Background: an optimization exercise with open tools, aiming at small area. Do not read the settings as production practice. At most, simulation tests tie the RTL to the original design; equivalence was not proved. Some runs may be left out. An edit can pass the tests and still lose a function that they never use. Only the layout flow was run in runs 2 to 6; the RTL was not checked for function there. With no activity given, the tool overestimates toggling in this design, so its power and IR-drop figures are unreliable.

==> flow/design.v <==
module first_set_bit64(
  input logic [63:0] x,
  output logic [5:0] q,
  output logic aOut
);
logic [4:0] z0,z1;
logic [1:0] a;
first_set_bit32 lzc0(x[31:0],z0,a[0]);
first_set_bit32 lzc1(x[63:32],z1,a[1]);
assign aOut = a[1] && a[0];
assign q = (a[1]) ? {1'b0,z0} : {1'b1,z1};
endmodule
module first_set_bit32(
  input logic [31:0] x,
  output logic [4:0] q,
  output logic aOut
);
logic [3:0] z0,z1;
logic [1:0] a;
first_set_bit16 lzc0(x[15:0],z0,a[0]);
first_set_bit16 lzc1(x[31:16],z1,a[1]);
assign aOut = a[1] && a[0];
assign q = (a[1]) ? {1'b0,z0} : {1'b1,z1};
endmodule
module first_set_bit16(
  input logic [15:0] x,
  output logic [3:0] q,
  output logic aOut
);
logic [2:0] z0,z1;
logic [1:0] a;
first_set_bit8 lzc0(x[7:0],z0,a[0]);
first_set_bit8 lzc1(x[15:8],z1,a[1]);
assign aOut = a[1] && a[0];
assign q = (a[1]) ? {1'b0,z0} : {1'b1,z1};
endmodule
module first_set_bit8(
  input logic [7:0] x,
  output logic [2:0] q,
  output logic aOut
);
logic [1:0] z0,z1;
logic [1:0] a;
first_set_bit4 lzc0(x[3:0],z0,a[0]);
first_set_bit4 lzc1(x[7:4],z1,a[1]);
assign aOut = a[1] && a[0];
assign q = (a[1]) ? {1'b0,z0} : {1'b1,z1};
endmodule
module first_set_bit4(
  input logic [3:0] x,
  output logic [1:0] q,
  output logic a
);
assign a = ~x[3] && ~x[2] && ~x[1] && ~x[0]; 
assign q = 2'b11 - {~(x[3] || x[2]),(~x[3] && x[2]) || (~x[3] && ~x[1])};
endmodule
module fp32_converter #(
    parameter int unsigned DATA_WIDTH = 51,        
    parameter int unsigned FIXED_POINT = 46        
) (
    input [DATA_WIDTH-1:0] in_fixed,
    input [7:0]            exp,
    output [31:0]          fp32
);
logic sign;
logic [DATA_WIDTH-1:0] abs_fixed;
logic [63:0] abs_fixed_64;
logic [5:0] first_set_bit;
logic [7:0] exp_out;
logic [DATA_WIDTH-1:0] shifted_fixed;
logic [5:0] shamt;
logic [22:0] mantissa;
assign sign = in_fixed[DATA_WIDTH-1];
assign abs_fixed = sign ? (~in_fixed)+1: in_fixed;
assign abs_fixed_64 = abs_fixed;
first_set_bit64 first_set_bit64_inst(
    .x (abs_fixed_64), 
    .q (first_set_bit),
    .aOut ()
);
assign exp_out = exp + first_set_bit - FIXED_POINT + 8'b01111111;
assign shamt = first_set_bit - 23;
assign shifted_fixed = abs_fixed >> shamt;
assign mantissa = shifted_fixed[22:0]; 
assign fp32 = {sign, exp_out, mantissa};
endmodule
module max_8 #(
  parameter int unsigned DATA_WIDTH=9
)(
    input clk,
    input [7:0][DATA_WIDTH-1:0] in,
    output logic signed [DATA_WIDTH-1:0] out
);
logic signed [DATA_WIDTH-1:0] max1;
logic signed [DATA_WIDTH-1:0] max2;
logic signed [DATA_WIDTH-1:0] max;
max_4 #(DATA_WIDTH) mx1(.in(in[3:0]), .out(max1));
max_4 #(DATA_WIDTH) mx2(.in(in[7:4]), .out(max2));
assign max = max1 > max2 ? max1 : max2;
always_ff @(posedge clk) begin
    out <= max;
end
endmodule
module max_4 #(
  parameter int unsigned DATA_WIDTH=9
)(
    input [3:0][DATA_WIDTH-1:0] in,
    output signed [DATA_WIDTH-1:0] out
);
logic signed [DATA_WIDTH-1:0] max;
always_comb begin
    max = $signed(in[0]);
    if ($signed(in[1]) > max)begin
        max = $signed(in[1]);
    end
    if ($signed(in[2]) > max)begin
        max = $signed(in[2]);
    end
    if ($signed(in[3]) > max)begin
        max = $signed(in[3]);
    end
end
assign out = max;
endmodule
module fixed_adder_arr #(
  parameter int unsigned ARRAY_IN_WIDTH=64,
  parameter int unsigned ARRAY_OUT_WIDTH=ARRAY_IN_WIDTH/2,
  parameter int unsigned DATA_WIDTH=32
)(
    input clk,
    input [ARRAY_IN_WIDTH-1:0][DATA_WIDTH-1:0] in,
    output logic [ARRAY_OUT_WIDTH-1:0][DATA_WIDTH:0] out
);
int i;
always_ff @(posedge clk) begin
    for (i=0; i<ARRAY_OUT_WIDTH; i=i+1) begin: add_arr
        out[i] <= $signed(in[2*i]) + $signed(in[2*i+1]);
    end
end
endmodule
module fixed_adder_arr_out_1d #(
  parameter int unsigned DATA_WIDTH=32
)(
    input clk,
    input [1:0][DATA_WIDTH-1:0] in,
    output logic signed [DATA_WIDTH:0] out
);
always_ff @(posedge clk) begin
    out <= $signed(in[0]) + $signed(in[1]);
end
endmodule
module normalizer #(
    parameter N = 8,
    parameter EXP_W = 8,
    parameter MANT_W = 23
) (
    input clk,
    input [N-1:0][EXP_W-1:0] exp_in,
    input [N-1:0][EXP_W-1:0] exp,
    input [N-1:0][MANT_W:0] mant,
    output logic signed [EXP_W-1:0] exp_max,
    output logic [N-1:0][2*MANT_W:0] out
);
logic unsigned [EXP_W-1:0] exp_diff[0:N-1];
max_8 #(.DATA_WIDTH (EXP_W)) max_inst (
    .clk (clk),
    .in (exp_in),
    .out (exp_max)
);
int j;
always_comb begin
    for(j=0;j<N;j=j+1) begin
        exp_diff[j] = exp_max - exp[j];
    end
end
int k;
always_comb begin
    for(k=0;k<N;k=k+1) begin
        out[k] = {mant[k], {MANT_W{1'b0}}} >>> exp_diff[k];
    end
end
endmodule
module fp_adder_tree #(
    parameter int unsigned N = 8
) (
    input clk,
    input rst_n,
    input            in_valid,
    input [32*N-1:0] fp_in,
    output           out_valid,
    output [31:0]    out
);
localparam EXP_W = 8;
localparam EXP_BIAS = 127;
localparam MANT_W = 23;
logic [N-1:0] in_sign;
logic [N-1:0][EXP_W-1:0] in_exp;
logic [N-1:0][MANT_W:0] in_mant_all;
logic [N-1:0] is_normal;
logic [N-1:0] in_sign_r;
logic [N-1:0][EXP_W-1:0] in_exp_r;
logic [N-1:0][MANT_W:0] in_mant_all_r;
logic signed [EXP_W-1:0] exp_max;
logic [N-1:0][2*MANT_W:0] mant_shift;
logic [N-1:0][2*MANT_W+1:0] mant_shift_sign;
logic [3:0][2*MANT_W+2:0] reduction_4;
logic [1:0][2*MANT_W+3:0] reduction_2;
logic signed [2*MANT_W+4:0] fixed_adder_out;
logic [EXP_W-1:0] exp_max_d2, exp_max_d3, exp_max_d4;
logic [31:0] fp32;
logic [31:0] out_r;
logic [4:0] valid_pipe;
int i;
always_comb begin
    for(i=0;i<N;i=i+1) begin
        in_sign[i] = fp_in[32*i+EXP_W+MANT_W];
        is_normal[i] = fp_in[32*i+MANT_W +: EXP_W] != {EXP_W{1'b0}};
        in_exp[i] = is_normal[i] ? {1'b0, fp_in[32*i+MANT_W +: EXP_W]}-EXP_BIAS: -EXP_BIAS+1;
        in_mant_all[i] = {is_normal[i], fp_in[32*i +: MANT_W]};  
    end
end
always_ff @(posedge clk) begin
    in_sign_r <= in_sign;
    in_exp_r <= in_exp;
    in_mant_all_r <= in_mant_all;
end
normalizer #(.N(N), .EXP_W(EXP_W), .MANT_W(MANT_W)) normalizer_inst (
    .clk (clk),
    .exp_in (in_exp),
    .exp (in_exp_r),
    .mant (in_mant_all_r),
    .exp_max (exp_max),
    .out (mant_shift)
);
int j;
always_comb begin
    for(j=0;j<N;j=j+1) begin
        if (in_sign_r[j]) begin
            mant_shift_sign[j] = ~{1'b0, mant_shift[j]}+1;
        end else begin
            mant_shift_sign[j] = {1'b0, mant_shift[j]};
        end
    end
end
fixed_adder_arr #(.ARRAY_IN_WIDTH(8), .DATA_WIDTH(2*MANT_W+2)) l1(
    clk, mant_shift_sign, reduction_4
);
fixed_adder_arr #(.ARRAY_IN_WIDTH(4), .DATA_WIDTH(2*MANT_W+3)) l2(
    clk, reduction_4, reduction_2
);
fixed_adder_arr_out_1d #(.DATA_WIDTH(2*MANT_W+4)) l3(
    clk, reduction_2, fixed_adder_out
);
always_ff @(posedge clk) begin
    exp_max_d2 <= exp_max;
    exp_max_d3 <= exp_max_d2;
    exp_max_d4 <= exp_max_d3;
end
fp32_converter #(
    .DATA_WIDTH (2*MANT_W+5),
    .FIXED_POINT (2*MANT_W)
) fp32_converter_inst (
    .in_fixed (fixed_adder_out),
    .exp (exp_max_d4),
    .fp32 (fp32)
);
always_ff @(posedge clk) begin
    out_r <= fp32;
end
always_ff @(posedge clk) begin
    if (!rst_n) begin
        valid_pipe <= '0;
    end else begin
        valid_pipe <= {valid_pipe[3:0], in_valid};
    end
end
assign out = out_r;
assign out_valid = valid_pipe[4];
endmodule
==> flow/run.sh <==
#!/bin/bash
# synth_recipe.tcl (not shown) runs the flow's synth.tcl, then flattens the netlist and writes it again
# the make line also repeats each setting of config.mk as NAME=value (left out here)
make -C /OpenROAD-flow-scripts/flow DESIGN_CONFIG=/design/flow/config.mk WORK_HOME=/design/flow/orfs CLKGATE_MAP_FILE= SYNTH_SCRIPT=/design/flow/synth_recipe.tcl finish
==> flow/config.mk <==
export PLATFORM = sky130hd
export DESIGN_NAME = fp_adder_tree
export DESIGN_NICKNAME = fp_adder_tree
export VERILOG_FILES = /design/flow/design.v
export SDC_FILE = /design/flow/constraint.sdc
export NUM_CORES = 4
export LEC_CHECK = 0
export CAP_MARGIN = 20
export CORE_MARGIN = 2
export CORE_UTILIZATION = 40
export SLEW_MARGIN = 20
==> flow/constraint.sdc <==
create_clock -name core_clock -period 8.5 [get_ports {clk}]
set_input_delay 1.7000 -clock core_clock [delete_from_list [all_inputs] [get_ports {clk}]]
set_output_delay 1.7000 -clock core_clock [all_outputs]
set_load 0.01 [all_outputs]
Fig. 1: run 1, close-up of the layout
The bar under the picture is 10 um long. Region (191, 110) to (216, 135) um. Cells in gray, sequential cells in the stronger gray; small squares are vias.
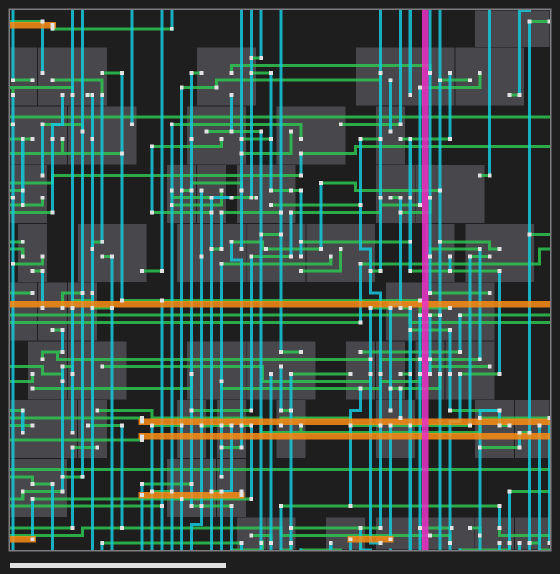
legend:
  M2:
    color: cyan
  M1:
    color: green
  M3:
    color: orange
  M4:
    color: magenta
cells with their middle in the window: 54
most frequent: xnor2_1 (10), nor2_1 (9), nand2_1 (8)
sequential cells in the window: 0

Fig. 2: run 1, IR drop over the die
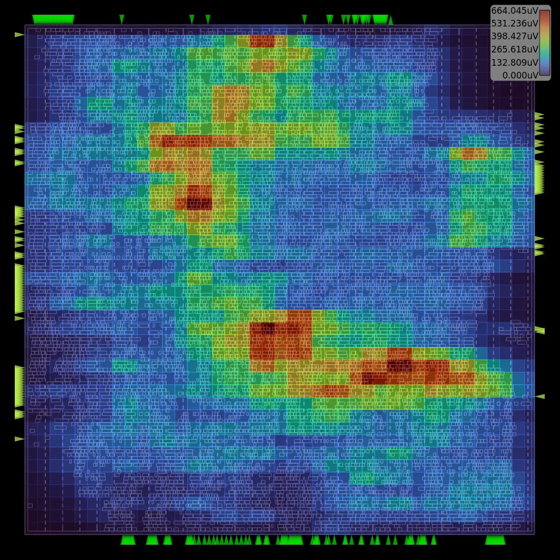

==> summary.txt, run 1 <==
Floorplanning
  • Die Area: 166000 sq um
  • Initial Util: 40.2%

Setup path
  • Worst path slowest cell: ha_1
  • CP endpoint: normalizer_inst.max_inst.out[7]$_DFF_P_
  • Crit. End Element: flip-flop
  • R2R depth: 35
  • Worst Setup SP: fp_in[24]

STA
  • Max-slew violation count: 0
  • Setup WS post-layout: 0.215 ns
  • RSZ-0062 raised after global routing: yes

Synthesis
  • Synth Cell Area: 65300 sq um
  • Netlist cell types: 126
  • Post-synth EDFFs: 0

Layout
  • Layout area overhead: 25.1%
  • Commonest non-fill, non-tap cell in the layout: buf_4
  • Share of layout cells above drive strength 1: 16.7%

Drt
  • Final wirelength: 252 mm

Clock tree
  • Hold_buf cts: 0
  • CTS max path bufs: 3

Outcome
  • Status: complete, no violations

Global routing
  • Pin count of the biggest net entering global routing: 61
Fig. 3: run 1, sequential cells colored by netlist name
Other sequential cells in the stronger gray, the rest of the logic in the fainter gray.
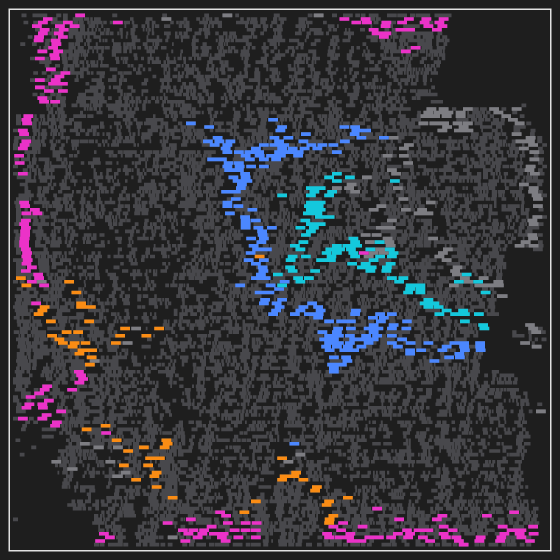
legend:
  in_mant_all_r:
    color: magenta
    placed_flops: 192
    where: all over the die
  l2.out:
    color: cyan
    placed_flops: 100
  l1.out:
    color: blue
    placed_flops: 196
    where: center
  in_exp_r:
    color: orange
    placed_flops: 64
not colored: 128

Fig. 4: run 1, metal 3
Cells faint in the background.
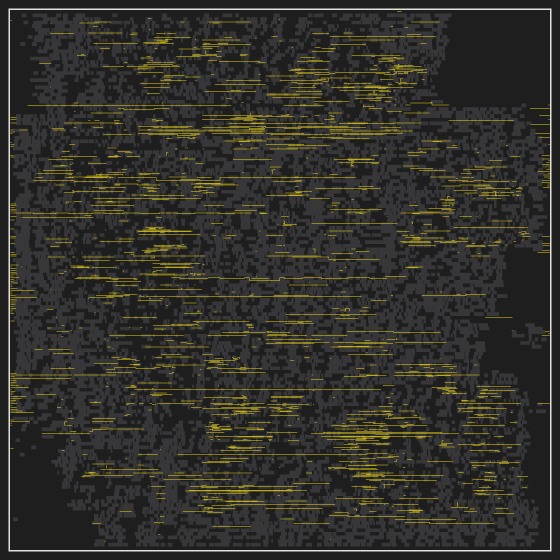
share of all routed wire: 6.5%
main direction: horizontal
longest straight run: 186 um

run 1: synthesized netlist by cell type (28+ instances only):
| cell | n | area share (%) |
|---|---|---|
| o21ai_0 | 623 | 4.8 |
| mux2i_1 | 345 | 5.3 |
| nor4_1 | 66 | 0.63 |
| nor2b_1 | 90 | 0.86 |
| o21ai_1 | 28 | 0.21 |
| clkbuf_1 | 254 | 1.5 |
| nand3_1 | 204 | 1.6 |
| buf_1 | 58 | 0.33 |
| dfxtp_1 | 680 | 21 |
| o21a_1 | 123 | 1.4 |
| or3_1 | 67 | 0.64 |
| or2_2 | 57 | 0.55 |
| mux4_2 | 40 | 1.4 |
| nand4_1 | 98 | 0.94 |
| o211ai_1 | 74 | 0.85 |
| a21oi_1 | 721 | 5.5 |
| xor2_1 | 280 | 3.8 |
| a211oi_1 | 89 | 1.0 |
| and2_1 | 53 | 0.51 |
| nand2_1 | 834 | 4.8 |
| o31ai_1 | 82 | 0.94 |
| xnor2_1 | 529 | 7.1 |
| a21boi_0 | 30 | 0.35 |
| and3_1 | 73 | 0.70 |
| buf_2 | 29 | 0.22 |
| a31oi_1 | 102 | 0.98 |
| nor2_1 | 698 | 4.0 |
| a22oi_1 | 51 | 0.59 |
| o21bai_1 | 55 | 0.63 |
| mux2_2 | 96 | 1.7 |
| inv_1 | 332 | 1.9 |
| a22o_1 | 29 | 0.39 |
| nor3_1 | 176 | 1.3 |
| o22ai_1 | 83 | 0.80 |
| ha_1 | 474 | 9.1 |
| nand2b_1 | 115 | 1.1 |
| a21o_1 | 218 | 2.5 |
run 1: repair_timing:
action	CTS	global route
endpoints found under the setup margin	8	45
resized for setup	34	190
setup buffers	7	22
cloned	1	2
pin swaps	14	68
run 1: worst max-delay path: cells and delay by family:
family | cells | cell delay (ns)
compound gates | 19 | 3.07
fa+ha+maj | 5 | 1.32
buf+inv | 8 | 1.14
simple gates | 8 | 0.93
mux | 3 | 0.63
run 1: cell type report:
class,count,area (sq um)
antenna,3,7.51
clock buffer,99,2200
clock inverter,46,703
fill,15875,80800
inverter,336,1280
multi-input combinational,7156,50200
sequential,680,13600
tap,2175,2720
timing repair buffer,1295,10900
timing repair inverter,1,5.00
run 1: routing by layer:
layer | part of all wire, % | global-route usage (%)
met5 | 0 | 0
met1 | 46 | 39.8
met2 | 44 | 46.1
met4 | 3.6 | 10.1
met3 | 6.5 | 3.46
Fig. 5: run 1, I/O nets highlighted
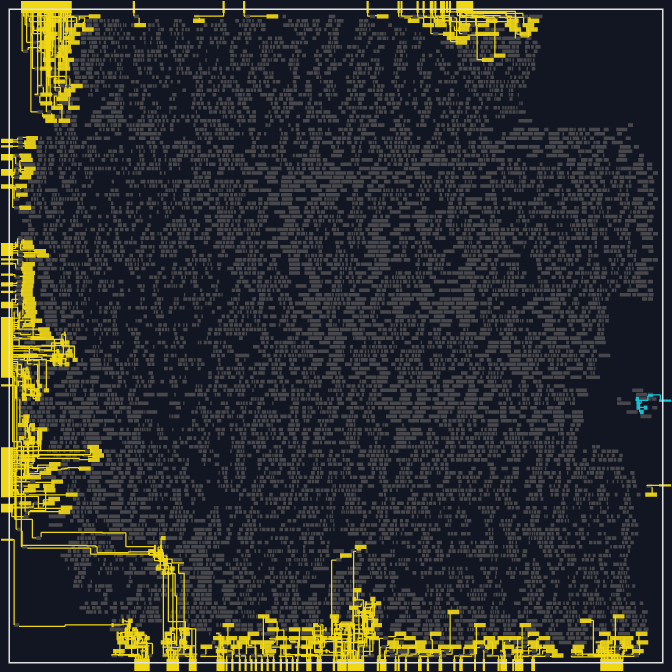

## Run 2: files that changed since run 1, shown whole
==> flow/design.v <==
module leading_zero_cnt (input [63:0] x, output logic [5:0] lz, output logic zero);
logic [15:0] z4; logic [15:0][1:0] c4;
logic [7:0] z8; logic [7:0][2:0] c8;
logic [3:0] z16; logic [3:0][3:0] c16;
logic [1:0] z32; logic [1:0][4:0] c32;
always_comb begin
    for (int i = 0; i < 16; i++) begin
        logic [3:0] n; n = x[4*i +: 4];
        z4[i] = ~|n;
        c4[i] = n[3] ? 2'd0 : n[2] ? 2'd1 : n[1] ? 2'd2 : 2'd3;
    end
    for (int i = 0; i < 8; i++) begin
        z8[i] = z4[2*i+1] & z4[2*i];
        c8[i] = z4[2*i+1] ? {1'b1, c4[2*i]} : {1'b0, c4[2*i+1]};
    end
    for (int i = 0; i < 4; i++) begin
        z16[i] = z8[2*i+1] & z8[2*i];
        c16[i] = z8[2*i+1] ? {1'b1, c8[2*i]} : {1'b0, c8[2*i+1]};
    end
    for (int i = 0; i < 2; i++) begin
        z32[i] = z16[2*i+1] & z16[2*i];
        c32[i] = z16[2*i+1] ? {1'b1, c16[2*i]} : {1'b0, c16[2*i+1]};
    end
    zero = z32[1] & z32[0];
    lz = z32[1] ? {1'b1, c32[0]} : {1'b0, c32[1]};
end
endmodule
module fp32_converter (
    input  [50:0] t,
    input  [7:0]  xmax,
    output [31:0] fp32
);
logic        sign;
logic [49:0] a;
logic [5:0]  lz;
logic        zero;
logic [48:0] norm;
logic [7:0]  exp_out;
logic [22:0] frac;
assign sign = ~t[50];
assign a    = sign ? -t[49:0] : t[49:0];
leading_zero_cnt lzc_inst (.x({a, 14'b0}), .lz(lz), .zero(zero));
assign norm    = a[48:0] << lz[4:0];
assign frac    = (lz > 6'd26) ? 23'd0 : norm[48:26];
assign exp_out = zero ? xmax - 8'd46 : xmax + 8'd3 - {2'b00, lz};
assign fp32 = {sign, exp_out, frac};
endmodule
module ge9 (
    input  [8:0] a,
    input  [8:0] b,
    output       ge
);
logic [8:0] g, p, c;
always_comb begin
    g = a & ~b;
    p = a | ~b;
    c[0] = p[0];
    for (int i = 1; i < 9; i++) c[i] = g[i] | (p[i] & c[i-1]);
end
assign ge = c[8];
endmodule
module exp_max (
    input  [7:0][7:0]   ex,
    output logic [7:0]  xmax
);
logic [7:0][8:0] k;
logic [3:0][8:0] q;
logic [3:0]      l1;
logic            ge01, ge02, ge03, ge12, ge13, ge23;
logic [3:0]      win;
always_comb
    for (int i = 0; i < 8; i++) k[i] = {~&ex[i], ex[i]};
for (genvar i = 0; i < 4; i++) begin : g_pair
    ge9 c (.a(k[2*i]), .b(k[2*i+1]), .ge(l1[i]));
    assign q[i] = l1[i] ? k[2*i] : k[2*i+1];
end
ge9 c01 (.a(q[0]), .b(q[1]), .ge(ge01));
ge9 c02 (.a(q[0]), .b(q[2]), .ge(ge02));
ge9 c03 (.a(q[0]), .b(q[3]), .ge(ge03));
ge9 c12 (.a(q[1]), .b(q[2]), .ge(ge12));
ge9 c13 (.a(q[1]), .b(q[3]), .ge(ge13));
ge9 c23 (.a(q[2]), .b(q[3]), .ge(ge23));
assign win[0] =  ge01 &  ge02 &  ge03;
assign win[1] = ~ge01 &  ge12 &  ge13;
assign win[2] = ~ge02 & ~ge12 &  ge23;
assign win[3] = ~ge03 & ~ge13 & ~ge23;
always_comb begin
    xmax = '0;
    for (int i = 0; i < 4; i++) xmax |= q[i][7:0] & {8{win[i]}};
end
endmodule
module csa_row #(
    parameter int unsigned W = 51
) (
    input  [W-1:0] a,
    input  [W-1:0] b,
    input  [W-1:0] c,
    output [W-1:0] sm,
    output [W-1:0] cy
);
logic [W-1:0] maj;
assign sm  = a ^ b ^ c;
assign maj = (a & b) | (a & c) | (b & c);
assign cy  = {maj[W-2:0], 1'b0};
endmodule
module align (
    input               s,
    input        [23:0] m,
    input        [5:0]  d,
    output logic [47:0] u
);
logic [46:0] v [0:6];
always_comb begin
    v[0] = {m, 23'b0};
    for (int k = 0; k < 6; k++) begin
        for (int j = 0; j < 47; j++)
            v[k+1][j] = d[k] ? ((j + (1 << k) < 47) ? v[k][j + (1 << k)] : 1'b0) : v[k][j];
    end
    u[46:0] = v[6] ^ {47{s}};
    u[47]   = ~s;
end
endmodule
module fp_adder_tree #(
    parameter int unsigned N = 8
) (
    input clk,
    input rst_n,
    input            in_valid,
    input [32*N-1:0] fp_in,
    output           out_valid,
    output [31:0]    out
);
localparam int W = 51;    
logic [N-1:0][7:0]  ex;      
logic [N-1:0][7:0]  d;       
logic [N-1:0]       s;
logic [N-1:0][23:0] m;
logic [7:0]         xmax;    
always_comb begin
    for (int i = 0; i < N; i++) begin
        s[i]  = fp_in[32*i+31];
        ex[i] = (fp_in[32*i+23 +: 8] == 8'd0) ? 8'd1 : fp_in[32*i+23 +: 8];
        m[i]  = {fp_in[32*i+23 +: 8] != 8'd0, fp_in[32*i +: 23]};
    end
end
exp_max exp_max_inst (.ex(ex), .xmax(xmax));
always_comb
    for (int i = 0; i < N; i++) d[i] = xmax - ex[i];
logic [N-1:0][23:0] m_r;
logic [N-1:0][5:0]  d_r;
logic [N-1:0]       s_r;
logic [7:0]         xmax_r;
logic               valid_r;
always_ff @(posedge clk) begin
    for (int i = 0; i < N; i++) begin
        m_r[i] <= (d[i] >= 8'd48) ? 24'd0 : m[i];
        d_r[i] <= d[i][5:0];
    end
    s_r    <= s;
    xmax_r <= xmax;
end
logic [N-1:0][47:0] u;       
logic [3:0]         nneg;    
for (genvar i = 0; i < N; i++) begin : g_align
    align align_inst (.s(s_r[i]), .m(m_r[i]), .d(d_r[i]), .u(u[i]));
end
always_comb begin
    nneg = '0;
    for (int i = 0; i < N; i++) nneg = nneg + s_r[i];
end
logic [8:0][W-1:0] r0;
logic [5:0][W-1:0] r1;
logic [3:0][W-1:0] r2;
logic [2:0][W-1:0] r3;
logic [1:0][W-1:0] r4;
always_comb begin
    for (int i = 0; i < N; i++) r0[i] = W'(u[i]);
    r0[8] = W'(nneg);
end
csa_row #(W) c10 (r0[0], r0[1], r0[2], r1[0], r1[1]);
csa_row #(W) c11 (r0[3], r0[4], r0[5], r1[2], r1[3]);
csa_row #(W) c12 (r0[6], r0[7], r0[8], r1[4], r1[5]);
csa_row #(W) c20 (r1[0], r1[1], r1[2], r2[0], r2[1]);
csa_row #(W) c21 (r1[3], r1[4], r1[5], r2[2], r2[3]);
csa_row #(W) c30 (r2[0], r2[1], r2[2], r3[0], r3[1]);
assign r3[2] = r2[3];
csa_row #(W) c40 (r3[0], r3[1], r3[2], r4[0], r4[1]);
logic [W-1:0] t_r;
logic [7:0]   xmax_r2;
logic         valid_r2;
always_ff @(posedge clk) begin
    t_r     <= r4[0] + r4[1];
    xmax_r2 <= xmax_r;
end
always_ff @(posedge clk) begin
    if (!rst_n) begin
        valid_r  <= 1'b0;
        valid_r2 <= 1'b0;
    end else begin
        valid_r  <= in_valid;
        valid_r2 <= valid_r;
    end
end
fp32_converter conv_inst (
    .t     (t_r),
    .xmax  (xmax_r2),
    .fp32  (out)
);
assign out_valid = valid_r2;
endmodule
Fig. 6: run 2, I/O nets highlighted
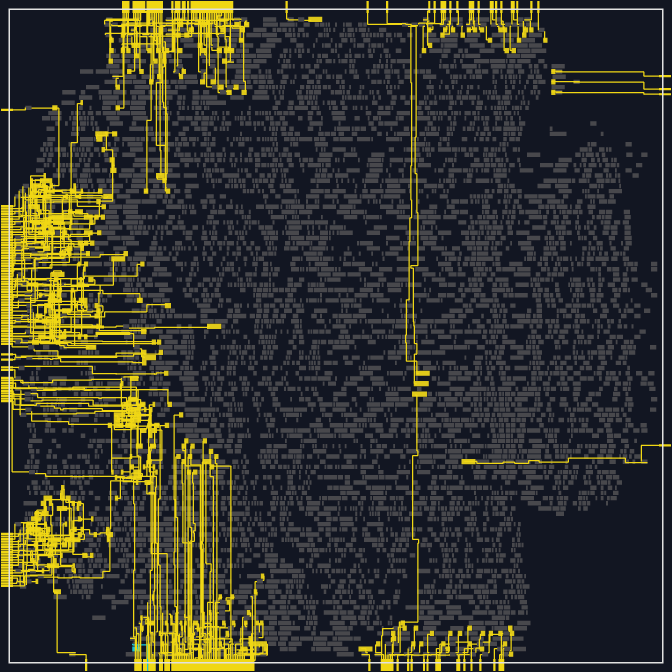
legend:
  rst_n:
    color: cyan
    direction: input
    end_cells: 2
    wire: 20.8 um
  fp_in:
    color: yellow
    direction: input
    end_cells: 422
    wire: 14100 um

Fig. 7: run 2, sequential cells colored by netlist name
Other sequential cells in the stronger gray, the rest of the logic in the fainter gray.
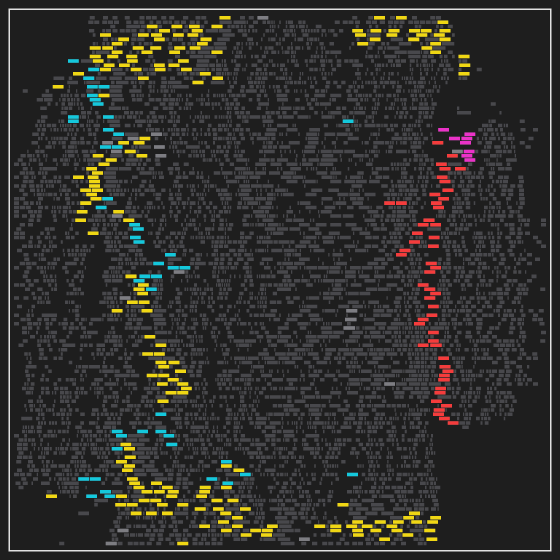
legend:
  m_r:
    color: yellow
    placed_flops: 192
  xmax_r2:
    color: magenta
    placed_flops: 8
    where: upper right
  d_r:
    color: cyan
    placed_flops: 48
    where: a vertical strip on the left
  t_r:
    color: red
    placed_flops: 51
    where: middle right
not colored: 18

==> run 2 against run 1 <==
  * Now fails the layout checks on setup timing
  * Via count decreased by 38%
  * Register-to-register slack lost 0.35 ns
  * Setup slack worse by 0.23 ns
  * Non-clock buffer count shrank 640
  * Synthesized cell count decreased by 32%
  * First-iteration DRC count shrank 40%
  * Synthesized area decreased by 30%
  * Critical path type is now flip-flop to flip-flop
  * Highest routed layer is now met5
==> summary.txt, run 2 <==
Layout
  • Layout area overhead: 18.0%
  • Post-route cell area: 53500 sq um
  • Share of layout cells above drive strength 1: 13.5% (-3.2 points)
  • Most flop-heavy register: m_r
  • Commonest non-fill, non-tap cell in the layout: inv_1

Synthesis
  • Synth top area share: 14.0% (-6.9 points)
  • Synth Cell Area: 45400 sq um (-30%)
  • Dominant cell type by area after synthesis: dfxtp_1
  • Top FF cell, synth: dfxtp_1
  • Most common cell in the netlist: inv_1
  • Cells after Synth: 5756
  • Top cells by area, synth: dfxtp_1 14%, fa_1 13%, xnor2_1 8.9%, mux2i_1 6.8%, inv_1 5.5%
  • Post-synth EDFFs: 0 (unchanged)
  • Most frequent cells after synthesis: 666 x inv_1, 568 x nor2_1, 461 x xnor2_1
  • Netlist cell types: 111 (-12%)
  • Syn Area/Cell: 7.89 sq um

Global routing
  • First-pass GRT wire length: 258 mm
  • Total GRT Usage: 29.3%
  • Pin count of the biggest net entering global routing: 52 (-15%)

STA
  • Setup WS post-layout: -0.0192 ns (-0.234 ns)
  • Max-slew violation count: 0 (unchanged)
  • RSZ-0062 raised after global routing: yes
  • Final Setup Violations: 2

Clock tree
  • Root Driver: clkbuf_16
  • TritonCTS clock tree: built
  • CTS clk-pin slew, worst paths: 0.06 ns
  • CTS max path bufs: 3 (unchanged)

Drt
  • Final wirelength: 175 mm (-30%)
  • Detail Route Antenna Nets: 0
  • DRT iter0 DRCs: 4010

Outcome
  • SO Viols: setup timing
  • Status: complete, but fails checks

Floorplanning
  • Die Area: 116000 sq um (-30%)
  • Initial Util: 40.3% (+0.16 points)

Setup path
  • CP delay by family, top: adder cells
  • Worst path buffer plus inverter count: 7 (-1)
  • Crit. End Element: flip-flop
  • Worst path slowest cell: fa_1
Fig. 8: run 2, IR drop over the die
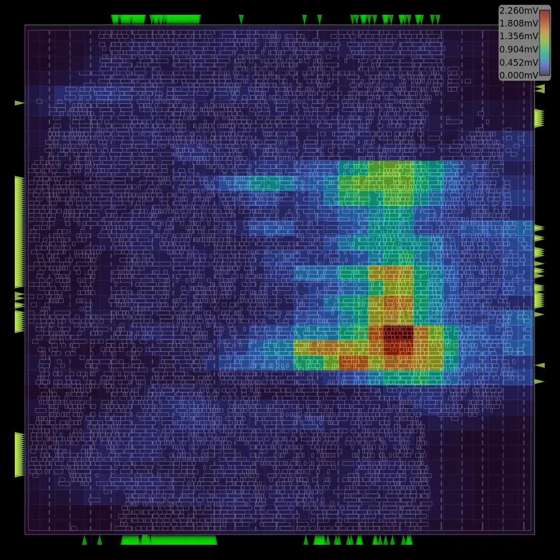

Fig. 9: run 2, close-up of the layout
The bar under the picture is 10 um long. Region (158, 90) to (183, 115) um. Cells in gray, sequential cells in the stronger gray; small squares are vias.
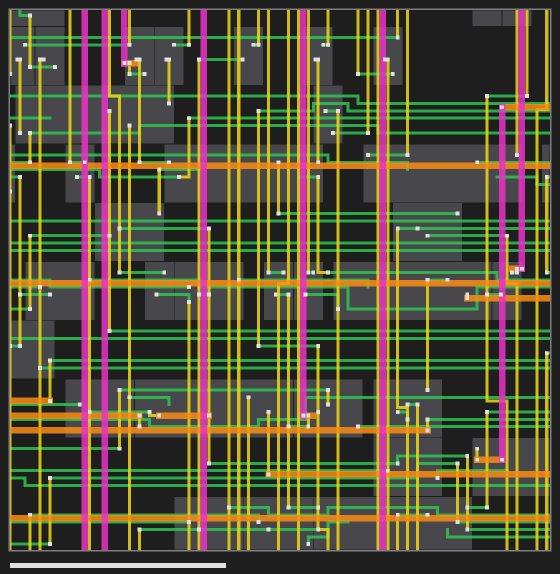

==> run 2: what timing repair did <==
item	4_1_cts	5_1_grt
hold buffers	0	0
buffers inserted	27	15
gates resized for setup	19	61
cloned	0	0
pin swaps	12	41
endpoints found under the setup margin	13	41
==> run 2: stage by stage <==
| stage | hold WS [ns] | setup slack, ns | utilization, % | instances | TNS, ns |
|---|---|---|---|---|---|
| final | 0.329 | -0.0192 | 47.6 | 7634 | -0.0352 |
| after global routing | 0.338 | -0.241 | 47.6 | 7633 | -1.62 |
| after CTS | 0.334 | 0.00966 | 47.3 | 7623 | 0 |
| after detailed placement | 0.321 | -0.293 | 46.0 | 7530 | -1.77 |
| after global placement | 0.317 | -0.177 | 46.0 | 7530 | -0.591 |
| after floorplan | 0.310 | 0.0647 | - | 5756 | 0 |
==> run 2: per-layer routing <==
metal,vias to the layer above,global-route usage (%),wire [um]
li1,20336,-,-
met1,20355,37.9,74100
met2,1477,48.3,81300
met3,277,4.85,11700
met4,14,12.1,8170
met5,-,0,94
==> run 2: cell families (layout without fill, tap and decap cells) <==
group / Yosys count / count (layout) / synth area share, %
other cells: 0 / 1 / 0
simple gates: 1692 / 1692 / 18.0
compound gates: 1207 / 1207 / 17.3
flops: 317 / 317 / 14.0
mux: 521 / 521 / 14.1
fa+ha+maj: 470 / 470 / 17.9
buf+inv: 1029 / 1406 / 8.73
xor+xnor: 520 / 520 / 10.0
==> run 2: final cells by class <==
cell class	instances	area, sq um
Sequential cell	317	6350
Fill cell	11150	59000
Antenna cell	1	2.50
Clock inverter	21	264
Inverter	685	2570
Clock buffer	45	1020
Multi-Input combinational cell	4410	35400
Timing Repair Buffer	655	6040
Tap cell	1500	1880
==> run 2: worst paths after layout <==
| kind | to | cells after the start | start | slack, ns |
|---|---|---|---|---|
| worst min-delay path | xmax_r2[0]$_DFF_P_ | 0 | xmax_r[0]$_DFF_P_ | 0.33 |
| worst max-delay path | t_r[50]$_DFF_P_ | 36 | s_r[3]$_DFF_P_ | -0.02 |
| worst min register to register | xmax_r2[0]$_DFF_P_ | 0 | xmax_r[0]$_DFF_P_ | 0.33 |
| worst max register to register | t_r[50]$_DFF_P_ | 36 | s_r[3]$_DFF_P_ | -0.02 |
Fig. 10: run 2, metal 3
Cells faint in the background.
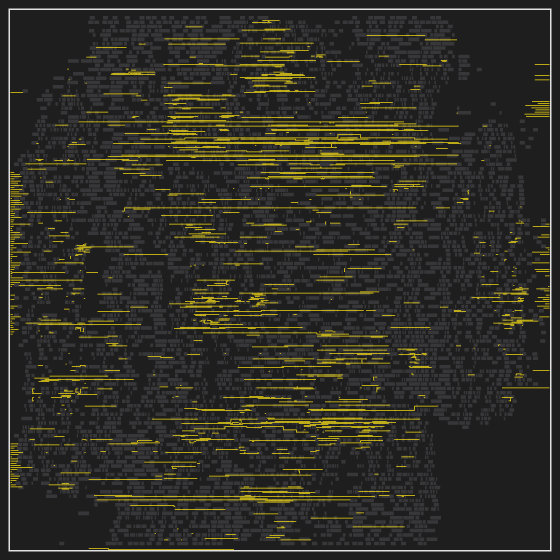

==> run 2 -> run 3 <==
--- a/flow/config.mk
+++ b/flow/config.mk
@@ -8,4 +8,5 @@
 export CAP_MARGIN = 20
 export CORE_MARGIN = 2
 export CORE_UTILIZATION = 40
+export GPL_TIMING_DRIVEN = 0
 export SLEW_MARGIN = 20
Fig. 11: run 3, metal 3
Cells faint in the background.
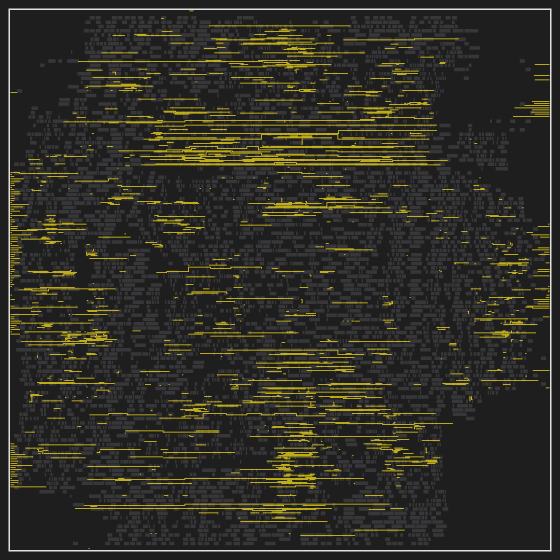
GR Util met3: 4.29%
vias after detailed routing: 43324
final wirelength: 181 mm

Fig. 12: run 3, IR drop over the die
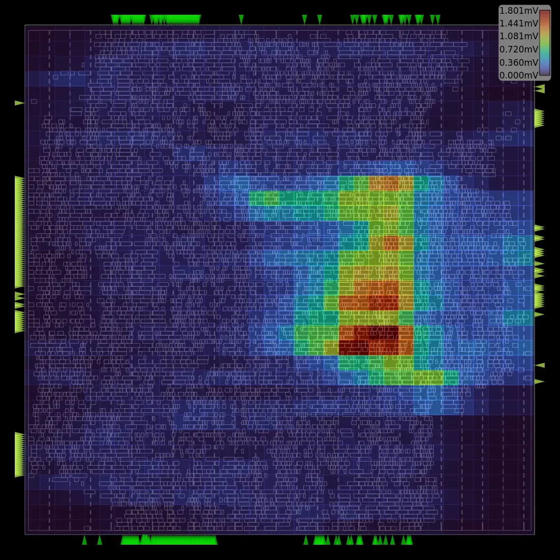

==> run 3 against run 2 <==
  * The layout still fails its checks (setup timing)
  * Critical path depth decreased by 1
  * Register-to-register slack worse by 0.08 ns
  * Fmax is 0.97% lower
  * Via count increased by 2.0%
  * Critical path type unchanged
  * Critical endpoint unchanged
  * Largest cell class unchanged
==> summary.txt, run 3 <==
Floorplanning
  • Die Area: 116000 sq um (unchanged)
  • Initial Util: 40.3% (unchanged)

Outcome
  • SO Viols: setup timing
  • Status: complete, but fails checks

Setup path
  • Worst path slowest cell: fa_2
  • Worst path buffer plus inverter count: 6 (-1)
  • CP delay by family, top: adder cells
  • Crit. End Element: flip-flop

Layout
  • Share of layout cells above drive strength 1: 11.1% (-2.3 points)
  • Multi-input gate area: 36000 sq um (+1.6%)
  • Most flop-heavy register: m_r
  • FF+latch area: 6370 sq um (+0.24%)
  • Commonest non-fill, non-tap cell in the layout: inv_1
  • Fillers: 11292 (+1.3%)

STA
  • RSZ-0062 raised after global routing: yes
  • Max-slew violation count: 0 (unchanged)
  • Setup WS post-layout: -0.103 ns (-0.0838 ns)
  • Final Setup Violations: 5 (+3)

Synthesis
  • Cells after Synth: 5756 (unchanged)
  • Top cells by area, synth: dfxtp_1 14%, fa_1 13%, xnor2_1 8.9%, mux2i_1 6.8%, inv_1 5.5%
  • Synth Area in Compound Gates: 17.3% (unchanged)
  • Synth Cell Area: 45400 sq um (unchanged)
  • Top FF cell, synth: dfxtp_1
  • Netlist cell types: 111 (unchanged)
  • Most frequent cells after synthesis: 666 x inv_1, 568 x nor2_1, 461 x xnor2_1
  • Main combinational cell family by area after synthesis: simple AND/OR/NAND/NOR gates
  • Post-synth EDFFs: 0 (unchanged)
  • Synth Area in XOR/XNOR: 10.0% (unchanged)
  • Synth top area share: 14.0% (unchanged)
  • Post-synthesis simple-gate area fraction: 18.0% (unchanged)
  • Mux share of post-synthesis cell area: 14.1% (unchanged)
  • Syn Area/Cell: 7.89 sq um (unchanged)
  • Dominant cell type by area after synthesis: dfxtp_1

Clock tree
  • Root Driver: clkbuf_16
  • TritonCTS clock tree: built
  • Hold_buf cts: 0 (unchanged)
  • CTS clk-pin slew, worst paths: 0.06 ns (about the same)
  • CTS max path bufs: 3 (unchanged)

Placed design
  • Placed Cells: 7546 (+0.21%)

Global routing
  • Total GRT Usage: 30.1% (+0.82 points)
Fig. 13: run 3, I/O nets highlighted
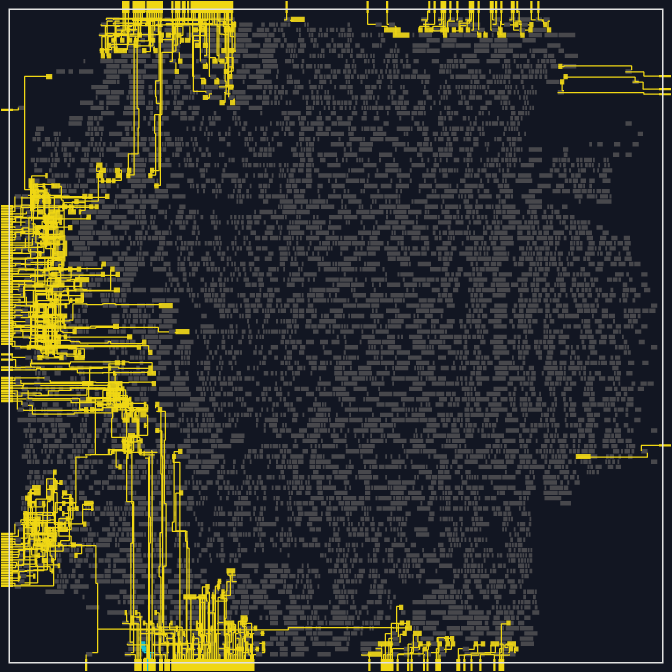
legend:
  fp_in:
    color: yellow
    direction: input
    end_cells: 422
    wire: 12300 um
  rst_n:
    color: cyan
    direction: input
    end_cells: 2
    wire: 17.2 um
I/O pin cnt: 292
Port Buffer Count: 285

Fig. 14: run 3, close-up of the layout
The bar under the picture is 10 um long. Region (158, 90) to (183, 115) um. Cells in gray, sequential cells in the stronger gray; small squares are vias.
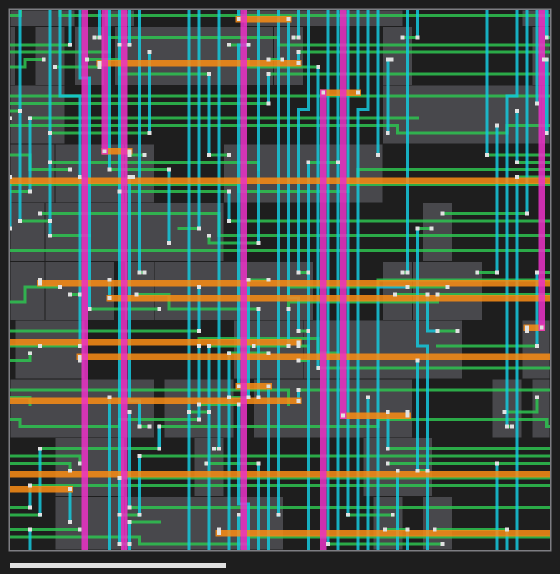
legend:
  M1:
    color: green
  M3:
    color: orange
  M2:
    color: cyan
  M4:
    color: magenta
sequential cells in the window: 0
most frequent: inv_1 (13), xnor2_1 (9), fa_1 (8)
cells with their middle in the window: 35

## run 3: cell counts after synthesis
No cell type changed its count.
## run 3: worst register-to-register path, delay by kind of cell, from the launching register on
family / cells / cell delay [ns]
DFF: 1 / 0.39
AOI/OAI and AO/OA: 14 / 2.42
xor gates and xnor gates: 2 / 0.34
buffers and inverters: 6 / 0.30
adders and majority gates: 11 / 4.80
and+or+nand+nor: 2 / 0.28
## run 3: metal layers
layer  wire length, um  global-route usage, %  vias to the layer above
met5                 0                      0                        -
met4             10000                   14.3                        0
met3             12400                   4.29                      354
met2             81300                   48.6                     1803
met1             77100                   39.6                    20750
li1                  -                      -                    20417
## run 3: cells by family after synthesis
family	Yosys count
mux	521
xor+xnor	520
compound gates	1207
flops	317
buf+inv	1029
fa+ha+maj	470
simple gates	1692
## run 3: through the flow
step           instance area, sq um  worst slack, ns  TNS, ns  utilization, %
2_1_floorplan                 45400           0.0647        0               -
3_3_place_gp                  50100            -3.38  -564.31            44.6
3_5_place_dp                  50200            -2.08  -353.27            44.6
4_1_cts                       52300           -0.232   -0.819            46.5
5_1_grt                       52900           -0.414    -3.24            47.0
6_report                      52900           -0.103   -0.310            47.0
## run 3: final timing paths
check / slack (ns) / from / cells past startpoint / to
worst max-delay path: -0.10 / s_r[0]$_DFF_P_ / 35 / t_r[50]$_DFF_P_
worst min-delay path: 0.33 / xmax_r[0]$_DFF_P_ / 0 / xmax_r2[0]$_DFF_P_
worst max register to register: -0.10 / s_r[0]$_DFF_P_ / 35 / t_r[50]$_DFF_P_
worst min register to register: 0.33 / xmax_r[0]$_DFF_P_ / 0 / xmax_r2[0]$_DFF_P_
## run 3: repair_timing
action	CTS	global route
pin swaps	46	48
resized for setup	188	105
hold endpoints to repair	0	0
endpoints found under the setup margin	247	238
setup buffers	37	33
## run 3: layout make-up
type | instances | area share [%]
plain buffers | 320 | 2.72
clock inverters | 11 | 0.225
multi-input cells | 4410 | 68.1
repair buffers | 359 | 6.51
diodes | 2 | 0.00947
well taps | 1500 | 3.55
clock buffers | 53 | 2.02
inverters | 685 | 4.86
flip-flops and latches | 317 | 12.0
Fig. 15: run 3, sequential cells colored by netlist name
Other sequential cells in the stronger gray, the rest of the logic in the fainter gray.
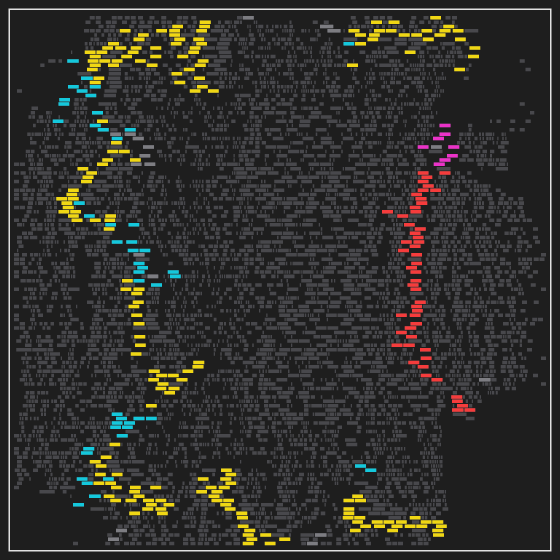

==> run 4: too many edits to list; what changed since run 3 <==
flow/design.v: 210 -> 1063 lines; modules unchanged: 0
  c_o22ai: new, 3 lines
  c_a22oi: new, 3 lines
  c_a222oi: new, 3 lines
  c_nand2: new, 3 lines
  c_nor2: new, 3 lines
  c_inv: new, 3 lines
  c_xor2: new, 3 lines
  c_xnor2: new, 3 lines
  c_fa: new, 4 lines
  c_ha: new, 4 lines
  leading_zero_cnt: edited, 27 -> 36 lines
  fp32_converter: edited, 20 -> 30 lines
  norm_shift: new, 177 lines
  ge9: edited, 14 -> 17 lines
  max9: new, 9 lines
  shift_dist: new, 16 lines
  exp_max: edited, 30 -> 21 lines
  csa_tree: new, 347 lines
  popcount8: new, 13 lines
  cpa51: new, 26 lines
  align: edited, 17 -> 278 lines
  fp_adder_tree: edited, 88 -> 61 lines
  removed: csa_row
==> module fp_adder_tree as of run 4 <==
module fp_adder_tree #(
    parameter int unsigned N = 8
) (
    input clk,
    input rst_n,
    input            in_valid,
    input [32*N-1:0] fp_in,
    output           out_valid,
    output [31:0]    out
);
logic [N-1:0][7:0]  e;
logic [N-1:0][5:0]  dsat;
logic [7:0]         xmax;
always_comb
    for (int i = 0; i < N; i++) e[i] = fp_in[32*i+23 +: 8];
exp_max exp_max_inst (.e(e), .xmax(xmax), .dsat(dsat));
logic [N-1:0][23:0] m_r;
logic [N-1:0][5:0]  d_r;
logic [N-1:0]       s_r;
logic [7:0]         xmax_r;
logic               valid_r;
always_ff @(posedge clk) begin
    for (int i = 0; i < N; i++) begin
        m_r[i] <= {e[i] != 8'd0, fp_in[32*i +: 23]};
        s_r[i] <= fp_in[32*i+31];
    end
    d_r    <= dsat;
    xmax_r <= xmax;
end
logic [N-1:0][47:0] u;
logic [3:0]         pc;
logic [50:0]        sum_x, sum_y, t;
for (genvar i = 0; i < N; i++) begin : g_align
    align align_inst (.s(s_r[i]), .m(m_r[i]), .d(d_r[i]), .u(u[i]));
end
popcount8 pc_inst (.s(s_r), .pc(pc));
csa_tree  csa_inst (.u(u), .pc(pc), .x(sum_x), .y(sum_y));
cpa51     cpa_inst (.a(sum_x), .b(sum_y), .s(t));
logic [50:0] t_r;
logic [7:0]  xmax_r2;
logic        valid_r2;
always_ff @(posedge clk) begin
    t_r     <= t;
    xmax_r2 <= xmax_r;
end
always_ff @(posedge clk) begin
    if (!rst_n) begin
        valid_r  <= 1'b0;
        valid_r2 <= 1'b0;
    end else begin
        valid_r  <= in_valid;
        valid_r2 <= valid_r;
    end
end
fp32_converter conv_inst (
    .t    (t_r),
    .xmax (xmax_r2),
    .fp32 (out)
);
assign out_valid = valid_r2;
endmodule
==> module fp32_converter as of run 4 <==
module fp32_converter (
    input  [50:0] t,
    input  [7:0]  xmax,
    output [31:0] fp32
);
logic        sign;
logic [49:0] nz;      
logic [49:0] a;       
logic [5:0]  lz;
logic        zero;
logic        big;
logic [7:0]  exp_out;
logic [22:0] frac;
assign sign = ~t[50];
logic [48:0] po;
always_comb begin
    po = t[48:0];
    for (int st = 1; st < 49; st = st * 2)
        for (int i = 2*st - 1; i < 49; i += 2*st) po[i] = po[i] | po[i-st];
    for (int st = 16; st >= 1; st = st / 2)
        for (int i = 3*st - 1; i < 49; i += 2*st) po[i] = po[i] | po[i-st];
    nz = {po, 1'b0};
end
assign a = t[49:0] ^ ({50{sign}} & nz);
leading_zero_cnt lzc_inst (.x({a, 14'b0}), .lz(lz), .zero(zero));
assign big = lz[5] | (lz[4] & lz[3] & (lz[2] | (lz[1] & lz[0])));
norm_shift norm_inst (.a(a[48:0]), .lz(lz[4:0]), .big(big), .f(frac));
assign exp_out = zero ? xmax - 8'd46 : xmax + 8'd3 - {2'b00, lz};
assign fp32 = {sign, exp_out, frac};
endmodule
==> module shift_dist as of run 4 <==
module shift_dist (
    input  [7:0] x,
    input  [7:0] y,
    output [5:0] dsat
);
logic [7:0] d;
logic [8:0] c;
always_comb begin
    c[0] = 1'b1;
    for (int i = 0; i < 8; i++) begin
        d[i]   = x[i] ^ ~y[i] ^ c[i];
        c[i+1] = (x[i] & ~y[i]) | (x[i] & c[i]) | (~y[i] & c[i]);
    end
end
assign dsat = d[5:0] | {6{d[7] | d[6] | (d[5] & d[4])}};
endmodule
==> module c_nor2 as of run 4 <==
module c_nor2 (input a, input b, output y);
assign y = ~(a | b);
endmodule
==> module c_inv as of run 4 <==
module c_inv (input a, output y);
assign y = ~a;
endmodule
==> module c_xor2 as of run 4 <==
module c_xor2 (input a, input b, output y);
assign y = a ^ b;
endmodule
==> module c_a22oi as of run 4 <==
module c_a22oi (input a1, input a2, input b1, input b2, output y);
assign y = ~((a1 & a2) | (b1 & b2));
endmodule
==> module c_xnor2 as of run 4 <==
module c_xnor2 (input a, input b, output y);
assign y = ~(a ^ b);
endmodule
==> module c_o22ai as of run 4 <==
module c_o22ai (input a1, input a2, input b1, input b2, output y);
assign y = ~((a1 | a2) & (b1 | b2));
endmodule
==> module popcount8 as of run 4 <==
module popcount8 (
    input  [7:0] s,
    output [3:0] pc
);
wire a0, a1, b0, b1, c0, c1, k, q1, q2, r2;
c_fa f0 (.a(s[0]), .b(s[1]), .ci(s[2]), .s(a0), .co(a1));
c_fa f1 (.a(s[3]), .b(s[4]), .ci(s[5]), .s(b0), .co(b1));
c_ha h0 (.a(s[6]), .b(s[7]), .s(c0), .co(c1));
c_fa f2 (.a(a0), .b(b0), .ci(c0), .s(pc[0]), .co(k));
c_fa f3 (.a(a1), .b(b1), .ci(c1), .s(q1), .co(q2));
c_ha h1 (.a(q1), .b(k), .s(pc[1]), .co(r2));
c_ha h2 (.a(q2), .b(r2), .s(pc[2]), .co(pc[3]));
endmodule
==> module ge9 as of run 4 <==
module ge9 (
    input  [8:0] a,
    input  [8:0] b,
    output       ge
);
logic [8:0] g, e;
logic [2:0] gg, ee;
always_comb begin
    g = a & ~b;
    e = ~(a ^ b);
    for (int k = 0; k < 3; k++) begin
        gg[k] = g[3*k+2] | (e[3*k+2] & g[3*k+1]) | (e[3*k+2] & e[3*k+1] & g[3*k]);
        ee[k] = e[3*k+2] & e[3*k+1] & e[3*k];
    end
end
assign ge = gg[2] | (ee[2] & gg[1]) | (ee[2] & ee[1] & (gg[0] | ee[0]));
endmodule
==> module cpa51 as of run 4 <==
module cpa51 (
    input  [50:0]       a,
    input  [50:0]       b,
    output logic [50:0] s
);
localparam int W = 51;
logic [W-1:0] g, p, gg, pp;
always_comb begin
    g  = a & b;
    p  = a ^ b;
    gg = g;
    pp = p;
    for (int st = 1; st < W; st = st * 2)
        for (int i = 2*st - 1; i < W; i += 2*st) begin
            gg[i] = gg[i] | (pp[i] & gg[i-st]);
            pp[i] = pp[i] & pp[i-st];
        end
    for (int st = 16; st >= 1; st = st / 2)
        for (int i = 3*st - 1; i < W; i += 2*st) begin
            gg[i] = gg[i] | (pp[i] & gg[i-st]);
            pp[i] = pp[i] & pp[i-st];
        end
    s[0] = p[0];
    for (int i = 1; i < W; i++) s[i] = p[i] ^ gg[i-1];
end
endmodule
==> module c_ha as of run 4 <==
module c_ha (input a, input b, output s, output co);
assign s  = a ^ b;
assign co = a & b;
endmodule
==> module max9 as of run 4 <==
module max9 (
    input  [8:0] a,
    input  [8:0] b,
    output [8:0] y
);
logic ge;
ge9 cmp (.a(a), .b(b), .ge(ge));
assign y = ge ? a : b;
endmodule
==> module c_fa as of run 4 <==
module c_fa (input a, input b, input ci, output s, output co);
assign s  = a ^ b ^ ci;
assign co = (a & b) | (a & ci) | (b & ci);
endmodule
==> module exp_max as of run 4 <==
module exp_max (
    input  [7:0][7:0]  e,
    output [7:0]       xmax,
    output [7:0][5:0]  dsat
);
logic [7:0][7:0] ex;
logic [8:0]      q [0:14];
always_comb begin
    for (int i = 0; i < 8; i++) begin
        ex[i] = {e[i][7:1], e[i][0] | ~|e[i][7:1]};
        q[i]  = {~&e[i], e[i]};
    end
end
for (genvar i = 0; i < 7; i++) begin : g_tree
    max9 m (.a(q[2*i]), .b(q[2*i+1]), .y(q[8+i]));
end
assign xmax = {q[14][7:1], q[14][0] | ~|q[14][7:1]};
for (genvar i = 0; i < 8; i++) begin : g_dist
    shift_dist dd (.x(xmax), .y(ex[i]), .dsat(dsat[i]));
end
endmodule
==> module c_a222oi as of run 4 <==
module c_a222oi (input a1, input a2, input b1, input b2, input c1, input c2, output y);
assign y = ~((a1 & a2) | (b1 & b2) | (c1 & c2));
endmodule
==> module leading_zero_cnt as of run 4 <==
module leading_zero_cnt (
    input  [63:0]      x,
    output logic [5:0] lz,
    output logic       zero
);
logic [15:0]      z4;
logic [15:0][1:0] c4;
logic [7:0]       z8;
logic [7:0][2:0]  c8;
logic [3:0]       z16;
logic [3:0][3:0]  c16;
logic [1:0]       z32;
logic [1:0][4:0]  c32;
always_comb begin
    for (int i = 0; i < 16; i++) begin
        logic [3:0] n;
        n = x[4*i +: 4];
        z4[i] = ~|n;
        c4[i] = n[3] ? 2'd0 : n[2] ? 2'd1 : n[1] ? 2'd2 : 2'd3;
    end
    for (int i = 0; i < 8; i++) begin
        z8[i] = z4[2*i+1] & z4[2*i];
        c8[i] = z4[2*i+1] ? {1'b1, c4[2*i]} : {1'b0, c4[2*i+1]};
    end
    for (int i = 0; i < 4; i++) begin
        z16[i] = z8[2*i+1] & z8[2*i];
        c16[i] = z8[2*i+1] ? {1'b1, c8[2*i]} : {1'b0, c8[2*i+1]};
    end
    for (int i = 0; i < 2; i++) begin
        z32[i] = z16[2*i+1] & z16[2*i];
        c32[i] = z16[2*i+1] ? {1'b1, c16[2*i]} : {1'b0, c16[2*i+1]};
    end
    zero = z32[1] & z32[0];
    lz   = z32[1] ? {1'b1, c32[0]} : {1'b0, c32[1]};
end
endmodule
==> module c_nand2 as of run 4 <==
module c_nand2 (input a, input b, output y);
assign y = ~(a & b);
endmodule
--- a/flow/config.mk
+++ b/flow/config.mk
@@ -9,4 +9,4 @@
 export CORE_MARGIN = 2
 export CORE_UTILIZATION = 40
-export GPL_TIMING_DRIVEN = 0
 export SLEW_MARGIN = 20
+export SYNTH_HIERARCHICAL = 1
Fig. 16: run 4, sequential cells colored by netlist name
Other sequential cells in the stronger gray, the rest of the logic in the fainter gray.
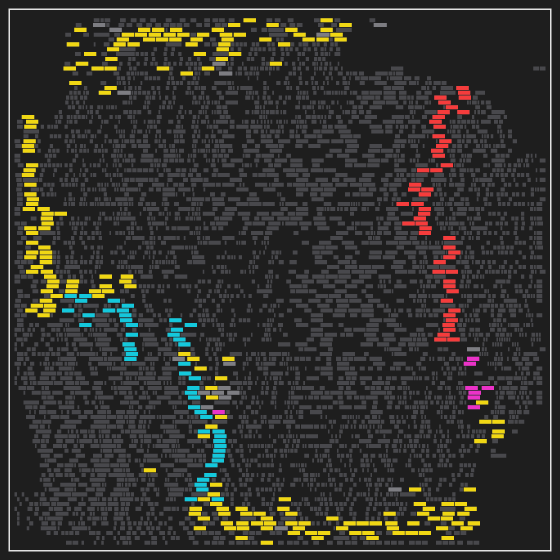
legend:
  m_r:
    color: yellow
    placed_flops: 192
    where: all over the die
  t_r:
    color: red
    placed_flops: 51
  d_r:
    color: cyan
    placed_flops: 48
  xmax_r2:
    color: magenta
    placed_flops: 8
FF+latch area: 6360 sq um
sequential cell area share: 14.4%
Final Util: 49.8%

Fig. 17: run 4, metal 3
Cells faint in the background.
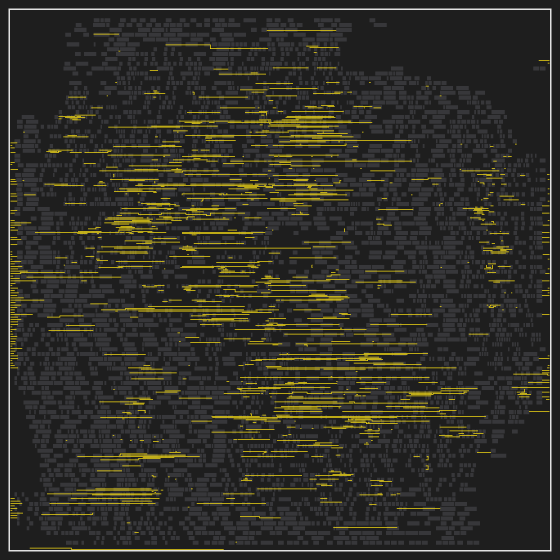
nets with wire on the layer: 638
longest straight run: 117 um
share of all routed wire: 7.0%
GR Util met3: 3.88%
vias after detailed routing: 34994
final wirelength: 140 mm

==> run 4 against run 3 <==
  * The layout still fails its checks (setup timing)
  * Fmax is 0.12% lower
  * Synthesized area decreased by 21%
  * Core utilization grew 2.8 points
  * Critical path depth rose by 1
  * Non-clock buffer count down 145
  * Hold slack lost 0.0067 ns
  * Largest cell class unchanged
==> summary.txt, run 4 <==
Floorplanning
  • I/O pin cnt: 292 (unchanged)
  • Initial Util: 40.5% (+0.15 points)
  • Die Area: 92200 sq um (-21%)
  • Site row count: 109

Outcome
  • SO Viols: setup timing
  • Status: complete, but fails checks

Synthesis
  • Synth Cell Area: 35900 sq um (-21%)
  • Cells after Synth: 4136 (-28%)
  • Syn Area/Cell: 8.68 sq um (+10%)

Layout
  • Most flop-heavy register: m_r
  • Final Non-Filler Cells: 5916
  • Layout area overhead: 23.0%
  • Inserted Diodes: 0 (-2)
  • Share of layout cells above drive strength 1: 13.6% (+2.4 points)

STA
  • Slew at the pin with the worst max-slew slack: 0.874 ns
  • Max-slew violation count: 0 (unchanged)
  • RSZ-0062 raised after global routing: yes
  • Setup_tns: -2.30 ns (-1.99 ns)
  • Final Setup Violations: 42 (+37)
  • Setup WS post-layout: -0.113 ns (-0.0102 ns)

Setup path
  • Setup crit start kind: input port
  • Worst path slowest cell: mux2_4
  • Crit. End Element: flip-flop
  • Critical path class: input port to flip-flop

Clock tree
  • TritonCTS clock tree: built
  • CTS clk-pin slew, worst paths: 0.06 ns (about the same)
  • Root Driver: clkbuf_16
  • Hold_buf cts: 0 (unchanged)
  • CTS max path bufs: 3 (unchanged)

Global routing
  • Initial antenna violation count: 1

Placed design
  • Port Buffer Count: 291 (+2.1%)
  • Placed Cells: 5820 (-23%)

Drt
  • Detail Route Antenna Nets: 0
Fig. 18: run 4, IR drop over the die
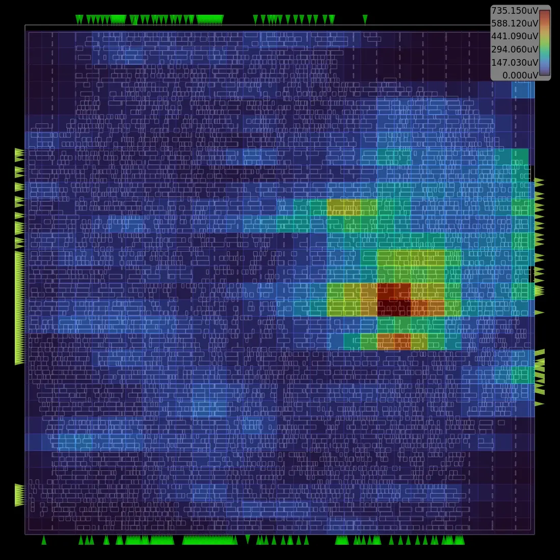

Fig. 19: run 4, close-up of the layout
The bar under the picture is 10 um long. Region (139, 79) to (164, 104) um. Cells in gray, sequential cells in the stronger gray; small squares are vias.
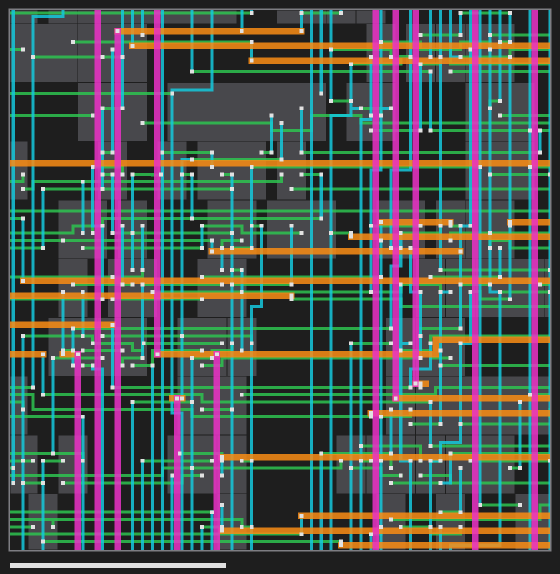

[run 4: changes by cell type in the layout (fill, tap and decap cells not counted), sizes merged, moves of 128 or more]
cell	delta
o21ai	-226
clkbuf	-198
xnor2	-433
and2	-128
a21oi	-255
mux2i	-309
xor2	+370
o22ai	+1057
inv	-422
[run 4: metrics by stage]
step	cell area (sq um)	worst slack, ns
after global placement	42200	-1.04
after global routing	44200	-0.379
after detailed placement	42200	-1.18
final	44200	-0.113
after floorplan	36300	-0.0810
after CTS	44000	-0.134
[run 4: timing repair]
| item | in CTS | in global routing |
|---|---|---|
| pin swaps | 48 | 40 |
| buffers inserted | 15 | 13 |
| cloned | 5 | 2 |
| setup endpoints to repair | 49 | 72 |
| gates resized for setup | 243 | 112 |
[run 4: final timing paths]
path	start	endpoint	slack [ns]	cells after the start
max	fp_in[91]	d_r[1]$_DFF_P_	-0.11	36
min	xmax_r[7]$_DFF_P_	xmax_r2[7]$_DFF_P_	0.32	0
max reg2reg	d_r[30]$_DFF_P_	t_r[48]$_DFF_P_	0.90	22
min reg2reg	xmax_r[7]$_DFF_P_	xmax_r2[7]$_DFF_P_	0.32	0
[run 4: cell type report]
type	count	area, sq um
Fill cell	8643	44500
Timing Repair Buffer	534	4750
Multi-Input combinational cell	3579	29500
Inverter	258	1000
Clock buffer	48	965
Tap cell	1165	1460
Sequential cell	317	6360
Clock inverter	14	171
Timing Repair inverter	1	7.51
[run 4: critical path: cells and delay by family]
family	cells	cell delay [ns]
compound gates	9	1.55
xor+xnor	1	0.28
fa+ha+maj	10	2.68
buf+inv	9	1.02
mux	3	0.99
simple gates	4	0.79
[run 4: metal layers]
| metal | routed length [um] | GRT usage [%] | vias up |
|---|---|---|---|
| met5 | 0 | 0 | - |
| met4 | 8230 | 15.3 | 0 |
| met3 | 9870 | 3.88 | 259 |
| met2 | 62900 | 46.9 | 1424 |
| met1 | 59100 | 39.9 | 16592 |
| li1 | - | - | 16719 |
Fig. 20: run 4, I/O nets highlighted
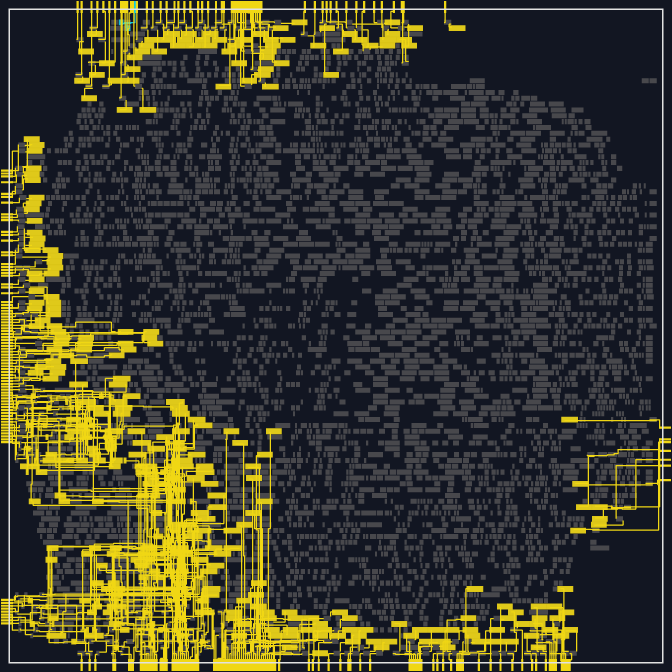

==> run 4 -> run 5 <==
--- a/flow/config.mk
+++ b/flow/config.mk
@@ -7,6 +7,6 @@
 export LEC_CHECK = 0
 export CAP_MARGIN = 20
 export CORE_MARGIN = 2
-export CORE_UTILIZATION = 40
+export CORE_UTILIZATION = 60
 export SLEW_MARGIN = 20
 export SYNTH_HIERARCHICAL = 1
Fig. 21: run 5, I/O nets highlighted
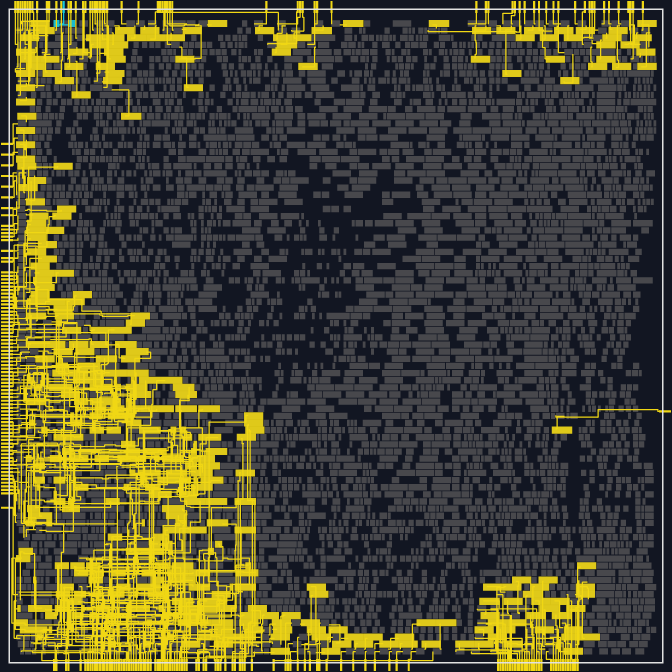
legend:
  fp_in:
    color: yellow
    direction: input
    end_cells: 400
    wire: 13500 um
  rst_n:
    color: cyan
    direction: input
    end_cells: 2
    wire: 12.2 um

Fig. 22: run 5, metal 3
Cells faint in the background.
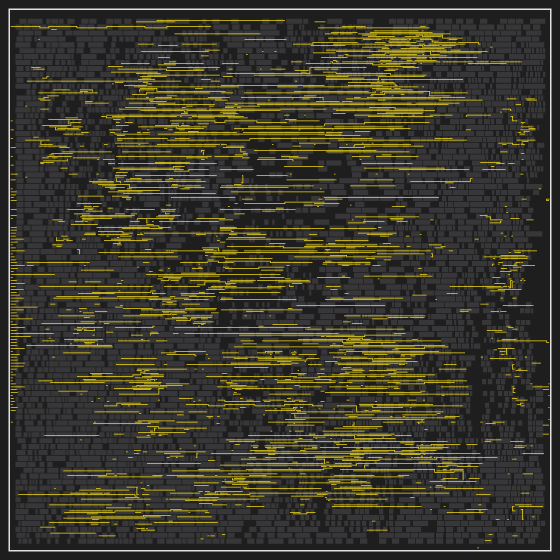
final wirelength: 142 mm
GR Util met3: 9.68%
vias after detailed routing: 37090

Fig. 23: run 5, close-up of the layout
The bar under the picture is 10 um long. Region (112, 62) to (137, 87) um. Cells in gray, sequential cells in the stronger gray; small squares are vias.
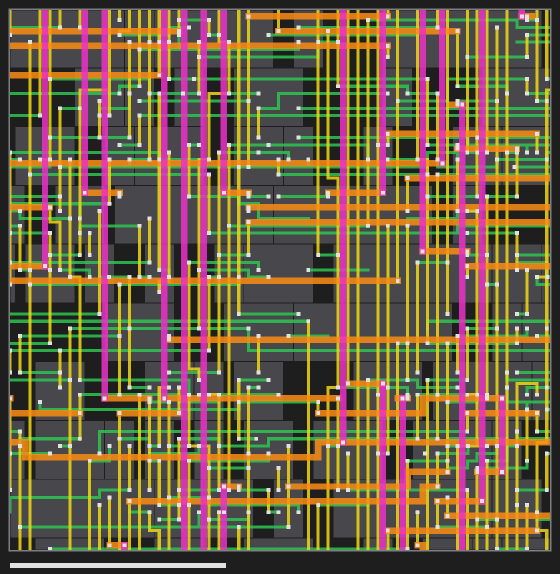

Fig. 24: run 5, IR drop over the die
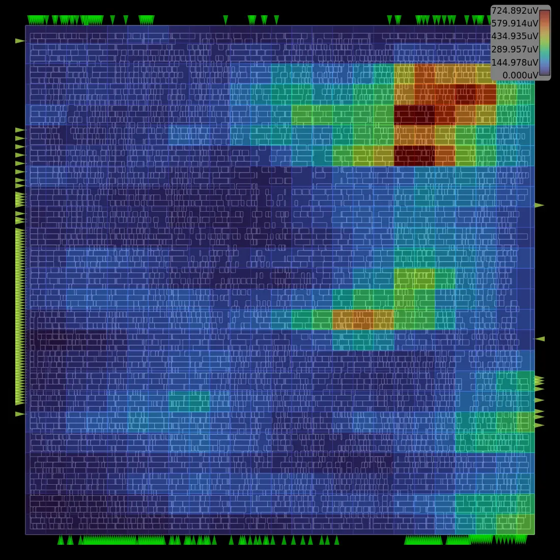

==> run 5 against run 4 <==
  * The layout still fails its checks (setup timing)
  * Fmax fell by 2.8%
  * Critical path depth did not move
  * Synthesized area unchanged
  * Non-clock buffer count down 12
  * Flip-flop and latch count unchanged
  * Critical path type unchanged
  * Largest cell class unchanged
==> summary.txt, run 5 <==
Setup path
  • Worst path slowest cell: fa_2
  • Setup crit start kind: input port
  • Worst path buffer plus inverter count: 10 (+1)
  • CP delay by family, top: adder cells
  • Crit. End Element: flip-flop

Global routing
  • Total GRT Usage: 44.2%
  • Initial antenna violation count: 6 (+5)

STA
  • Slew at the pin with the worst max-slew slack: 1.01 ns (+0.138 ns)
  • Final Setup Violations: 48 (+14%)
  • RSZ-0062 raised after global routing: yes
  • Setup WS post-layout: -0.365 ns (-0.252 ns)

Clock tree
  • CTS clk-pin slew, worst paths: 0.07 ns (about the same)
  • Root Driver: clkbuf_16
  • CTS max path bufs: 3 (unchanged)
  • Hold_buf cts: 0 (unchanged)

Synthesis
  • Syn Area/Cell: 8.68 sq um (unchanged)
  • Synth Cell Area: 35900 sq um (unchanged)
  • Cells after Synth: 4136 (unchanged)

Floorplanning
  • Initial Util: 60.7% (+20 points)
  • Die Area: 61800 sq um (-33%)
  • I/O pin cnt: 292 (unchanged)
  • Site row count: 89 (-18%)

Layout
  • Fillers: 4382 (-49%)
  • Share of layout cells above drive strength 1: 13.5% (-0.092 points)
  • Final Util: 73.9% (+24 points)
  • Multi-input gate area: 29500 sq um (about the same)
  • FF+latch area: 6360 sq um (unchanged)

Outcome
  • SO Viols: setup timing
  • Status: complete, but fails checks

Drt
  • DRT iter0 DRCs: 5484
  • Detail Route Antenna Nets: 0 (unchanged)

Placed design
  • Port Buffer Count: 291 (unchanged)
  • Dpl hpwl: 113 mm
## run 5: changes by cell type in the layout (fill, tap and decap cells not counted), moves of 4 or more
cell / previous run / this run
dlygate4sd2_1: 2 / 13
buf_2: 15 / 11
a21oi_2: 9 / 13
buf_16: 5 / 0
clkbuf_1: 9 / 1
inv_6: 6 / 2
buf_4: 216 / 198
ha_4: 32 / 36
## run 5: worst register-to-register path: stages (launching register included)
cell,delay (ns)
dfxtp_1,0.82
inv_1,0.56
o22ai_1,0.34
o22ai_1,0.15
o22ai_1,0.35
nand2_1,0.14
o22ai_1,0.38
xor2_1,0.33
fa_1,0.46
fa_1,0.40
fa_1,0.42
fa_1,0.54
ha_1,0.36
o21ai_2,0.07
a2111oi_2,0.35
o21ai_1,0.15
a31o_1,0.30
o31a_4,0.35
o41ai_4,0.44
a2111oi_1,0.18
nor2_1,0.24
fa_1,0.44
## run 5: what timing repair did
action                     CTS  global route
setup endpoints to repair   49            67
pin swaps                   50            42
cloned                       2             1
buffers inserted            25            15
resized for setup          245            91
## run 5: routing by layer
layer / wire length (um) / global-route usage, % / up-vias / share of wire (%)
met5: 37 / 0 / - / 0.026
met4: 12500 / 31.8 / 6 / 8.8
met3: 16000 / 9.68 / 520 / 11
met2: 61000 / 67.2 / 2431 / 43
met1: 52300 / 55.8 / 17430 / 37
li1: - / - / 16703 / -
## run 5: final timing paths
path	slack [ns]	to	cells past startpoint	start
hold reg to reg	0.44	valid_r2$_SDFF_PN0_	1	valid_r$_SDFF_PN0_
hold / removal	0.44	valid_r2$_SDFF_PN0_	1	valid_r$_SDFF_PN0_
setup reg to reg	0.62	t_r[48]$_DFF_P_	21	d_r[37]$_DFF_P_
setup / recovery	-0.37	d_r[1]$_DFF_P_	36	fp_in[124]
## run 5: final cells by class
cell class,count,area share [%]
Multi-Input combinational cell,3579,67.5
Sequential cell,317,14.6
Timing Repair Buffer,522,10.7
Inverter,258,2.27
Tap cell,773,2.21
Clock buffer,41,2.17
Clock inverter,21,0.604
Timing Repair inverter,1,0.0172
Antenna cell,2,0.0115
## run 5: stage by stage
stage	setup TNS, ns	hold WS, ns	cells	cell area [sq um]
floorplan	-3.43	0.310	4172	36300
global placement	-46.56	0.415	5411	41600
detailed placement	-54.84	0.415	5411	41600
CTS	-6.80	0.435	5499	43500
global route	-23.26	0.442	5512	43700
finish	-13.33	0.438	5514	43700
Fig. 25: run 5, sequential cells colored by netlist name
Other sequential cells in the stronger gray, the rest of the logic in the fainter gray.
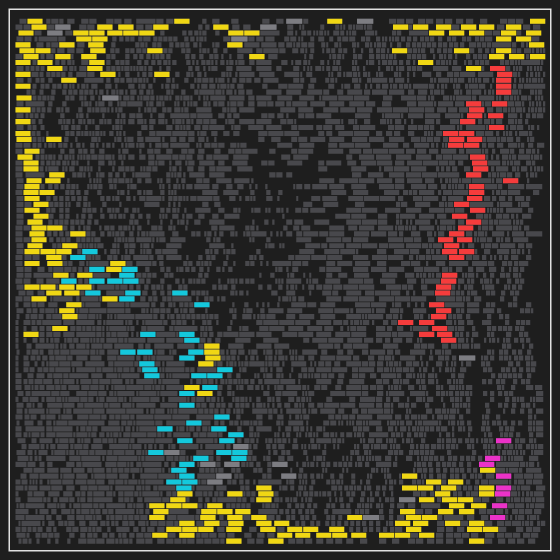

==> run 5 -> run 6 <==
--- a/flow/design.v
+++ b/flow/design.v
@@ -325,13 +325,13 @@
 always_comb begin
     for (int i = 0; i < 8; i++) begin
         ex[i] = {e[i][7:1], e[i][0] | ~|e[i][7:1]};
-        q[i]  = {~&e[i], e[i]};
+        q[i]  = {~&e[i], ex[i]};
     end
 end
 for (genvar i = 0; i < 7; i++) begin : g_tree
     max9 m (.a(q[2*i]), .b(q[2*i+1]), .y(q[8+i]));
 end
-assign xmax = {q[14][7:1], q[14][0] | ~|q[14][7:1]};
+assign xmax = q[14][7:0];
 for (genvar i = 0; i < 8; i++) begin : g_dist
     shift_dist dd (.x(xmax), .y(ex[i]), .dsat(dsat[i]));
 end
Fig. 26: run 6, sequential cells colored by netlist name
Other sequential cells in the stronger gray, the rest of the logic in the fainter gray.
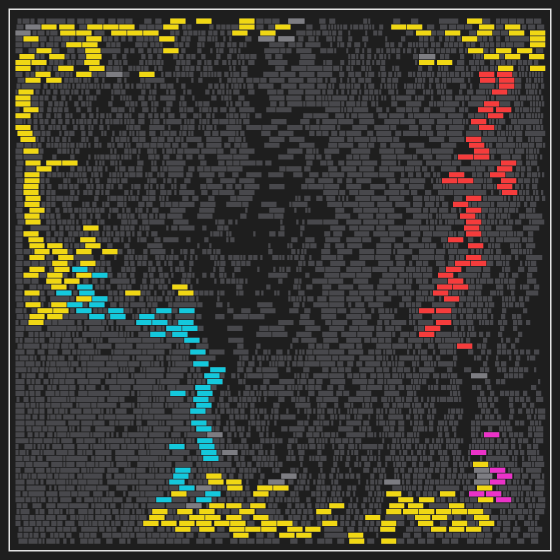
Final Util: 73.7%
sequential cell area share: 14.6%

Fig. 27: run 6, IR drop over the die
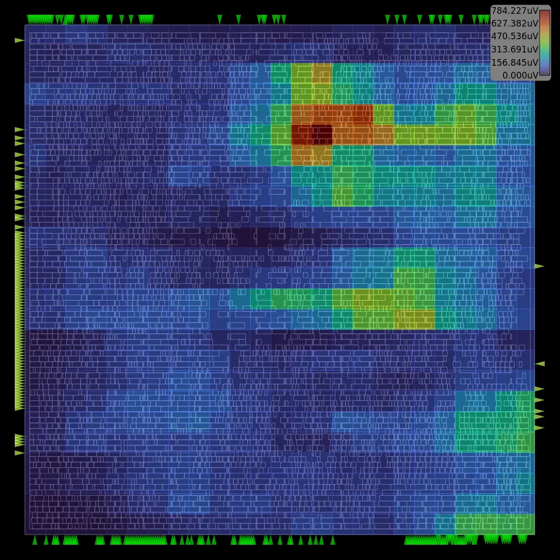

==> run 6 against run 5 <==
  * Still fails the layout checks on setup timing
  * Sequential share of layout area is essentially flat
  * Register-to-register slack worse by 0.18 ns
  * Cell count barely moved
  * Setup slack better by 0.22 ns
  * Routed wire length grew 0.99%
  * Clock skew is 0.0079 ns lower
  * Non-clock buffer count up 5
==> summary.txt, run 6 <==
Min path
  • Hold Path Depth: 0 (-1)
  • Hold_sp: xmax_r[2]$_DFF_P_
  • Hold EP: xmax_r2[2]$_DFF_P_

Clock tree
  • Root Driver: clkbuf_16
  • CTS clk-pin slew, worst paths: 0.06 ns (about the same)
  • CTS max path bufs: 3 (unchanged)

Setup path
  • Setup crit start kind: input port
  • R2R depth: 23 (+9.5%)
  • Worst path slowest cell: fa_2
  • Crit. End Element: flip-flop
  • Reg2reg end: t_r[48]$_DFF_P_
  • R2R setup slack: 0.44 ns (-0.18 ns)

Layout
  • Fillers: 4366 (-0.37%)

Floorplanning
  • Site row count: 89 (unchanged)
  • Die Area: 61800 sq um (about the same)
  • I/O pin cnt: 292 (unchanged)
  • Initial Util: 60.7% (about the same)

Placed design
  • Dpl hpwl: 113 mm (+0.40%)
  • Port Buffer Count: 291 (unchanged)

Drt
  • Detail Route Antenna Nets: 0 (unchanged)
  • DRT iter0 DRCs: 5518 (+0.62%)
  • Vias after detailed routing: 37270 (+0.49%)

Synthesis
  • Cells after Synth: 4132 (-0.097%)

Global routing
  • Initial antenna violation count: 6 (unchanged)
  • Total GRT Usage: 44.2% (about the same)

STA
  • Slew at the pin with the worst max-slew slack: 0.945 ns (-0.0667 ns)
  • Final Setup Violations: 12 (-75%)
  • Hold WS: 0.326 ns (-0.112 ns)
  • Setup WS post-layout: -0.145 ns (+0.221 ns)

Outcome
  • SO Viols: setup timing
  • Status: complete, but fails checks
Fig. 28: run 6, close-up of the layout
The bar under the picture is 10 um long. Region (112, 62) to (137, 87) um. Cells in gray, sequential cells in the stronger gray; small squares are vias.
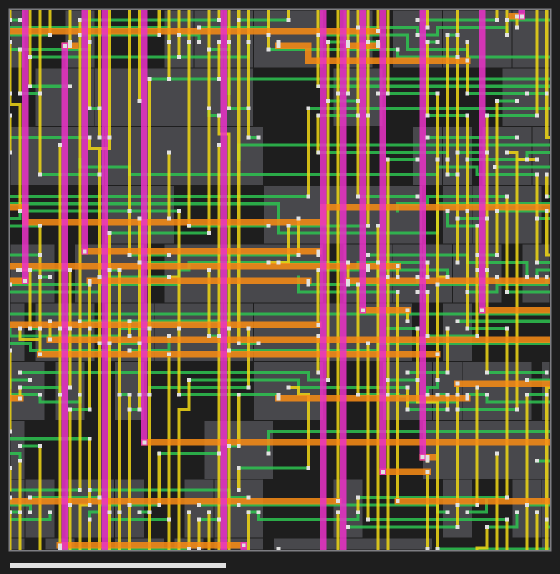
legend:
  M2:
    color: yellow
  M4:
    color: magenta
  M1:
    color: green
  M3:
    color: orange
cells with their middle in the window: 54
sequential cells in the window: 0
most frequent: nor2_1 (14), o22ai_1 (11), nand2_1 (11)

Fig. 29: run 6, metal 3
Cells faint in the background.
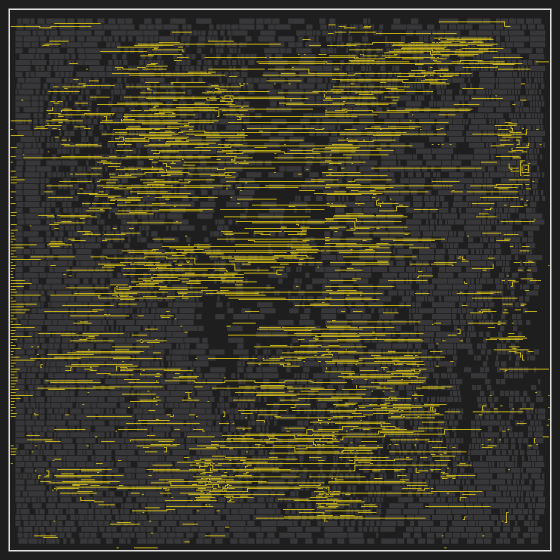
wire length on this layer: 16000 um
share of all routed wire: 11%
longest straight run: 101 um
GR Util met3: 9.07%
final wirelength: 143 mm

-- run 6: worst max-delay path by stage --
stage / from / endpoint / slack, ns / cells past startpoint
finish: fp_in[126] / d_r[13]$_DFF_P_ / -0.14 / 37
global route: fp_in[126] / d_r[13]$_DFF_P_ / -0.32 / 37
CTS: fp_in[183] / d_r[24]$_DFF_P_ / 0.003 / 36
detailed placement: fp_in[29] / d_r[12]$_DFF_P_ / -0.91 / 32
global placement: fp_in[188] / d_r[15]$_DFF_P_ / -0.66 / 34
floorplan: fp_in[60] / d_r[0]$_DFF_P_ / 0.02 / 33
-- run 6: per-layer routing --
| metal | GRT usage (%) | share of wire, % | wire, um |
|---|---|---|---|
| met1 | 56.6 | 37 | 53200 |
| met3 | 9.07 | 11 | 16000 |
| met4 | 30.1 | 8.7 | 12500 |
| met5 | 0 | 0.019 | 27 |
| met2 | 67.5 | 43 | 61500 |
-- run 6: area by class of cell --
class | count | area (sq um) | share of cell area (%)
flip-flops and latches | 317 | 6360 | 14.6
multi-input cells | 3575 | 29200 | 67.1
clock buffers | 46 | 977 | 2.24
repair buffers | 527 | 4790 | 11.0
clock inverters | 18 | 270 | 0.620
inverters | 259 | 978 | 2.25
well taps | 773 | 967 | 2.22
diodes | 3 | 7.51 | 0.0172
repair inverters | 1 | 7.51 | 0.0172
-- run 6: repair_timing --
action                                  4_1_cts  5_1_grt
gates cloned                                  4        1
gates resized for setup                      88      186
endpoints found under the setup margin       49       68
setup buffers                                18       23
pin swaps                                    34       68
hold buffers                                  0        0
-- run 6: per-stage QoR --
step	std cells	setup TNS (ns)	instance area, sq um	utilization, %
global route	5517	-7.40	43600	73.7
floorplan	4168	0	36000	-
finish	5519	-0.723	43600	73.7
CTS	5494	0	43000	72.7
global placement	5408	-30.70	41300	69.8
detailed placement	5408	-41.11	41300	69.8
-- run 6: worst max-delay path, delay by kind of cell --
kind | cells | cell delay, ns
simple gates | 6 | 0.90
compound gates | 6 | 1.04
fa+ha+maj | 10 | 3.04
buf+inv | 11 | 1.34
mux | 3 | 0.72
xor+xnor | 1 | 0.32
Fig. 30: run 6, I/O nets highlighted
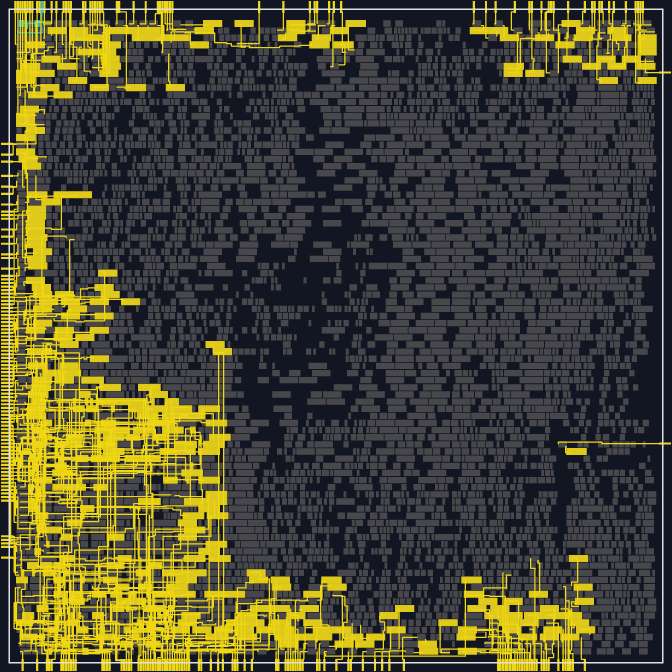

==> run 7: too many edits to list; what changed since run 6 <==
flow/design.v: 1063 -> 1100 lines; modules unchanged: 17
  max9n: new, 12 lines
  dist_lo: new, 13 lines
  dist_sat: new, 13 lines
  exp_max: edited, 21 -> 35 lines
  align: edited, 278 -> 281 lines
  fp_adder_tree: edited, 61 -> 68 lines
  removed: max9, shift_dist
==> module max9n as of run 7 <==
module max9n (
    input  [8:0] a,
    input  [8:0] b,
    input        ge,
    output [8:0] y
);
wire gen;
c_inv i_gen (.a(ge), .y(gen));
for (genvar i = 0; i < 9; i++) begin : g_mux
    c_o22ai u (.a1(b[i]), .a2(ge), .b1(a[i]), .b2(gen), .y(y[i]));
end
endmodule
==> module dist_sat as of run 7 <==
module dist_sat (
    input  [1:0] nx,
    input  [1:0] y,
    input        ci,
    input  [1:0] r54,
    output       keep
);
wire [1:0] r;       
wire       c6, c7;
c_fa f6 (.a(nx[0]), .b(y[0]), .ci(ci), .s(r[0]), .co(c6));
c_fa f7 (.a(nx[1]), .b(y[1]), .ci(c6), .s(r[1]), .co(c7));
assign keep = r[1] & r[0] & (r54[1] | r54[0]);
endmodule
==> module dist_lo as of run 7 <==
module dist_lo (
    input  [5:0] nx,
    input  [5:0] y,
    output [5:0] r,
    output       co
);
wire [5:0] c;
c_ha h0 (.a(nx[0]), .b(y[0]), .s(r[0]), .co(c[0]));
for (genvar i = 1; i < 6; i++) begin : g_fa
    c_fa f (.a(nx[i]), .b(y[i]), .ci(c[i-1]), .s(r[i]), .co(c[i]));
end
assign co = c[5];
endmodule
==> module fp_adder_tree as of run 7 <==
module fp_adder_tree #(
    parameter int unsigned N = 8
) (
    input clk,
    input rst_n,
    input            in_valid,
    input [32*N-1:0] fp_in,
    output           out_valid,
    output [31:0]    out
);
logic [N-1:0][7:0]  e;
logic [N-1:0][5:0]  rl;
logic [N-1:0]       cl;
logic [7:0]         xn;
always_comb
    for (int i = 0; i < N; i++) e[i] = fp_in[32*i+23 +: 8];
exp_max exp_max_inst (.e(e), .xn(xn), .rl(rl), .cl(cl));
logic [N-1:0][23:0] m_r;
logic [N-1:0]       s_r;
logic [N-1:0][5:0]  rl_r;
logic [N-1:0]       cl_r;
logic [N-1:0][1:0]  eh_r;
logic [7:0]         xn_r;
logic               valid_r;
always_ff @(posedge clk) begin
    for (int i = 0; i < N; i++) begin
        m_r[i]  <= {e[i] != 8'd0, fp_in[32*i +: 23]};
        s_r[i]  <= fp_in[32*i+31];
        eh_r[i] <= e[i][7:6];
    end
    rl_r <= rl;
    cl_r <= cl;
    xn_r <= xn;
end
logic [N-1:0]       keep;
logic [N-1:0][47:0] u;
logic [3:0]         pc;
logic [50:0]        sum_x, sum_y, t;
for (genvar i = 0; i < N; i++) begin : g_align
    dist_sat dist_inst (.nx(xn_r[7:6]), .y(eh_r[i]), .ci(cl_r[i]), .r54(rl_r[i][5:4]), .keep(keep[i]));
    align align_inst (.s(s_r[i]), .m(m_r[i]), .rl(rl_r[i]), .keep(keep[i]), .u(u[i]));
end
popcount8 pc_inst (.s(s_r), .pc(pc));
csa_tree  csa_inst (.u(u), .pc(pc), .x(sum_x), .y(sum_y));
cpa51     cpa_inst (.a(sum_x), .b(sum_y), .s(t));
logic [50:0] t_r;
logic [7:0]  xmax_r2;
logic        valid_r2;
always_ff @(posedge clk) begin
    t_r     <= t;
    xmax_r2 <= ~xn_r;
end
always_ff @(posedge clk) begin
    if (!rst_n) begin
        valid_r  <= 1'b0;
        valid_r2 <= 1'b0;
    end else begin
        valid_r  <= in_valid;
        valid_r2 <= valid_r;
    end
end
fp32_converter conv_inst (
    .t    (t_r),
    .xmax (xmax_r2),
    .fp32 (out)
);
assign out_valid = valid_r2;
endmodule
==> module exp_max as of run 7 <==
module exp_max (
    input  [7:0][7:0]  e,
    output [7:0]       xn,
    output [7:0][5:0]  rl,
    output [7:0]       cl
);
logic [7:0][7:0] ex;
logic [7:0][8:0] q;
wire  [3:0][8:0] w1n;      
wire  [1:0][8:0] w2;       
wire  [8:0]      kn;       
wire  [3:0]      ge1;
wire  [1:0]      ge2;
wire             ge3;
always_comb begin
    for (int i = 0; i < 8; i++) begin
        ex[i] = {e[i][7:1], e[i][0] | ~|e[i][7:1]};
        q[i]  = {~&e[i], ex[i]};
    end
end
for (genvar i = 0; i < 4; i++) begin : g_r1
    ge9   c (.a(q[2*i]), .b(q[2*i+1]), .ge(ge1[i]));
    max9n m (.a(q[2*i]), .b(q[2*i+1]), .ge(ge1[i]), .y(w1n[i]));
end
for (genvar i = 0; i < 2; i++) begin : g_r2
    ge9   c (.a(w1n[2*i+1]), .b(w1n[2*i]), .ge(ge2[i]));
    max9n m (.a(w1n[2*i]), .b(w1n[2*i+1]), .ge(ge2[i]), .y(w2[i]));
end
ge9   c3 (.a(w2[0]), .b(w2[1]), .ge(ge3));
max9n m3 (.a(w2[0]), .b(w2[1]), .ge(ge3), .y(kn));
assign xn = kn[7:0];
for (genvar i = 0; i < 8; i++) begin : g_dist
    dist_lo dd (.nx(kn[5:0]), .y(ex[i][5:0]), .r(rl[i]), .co(cl[i]));
end
endmodule
==> flow/flow/run.sh (new file) <==
#!/bin/bash
# Standard layout, with two changes: the port buffers are buf_1 cells, and
# after global routing the cells on paths with slack are downsized
# (ORFS's power recovery step), which also takes back area.
set -euo pipefail
export BUFFER_PORTS_ARGS="-buffer_cell sky130_fd_sc_hd__buf_1"
export RECOVER_POWER=100
bash standard.sh > standard.log 2>&1
==> flow/standard.sh (new file) <==
#!/bin/bash
# synth_recipe.tcl (not shown) runs the flow's synth.tcl, then flattens the netlist and writes it again
# the make line also repeats each setting of config.mk as NAME=value (left out here)
make -C /OpenROAD-flow-scripts/flow DESIGN_CONFIG=/design/flow/config.mk WORK_HOME=/design/flow/orfs CLKGATE_MAP_FILE= SYNTH_SCRIPT=/design/flow/synth_recipe.tcl "${@:-finish}"
--- a/flow/config.mk
+++ b/flow/config.mk
@@ -8,5 +8,5 @@
 export CAP_MARGIN = 20
 export CORE_MARGIN = 2
-export CORE_UTILIZATION = 60
+export CORE_UTILIZATION = 40
 export SLEW_MARGIN = 20
 export SYNTH_HIERARCHICAL = 1
removed: flow/run.sh
Fig. 31: run 7, I/O nets highlighted
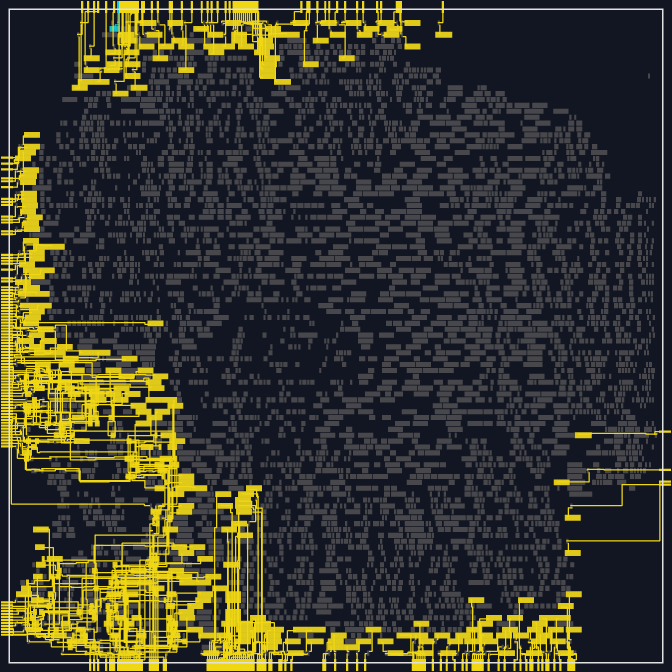
legend:
  fp_in:
    color: yellow
    direction: input
    end_cells: 388
    wire: 11100 um
  rst_n:
    color: cyan
    direction: input
    end_cells: 2
    wire: 11.3 um
Port Buffer Count: 291

Fig. 32: run 7, IR drop over the die
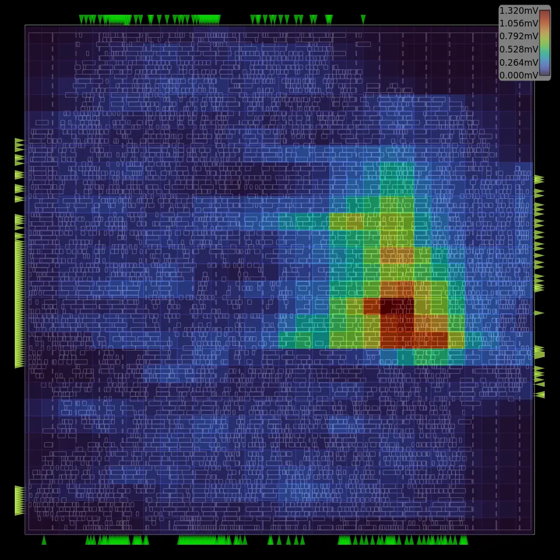

==> run 7 against run 6 <==
  * First-iteration DRC count shrank 39%
  * Register-to-register slack gained 0.08 ns
  * Clock skew grew 0.011 ns
  * Critical endpoint is now out[30]
  * Largest cell class unchanged
  * Fails layout checks on capacitance limit, slew limit
  * Critical path type is now flip-flop to output pin
  * Critical path depth shrank 16
  * Global-route usage shrank 15 points
==> summary.txt, run 7 <==
Run
  • MaxCap Viol Count: 2

Setup path
  • Crit. End Element: output pin
  • Reg2reg end: t_r[49]$_DFF_P_
  • Setup crit start kind: flip-flop

Drt
  • Vias after detailed routing: 33984 (-8.8%)

Clock tree
  • Hold_buf cts: 0 (unchanged)
  • Root Driver: clkbuf_16
  • CTS clk-pin slew, worst paths: 0.06 ns (about the same)

STA
  • Max-slew violation count: 20
  • Setup_tns: 0 ns (+0.723 ns)
  • Final Setup Violations: 0 (-12)

Outcome
  • Status: complete, but fails checks
  • SO Viols: capacitance limit, slew limit

Min path
  • Hold Path Depth: 1 (+1)
  • Hold EP: valid_r2$_SDFF_PN0_
  • Hold_sp: valid_r$_SDFF_PN0_

Global routing
  • Total GRT Usage: 29.5% (-15 points)

Layout
  • Multi-input gate area: 27800 sq um (-4.8%)
  • Fillers: 8891 (+100%)

Floorplanning
  • Initial Util: 40.5% (-20 points)
Fig. 33: run 7, sequential cells colored by netlist name
Other sequential cells in the stronger gray, the rest of the logic in the fainter gray.
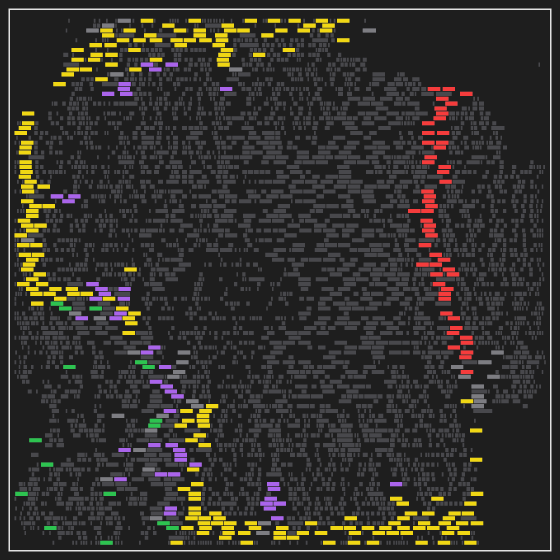
legend:
  m_r:
    color: yellow
    placed_flops: 192
    where: all over the die
  rl_r:
    color: purple
    placed_flops: 48
  t_r:
    color: red
    placed_flops: 51
  eh_r:
    color: green
    placed_flops: 16
not colored: 34
sequential cell area share: 16.9%
Final Util: 46.3%
FF+latch area: 6840 sq um

Fig. 34: run 7, close-up of the layout
The bar under the picture is 10 um long. Region (138, 78) to (163, 103) um. Cells in gray, sequential cells in the stronger gray; small squares are vias.
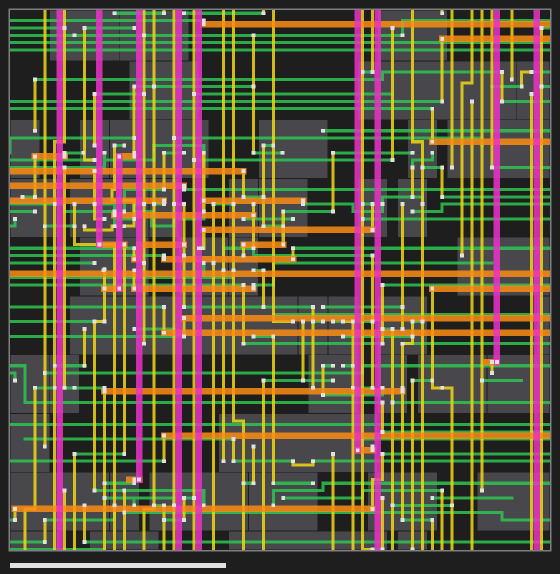

==> run 7: stage by stage <==
step	instance area [sq um]	worst slack, ns	instances
detailed placement	39200	-0.0426	5684
CTS	40400	0.130	5751
global placement	39200	-0.00553	5684
global route	40300	0.0471	5758
finish	40300	0.378	5758
floorplan	35400	0.290	4095
==> run 7: worst max-delay path, cell delays in order, from the launching register on <==
cell and delay, ns:
dfxtp_1 0.34, or4_4 0.54, or4_4 0.56, nor3_4 0.25
buf_12 0.16, a31oi_1 0.09, xor2_1 0.25, nor4_4 0.37
nand2_1 0.16, nor2_1 0.22, o2111ai_1 0.21, a22oi_1 0.36
inv_1 0.08, ha_1 0.28, ha_1 0.21, fa_1 0.47
a211oi_1 0.31, o21bai_1 0.15, a31o_2 0.26, o22ai_1 0.18
xor2_1 0.20, buf_1 0.17
==> run 7: area by class of cell <==
cell class	instances	share of cell area (%)
Timing Repair Buffer	450	5.56
Antenna cell	2	0.0124
Clock inverter	19	0.586
Multi-Input combinational cell	3544	68.9
Clock buffer	48	2.52
Sequential cell	341	16.9
Inverter	199	1.85
Tap cell	1155	3.58
==> run 7: worst max path at each step <==
stage | start | end | depth (start not counted)
global route | fp_in[188] | rl_r[29]$_DFF_P_ | 31
finish | t_r[14]$_DFF_P_ | out[30] | 21
detailed placement | fp_in[60] | rl_r[41]$_DFF_P_ | 30
CTS | t_r[14]$_DFF_P_ | out[30] | 20
floorplan | fp_in[188] | rl_r[11]$_DFF_P_ | 28
global placement | fp_in[30] | rl_r[17]$_DFF_P_ | 29
==> run 7: layer usage <==
metal  wire length [um]  vias up  global-route usage, %
li1                   -    16385                      -
met1              59900    16094                   40.6
met2              60500     1285                   45.9
met3               8900      218                   3.71
met4               7450        2                   14.2
met5                 13        -                      0
==> run 7: timing repair <==
action | CTS | global route
buffers inserted | 0 | 5
setup endpoints to repair | 0 | 2
gates resized for setup | 0 | 1
Fig. 35: run 7, metal 3
Cells faint in the background.
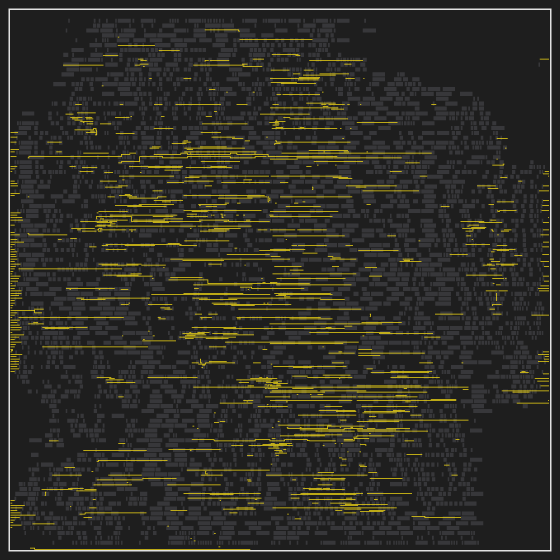

==> run 7 -> run 8 <==
==> flow/run.sh (new file) <==
#!/bin/bash
# synth_recipe.tcl (not shown) runs the flow's synth.tcl, then flattens the netlist and writes it again
# the make line also repeats each setting of config.mk as NAME=value (left out here)
make -C /OpenROAD-flow-scripts/flow DESIGN_CONFIG=/design/flow/config.mk WORK_HOME=/design/flow/orfs CLKGATE_MAP_FILE= SYNTH_SCRIPT=/design/flow/synth_recipe.tcl finish
--- a/flow/config.mk
+++ b/flow/config.mk
@@ -8,5 +8,6 @@
 export CAP_MARGIN = 20
 export CORE_MARGIN = 2
 export CORE_UTILIZATION = 40
+export GPL_TIMING_DRIVEN = 0
 export SLEW_MARGIN = 20
 export SYNTH_HIERARCHICAL = 1
removed: flow/flow/run.sh
removed: flow/standard.sh
Fig. 36: run 8, metal 3
Cells faint in the background.
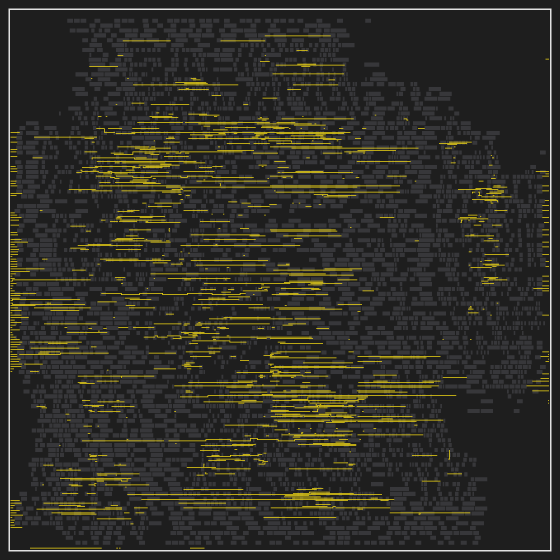
nets with wire on the layer: 639
wire length on this layer: 9640 um
share of all routed wire: 7.1%

Fig. 37: run 8, sequential cells colored by netlist name
Other sequential cells in the stronger gray, the rest of the logic in the fainter gray.
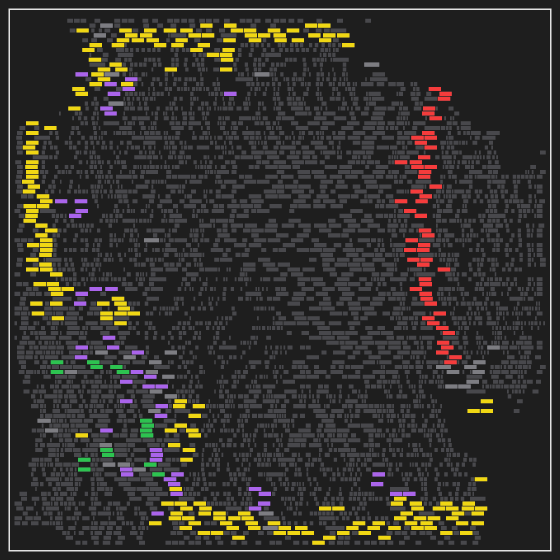
FF+latch area: 6860 sq um
Final Util: 49.1%
sequential cell area share: 16.0%

==> run 8 against run 7 <==
  * Now clean on timing, DRC and antenna
  * Sequential share of layout area decreased by 0.91 points
  * Setup slack got worse by 0.21 ns
  * Register-to-register slack got worse by 0.09 ns
  * Routed wire length decreased by 0.97%
  * Clock skew increased by 0.0049 ns
  * Via count increased by 0.29%
  * Flip-flop and latch count unchanged
  * Synthesized area unchanged
  * Count of clock-buffer cells in the layout increased by 1
  * Critical path type is now input port to flip-flop
  * Critical endpoint is now rl_r[23]$_DFF_P_
  * Largest cell class unchanged
  * Highest routed layer unchanged
==> summary.txt, run 8 <==
Outcome
  • Status: complete, no violations

Floorplanning
  • Die W: 301 um
  • Initial Util: 40.5% (unchanged)
  • Site row count: 108
  • Die Area: 90700 sq um
  • CORE AREA: 87200 sq um

Drt
  • Vias after detailed routing: 34082 (+0.29%)
  • Routed len/inst: 23.8 um
  • First drt pass iteration count: 6
  • Via density: 5.98
  • Final wirelength: 135 mm
  • Detail Route Antenna Nets: 0

Min path
  • Hold_sp: valid_r$_SDFF_PN0_
  • Hold Path Depth: 1 (unchanged)
  • Hold EP: valid_r2$_SDFF_PN0_
  • Worst min path class: flip-flop to flip-flop

Layout
  • Post-route cell area: 42800 sq um (+6.1%)
  • Layout area overhead: 21.2%
  • Fin nets: 5326
  • Max reg flops: 192
  • Commonest non-fill, non-tap cell in the layout: o22ai_1
  • Final Non-Filler Cells: 5695 (-1.1%)
  • Fillers: 8479 (-4.6%)
  • Most frequent cells in the layout: 1213 x o22ai_1, 496 x nor2_1, 426 x xor2_1, 373 x fa_1, 331 x dfxtp_1
  • Biggest regs: m_r (192), t_r (51), rl_r (48)

STA
  • Max-slew violation count: 0 (-100%)
  • Final worst path period need: 8.33 ns
  • Setup WS post-layout: 0.172 ns (-0.206 ns)
  • Relative slew margins: 30.8%
  • Setup_tns: 0 ns (unchanged)
  • Fin. Hold Viols: 0
  • Final Setup Violations: 0 (unchanged)
  • Hold WS: 0.437 ns
  • Fin crit share: 98.0%
  • FMAX: 0.120 GHz

Placed design
  • Placed Cells: 5564 (-2.1%)
  • Placed Area: 40400 sq um (+3.2%)
  • Dpl hpwl: 111 mm
  • Port Buffer Count: 291 (unchanged)
  • Routability Congestion: 1.08
  • Place WS: -1.54 ns (-1.50 ns)

Setup path
  • Crit. End Element: flip-flop
  • Setup crit start kind: input port
  • WP data arrival: 8.77 ns
  • R2R setup slack: 0.43 ns
  • Reg2reg end: t_r[38]$_DFF_P_

Synthesis
  • Synth Cell Area: 35300 sq um

Clock tree
  • Root Driver: clkbuf_16
  • TritonCTS Sinks: 341
  • CTS clk-pin slew, worst paths: 0.06 ns (about the same)

Global routing
  • Total GRT Usage: 29.1% (-0.39 points)
  • Gr ovfl total: 0
  • First-pass GRT wire length: 198 mm
  • Pin count of the biggest net entering global routing: 50

Run
  • MaxCap Viol Count: 0 (-2)
Fig. 38: run 8, I/O nets highlighted
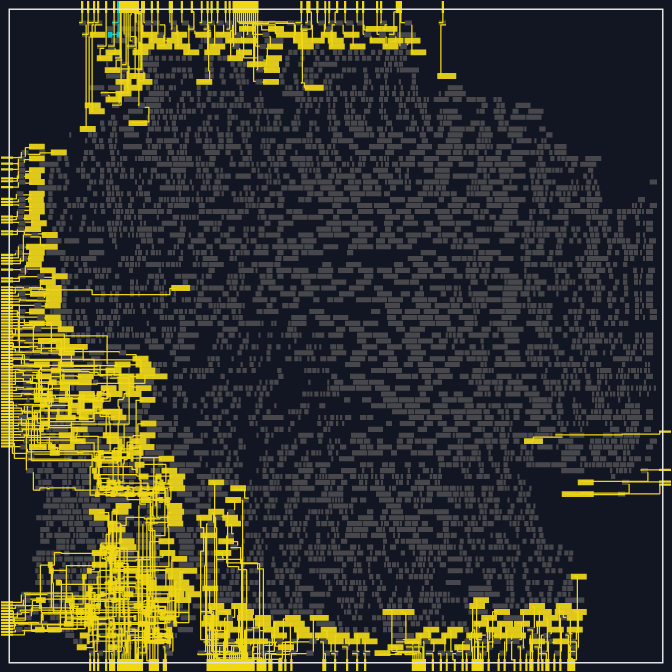
legend:
  fp_in:
    color: yellow
    direction: input
    end_cells: 388
    wire: 11500 um
  rst_n:
    color: cyan
    direction: input
    end_cells: 2
    wire: 16.9 um

Fig. 39: run 8, close-up of the layout
The bar under the picture is 10 um long. Region (138, 78) to (163, 103) um. Cells in gray, sequential cells in the stronger gray; small squares are vias.
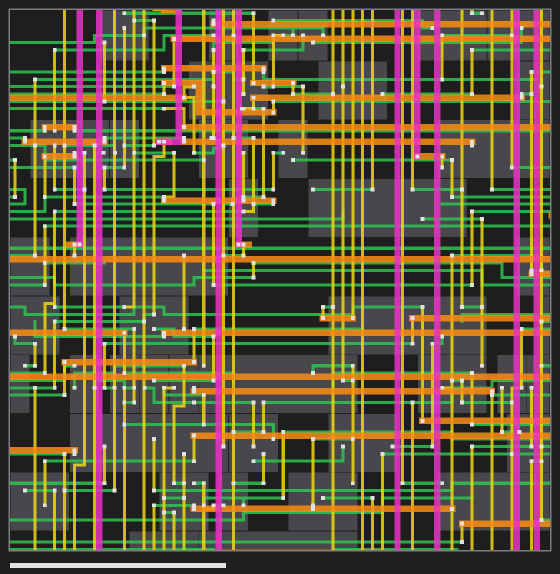
legend:
  M2:
    color: yellow
  M1:
    color: green
  M4:
    color: magenta
  M3:
    color: orange
most frequent: nor2_1 (8), xor2_1 (8)
cells with their middle in the window: 37
sequential cells in the window: 0

## run 8: worst max-delay path by stage
stage,start,endpoint,slack (ns),cells past startpoint
after floorplan,fp_in[188],rl_r[11]$_DFF_P_,0.29,28
after global placement,fp_in[188],rl_r[17]$_DFF_P_,-1.49,29
after detailed placement,fp_in[60],rl_r[47]$_DFF_P_,-1.54,29
after CTS,fp_in[156],rl_r[23]$_DFF_P_,0.002,29
after global routing,fp_in[60],rl_r[17]$_DFF_P_,-0.02,30
final,fp_in[122],rl_r[23]$_DFF_P_,0.17,28
## run 8: routing by layer
| metal | wire [um] | up-vias | GRT usage (%) |
|---|---|---|---|
| li1 | - | 16288 | - |
| met1 | 58000 | 16153 | 39.6 |
| met2 | 59400 | 1398 | 45.0 |
| met3 | 9640 | 241 | 3.76 |
| met4 | 8400 | 2 | 15.5 |
| met5 | 12 | - | 0 |
## run 8: critical path, stage by stage
cell and delay, ns:
clkdlybuf4s50_1 0.61, nor3_1 0.25, a21o_1 0.23, inv_1 0.07
ha_1 0.27, o211ai_1 0.10, a21o_1 0.19, o211ai_4 0.26
inv_2 0.14, o22ai_2 0.26, ha_1 0.29, o211ai_1 0.18
a21o_1 0.18, o211ai_4 0.11, buf_4 0.17, o22ai_4 0.30
ha_1 0.29, o211ai_1 0.17, a21o_1 0.18, o211ai_4 0.18
inv_4 0.19, o22ai_4 0.15, ha_1 0.25, fa_1 0.38
fa_1 0.41, fa_1 0.40, fa_1 0.40, fa_1 0.43
## run 8: layout make-up
class / instances / area (sq um) / share of cell area [%]
antenna: 5 / 12.5 / 0.0292
buffer: 11 / 67.6 / 0.158
clock buffer: 49 / 1050 / 2.47
clock inverter: 19 / 294 / 0.687
inverter: 199 / 797 / 1.86
multi-input combinational: 3546 / 28400 / 66.3
sequential: 341 / 6860 / 16.0
tap: 1155 / 1450 / 3.38
timing repair buffer: 359 / 3790 / 8.86
timing repair inverter: 11 / 80.1 / 0.187
## run 8: what timing repair did
item | in CTS | in global routing
gates resized for setup | 77 | 81
setup buffers | 27 | 18
hold buffers | 0 | 0
pin swaps | 17 | 15
setup endpoints to repair | 68 | 65
gates cloned | 10 | 3
Fig. 40: run 8, IR drop over the die
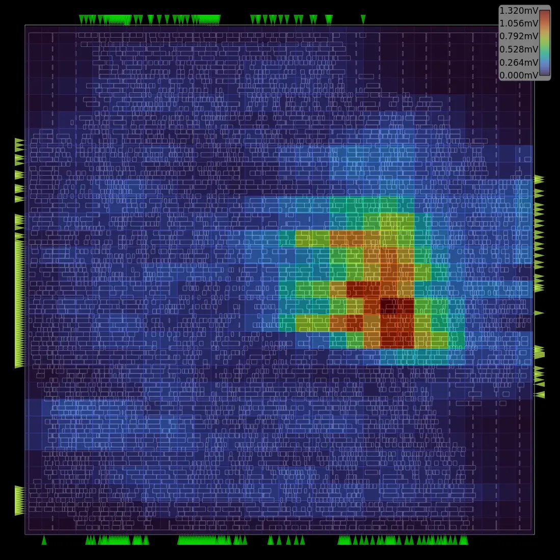

==> run 8 -> run 9 <==
--- a/flow/config.mk
+++ b/flow/config.mk
@@ -8,6 +8,5 @@
 export CAP_MARGIN = 20
 export CORE_MARGIN = 2
 export CORE_UTILIZATION = 40
-export GPL_TIMING_DRIVEN = 0
 export SLEW_MARGIN = 20
 export SYNTH_HIERARCHICAL = 1
Fig. 41: run 9, IR drop over the die
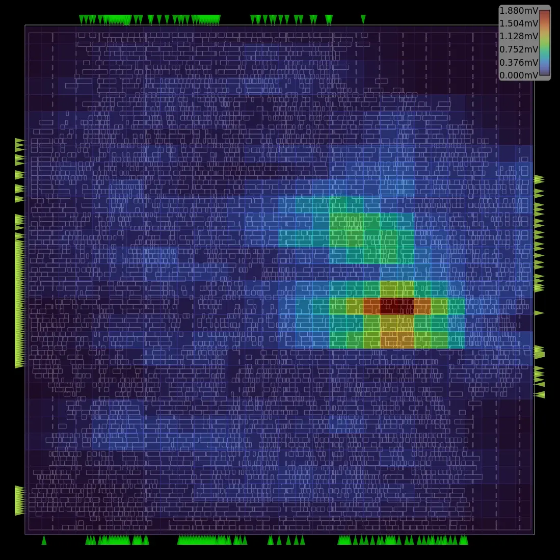

Fig. 42: run 9, close-up of the layout
The bar under the picture is 10 um long. Region (138, 78) to (163, 103) um. Cells in gray, sequential cells in the stronger gray; small squares are vias.
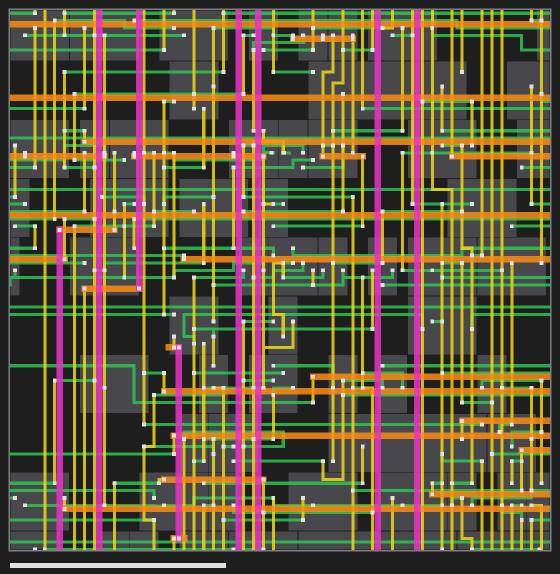
legend:
  M4:
    color: magenta
  M1:
    color: green
  M3:
    color: orange
  M2:
    color: yellow
sequential cells in the window: 0
most frequent: xor2_1 (18), nor2_1 (12), nand2_1 (10)
cells with their middle in the window: 51

Fig. 43: run 9, I/O nets highlighted
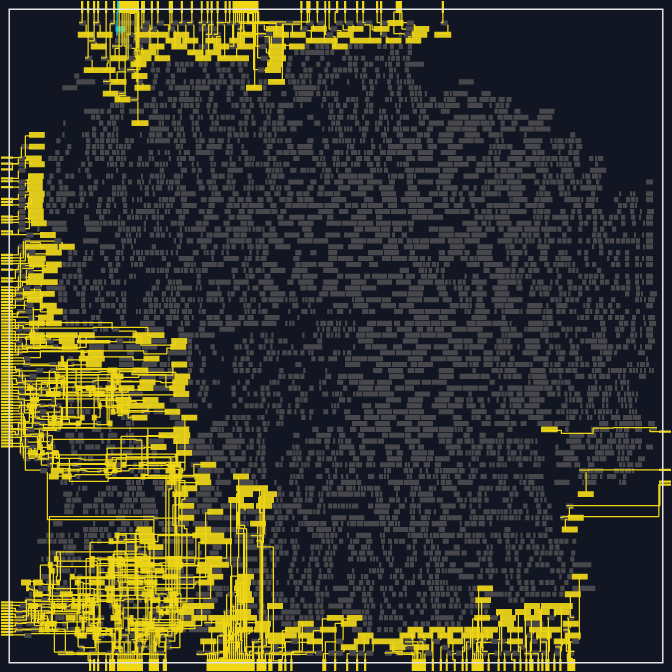

Fig. 44: run 9, metal 3
Cells faint in the background.
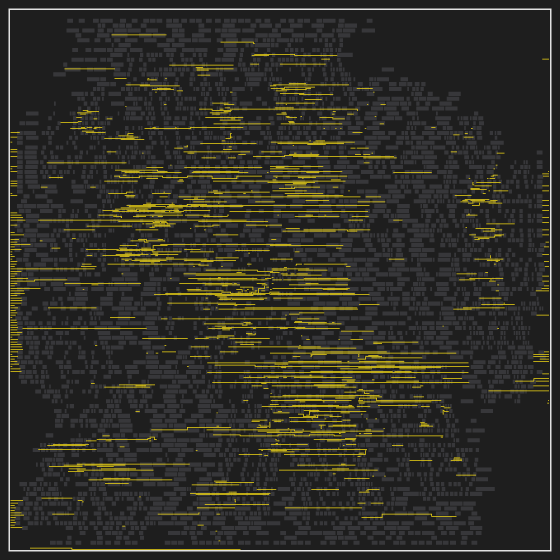
main direction: horizontal
longest straight run: 145 um
nets with wire on the layer: 646
share of all routed wire: 7.6%
final wirelength: 135 mm
vias after detailed routing: 34533
GR Util met3: 4.54%

==> run 9 against run 8 <==
  * Register-to-register slack improved by 0.19 ns
  * Fmax is 1.2% higher
  * Hold slack improved by 0.0048 ns
  * Routed wire length about the same
  * Count of clock-buffer cells in the layout up 4
  * Cell count grew 1.7%
  * Via count increased by 1.3%
  * Synthesized area stayed put
  * Critical path type is now flip-flop to output pin
  * Largest cell class unchanged
==> summary.txt, run 9 <==
Setup path
  • Crit. End Element: output pin
  • WP data arrival: 6.53 ns (-2.24 ns)
  • Worst path slowest cell: clkdlybuf4s50_1

STA
  • Relative slew margins: 42.4% (+12 points)
  • Fin. Hold Viols: 0 (unchanged)

Clock tree
  • CTS clk-pin slew, worst paths: 0.06 ns (about the same)
  • Hold_buf cts: 0 (unchanged)

Drt
  • Detail Route Antenna Nets: 0 (unchanged)
  • Via density: 5.97 (-0.32%)

Placed design
  • Port Buffer Count: 291 (unchanged)
  • Routability Congestion: 1.08 (about the same)
  • Dpl hpwl: 114 mm (+2.3%)

Layout
  • Multi-input gate area: 27900 sq um (-1.5%)
  • Max reg flops: 192 (unchanged)
  • Fin nets: 5422 (+1.8%)
  • Most frequent cells in the layout: 1236 x o22ai_1, 496 x nor2_1, 424 x xor2_1, 373 x fa_1, 333 x dfxtp_1
  • Fillers: 8567 (+1.0%)
  • Commonest non-fill, non-tap cell in the layout: o22ai_1
  • Final Util: 48.9% (-0.16 points)

Global routing
  • First-pass GRT wire length: 198 mm (-0.18%)

Synthesis
  • Synth Cell Area: 35300 sq um (unchanged)

Floorplanning
  • Site row count: 108 (unchanged)

Outcome
  • Status: complete, no violations

Min path
  • Worst min path class: flip-flop to flip-flop
[run 9: per-stage QoR]
stage | instance area, sq um | worst slack, ns | setup TNS (ns) | instances
final | 42600 | 0.268 | 0 | 5789
after global routing | 42600 | -0.0134 | -0.0134 | 5787
after CTS | 42500 | 0.00766 | 0 | 5784
after detailed placement | 41200 | -0.109 | -0.668 | 5710
after global placement | 41200 | 0.0956 | 0 | 5710
after floorplan | 35400 | 0.290 | 0 | 4095
[run 9: worst paths after layout]
kind                                    startpoint                   to  slack (ns)  depth (start not counted)
worst max register to register     xn_r[6]$_DFF_P_      t_r[49]$_DFF_P_        0.62                         24
worst max-delay path               t_r[14]$_DFF_P_              out[30]        0.27                         22
worst min register to register  valid_r$_SDFF_PN0_  valid_r2$_SDFF_PN0_        0.44                          1
worst min-delay path            valid_r$_SDFF_PN0_  valid_r2$_SDFF_PN0_        0.44                          1
[run 9: timing repair]
action                     in CTS  in global routing
setup endpoints to repair       1                  3
resized for setup               1                 15
setup buffers                   5                  2
pin swaps                       2                  2
cloned                          0                  0
[run 9: area by class of cell]
cell class	count	area share, %
Antenna cell	2	0.0117
Clock buffer	53	2.62
Clock inverter	16	0.411
Inverter	199	1.75
Multi-Input combinational cell	3544	65.5
Sequential cell	341	16.0
Tap cell	1155	3.39
Timing Repair Buffer	479	10.2
[run 9: worst max-delay path, delay by kind of cell (launching register included)]
kind / cells / cell delay, ns
AND/OR/NAND/NOR: 5 / 1.91
flip-flops: 1 / 0.34
buffers and inverters: 5 / 1.19
AO/OA/AOI/OAI: 7 / 1.17
XOR/XNOR: 2 / 0.40
adder cells (fa/ha/maj): 3 / 0.94
[run 9: per-layer routing]
layer,vias up,global-route usage (%),wire length (um)
met5,-,0,13
met4,2,15.3,8410
met3,234,4.54,10300
met2,1403,45.0,59400
met1,16460,38.8,57300
li1,16434,-,-
Fig. 45: run 9, sequential cells colored by netlist name
Other sequential cells in the stronger gray, the rest of the logic in the fainter gray.
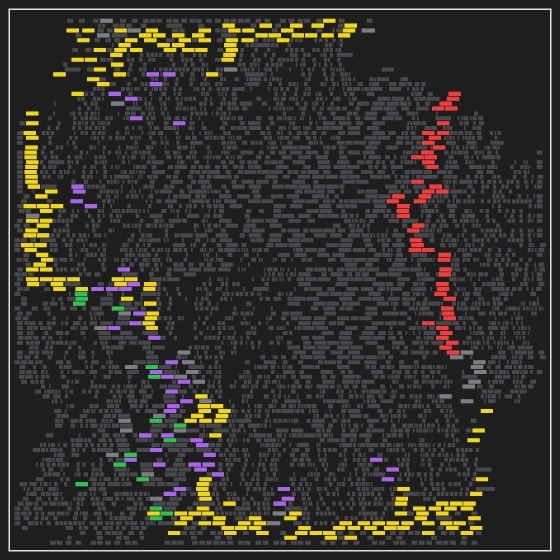

==> run 9 -> run 10 <==
==> flow/flow/run.sh (new file) <==
#!/bin/bash
# Standard layout, with one change: the port buffers that the standard flow
# puts on every input and output are buf_1 cells instead of the default.
set -euo pipefail
export BUFFER_PORTS_ARGS="-buffer_cell sky130_fd_sc_hd__buf_1"
bash standard.sh > standard.log 2>&1
==> flow/standard.sh (new file) <==
#!/bin/bash
# synth_recipe.tcl (not shown) runs the flow's synth.tcl, then flattens the netlist and writes it again
# the make line also repeats each setting of config.mk as NAME=value (left out here)
make -C /OpenROAD-flow-scripts/flow DESIGN_CONFIG=/design/flow/config.mk WORK_HOME=/design/flow/orfs CLKGATE_MAP_FILE= SYNTH_SCRIPT=/design/flow/synth_recipe.tcl "${@:-finish}"
removed: flow/run.sh
Fig. 46: run 10, sequential cells colored by netlist name
Other sequential cells in the stronger gray, the rest of the logic in the fainter gray.
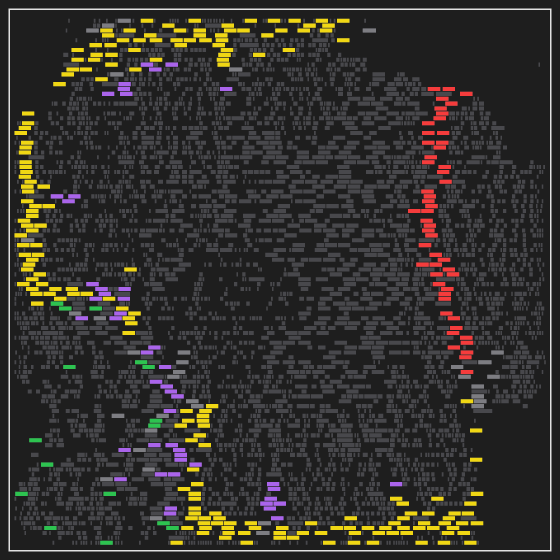
legend:
  m_r:
    color: yellow
    placed_flops: 192
    where: all over the die
  t_r:
    color: red
    placed_flops: 51
  eh_r:
    color: green
    placed_flops: 16
  rl_r:
    color: purple
    placed_flops: 48

Fig. 47: run 10, close-up of the layout
The bar under the picture is 10 um long. Region (138, 78) to (163, 103) um. Cells in gray, sequential cells in the stronger gray; small squares are vias.
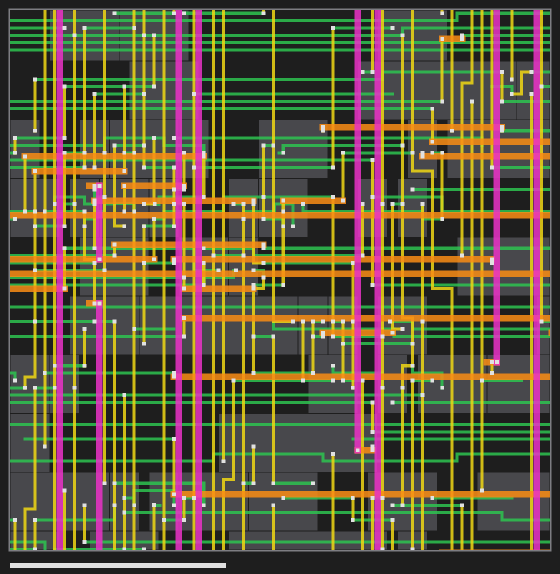
legend:
  M3:
    color: orange
  M2:
    color: yellow
  M1:
    color: green
  M4:
    color: magenta
sequential cells in the window: 0
most frequent: xor2_1 (13), nor2_1 (9)
cells with their middle in the window: 40

==> run 10 against run 9 <==
  * Design area shrank 5.1%
  * Fmax up 0.91%
  * Setup slack improved by 0.074 ns
  * Synthesized cell count unchanged
  * Routed wire length grew 1.0%
  * Non-clock buffer count is 29 lower
  * First-iteration DRC count is 7.5% lower
  * Cell count decreased by 0.54%
  * Flip-flop and latch count unchanged
  * Critical path depth is 1 lower
  * Synthesized area is the same
  * Largest cell class unchanged
  * Highest routed layer unchanged
==> summary.txt, run 10 <==
Outcome
  • Status: complete, no violations

Setup path
  • Worst path slowest cell: or4_4
  • WP data arrival: 6.46 ns (-0.07 ns)
  • Worst path buffer plus inverter count: 3 (-2)

Layout
  • Max reg flops: 192 (unchanged)
  • Final Non-Filler Cells: 5758 (-0.54%)
  • Fin nets: 5392 (-0.55%)

Placed design
  • Port Buffer Count: 291 (unchanged)

STA
  • Setup WS post-layout: 0.342 ns (+0.0745 ns)
  • Fin. Hold Viols: 0 (unchanged)

Drt
  • Routed met2 length: 60.5 mm (+1.9%)
  • Metal-1 WL: 59.5 mm (+3.8%)

Global routing
  • Met1 Use GR: 40.6% (+1.8 points)
Fig. 48: run 10, IR drop over the die
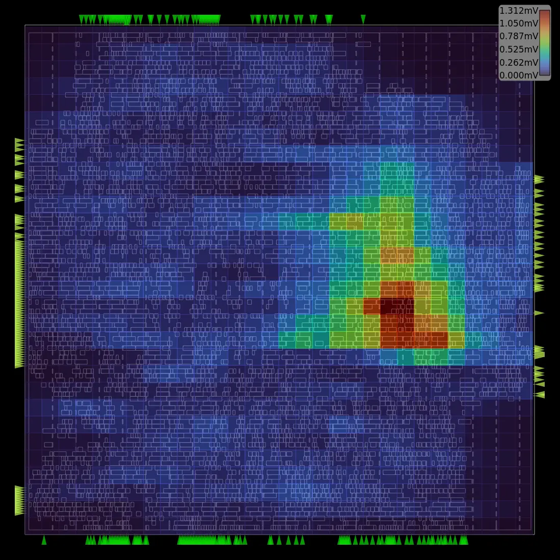

Fig. 49: run 10, metal 3
Cells faint in the background.
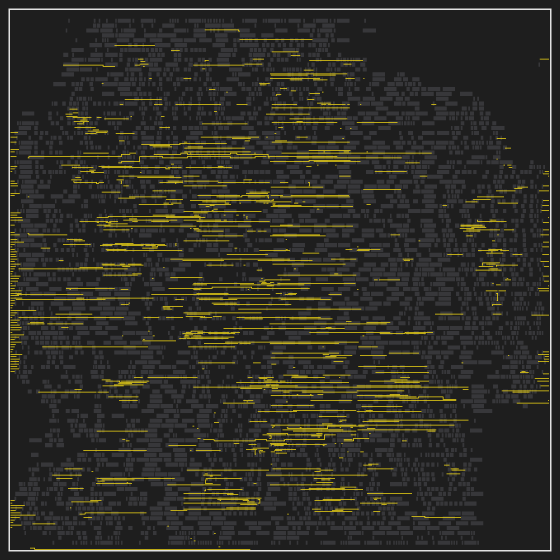
final wirelength: 137 mm
GR Util met3: 3.71%
vias after detailed routing: 33959

==> run 10: cell type report <==
class                   instances  area share (%)
flip-flops and latches        341            16.9
well taps                    1155            3.57
diodes                          2          0.0124
inverters                     199            1.85
repair buffers                450            5.74
multi-input cells            3544            68.8
clock inverters                19           0.584
clock buffers                  48            2.52
==> run 10: timing repair <==
item | 4_1_cts | 5_1_grt
resized for setup | 0 | 1
hold endpoints to repair | 0 | 0
hold buffers | 0 | 0
setup buffers | 0 | 5
setup endpoints to repair | 0 | 2
==> run 10: how the worst min path moves through the flow <==
stage	slack (ns)	end	from	depth (start not counted)
6_report	0.43	valid_r2$_SDFF_PN0_	valid_r$_SDFF_PN0_	1
5_1_grt	0.46	valid_r2$_SDFF_PN0_	valid_r$_SDFF_PN0_	1
4_1_cts	0.44	valid_r2$_SDFF_PN0_	valid_r$_SDFF_PN0_	1
3_5_place_dp	0.42	valid_r2$_SDFF_PN0_	valid_r$_SDFF_PN0_	1
3_3_place_gp	0.41	valid_r2$_SDFF_PN0_	valid_r$_SDFF_PN0_	1
2_1_floorplan	0.34	xmax_r2[0]$_DFF_P_	xn_r[0]$_DFF_P_	1

static timing again, ports no longer ideal:
The flow's constraints put no driver on any port. The routed layouts listed below were extracted and timed again, unchanged, in two steps. Step 1 sets driving cells, clkbuf_16 on the clock port and buf_2 on the other inputs (assumed; they add their load-dependent delay and slew). Step 2 times the ports against the registers' clock, not the clock port: input delays grow and output delays shrink by t, the midpoint of the rising clock arrivals with the driver on. Three values: ideal ports, drivers, drivers and shift; two values: the first two.
| run | t, ns | setup slack, ns | worst setup path after step 2 | slew at the worst register clock pin (ns) |
|---|---|---|---|---|
| run 1 | 0.783 | 0.215 / 0.273 / -0.510 | input to register | 0.07 / 0.07 |
| run 2 | 0.656 | -0.019 / -0.019 / -0.114 | input to register | 0.07 / 0.07 |
| run 3 | 0.653 | -0.103 / -0.103 / -0.532 | input to register | 0.06 / 0.06 |
| run 4 | 0.632 | -0.113 / -0.080 / -0.712 | input to register | 0.07 / 0.07 |
| run 5 | 0.629 | -0.365 / -0.334 / -0.963 | input to register | 0.07 / 0.07 |
| run 6 | 0.637 | -0.145 / -0.100 / -0.737 | input to register | 0.07 / 0.07 |
| run 7 | 0.639 | 0.378 / 0.316 / -0.059 | input to register | 0.07 / 0.07 |
| run 8 | 0.646 | 0.172 / 0.150 / -0.427 | input to register | 0.07 / 0.07 |
| run 9 | 0.640 | 0.268 / 0.203 / -0.143 | input to register | 0.06 / 0.06 |
| run 10 | 0.641 | 0.342 / 0.279 / -0.056 | input to register | 0.07 / 0.07 |
The setup slack of run 1, which loses most, moves by +0.058 ns with the drivers and by -0.725 ns with both steps.
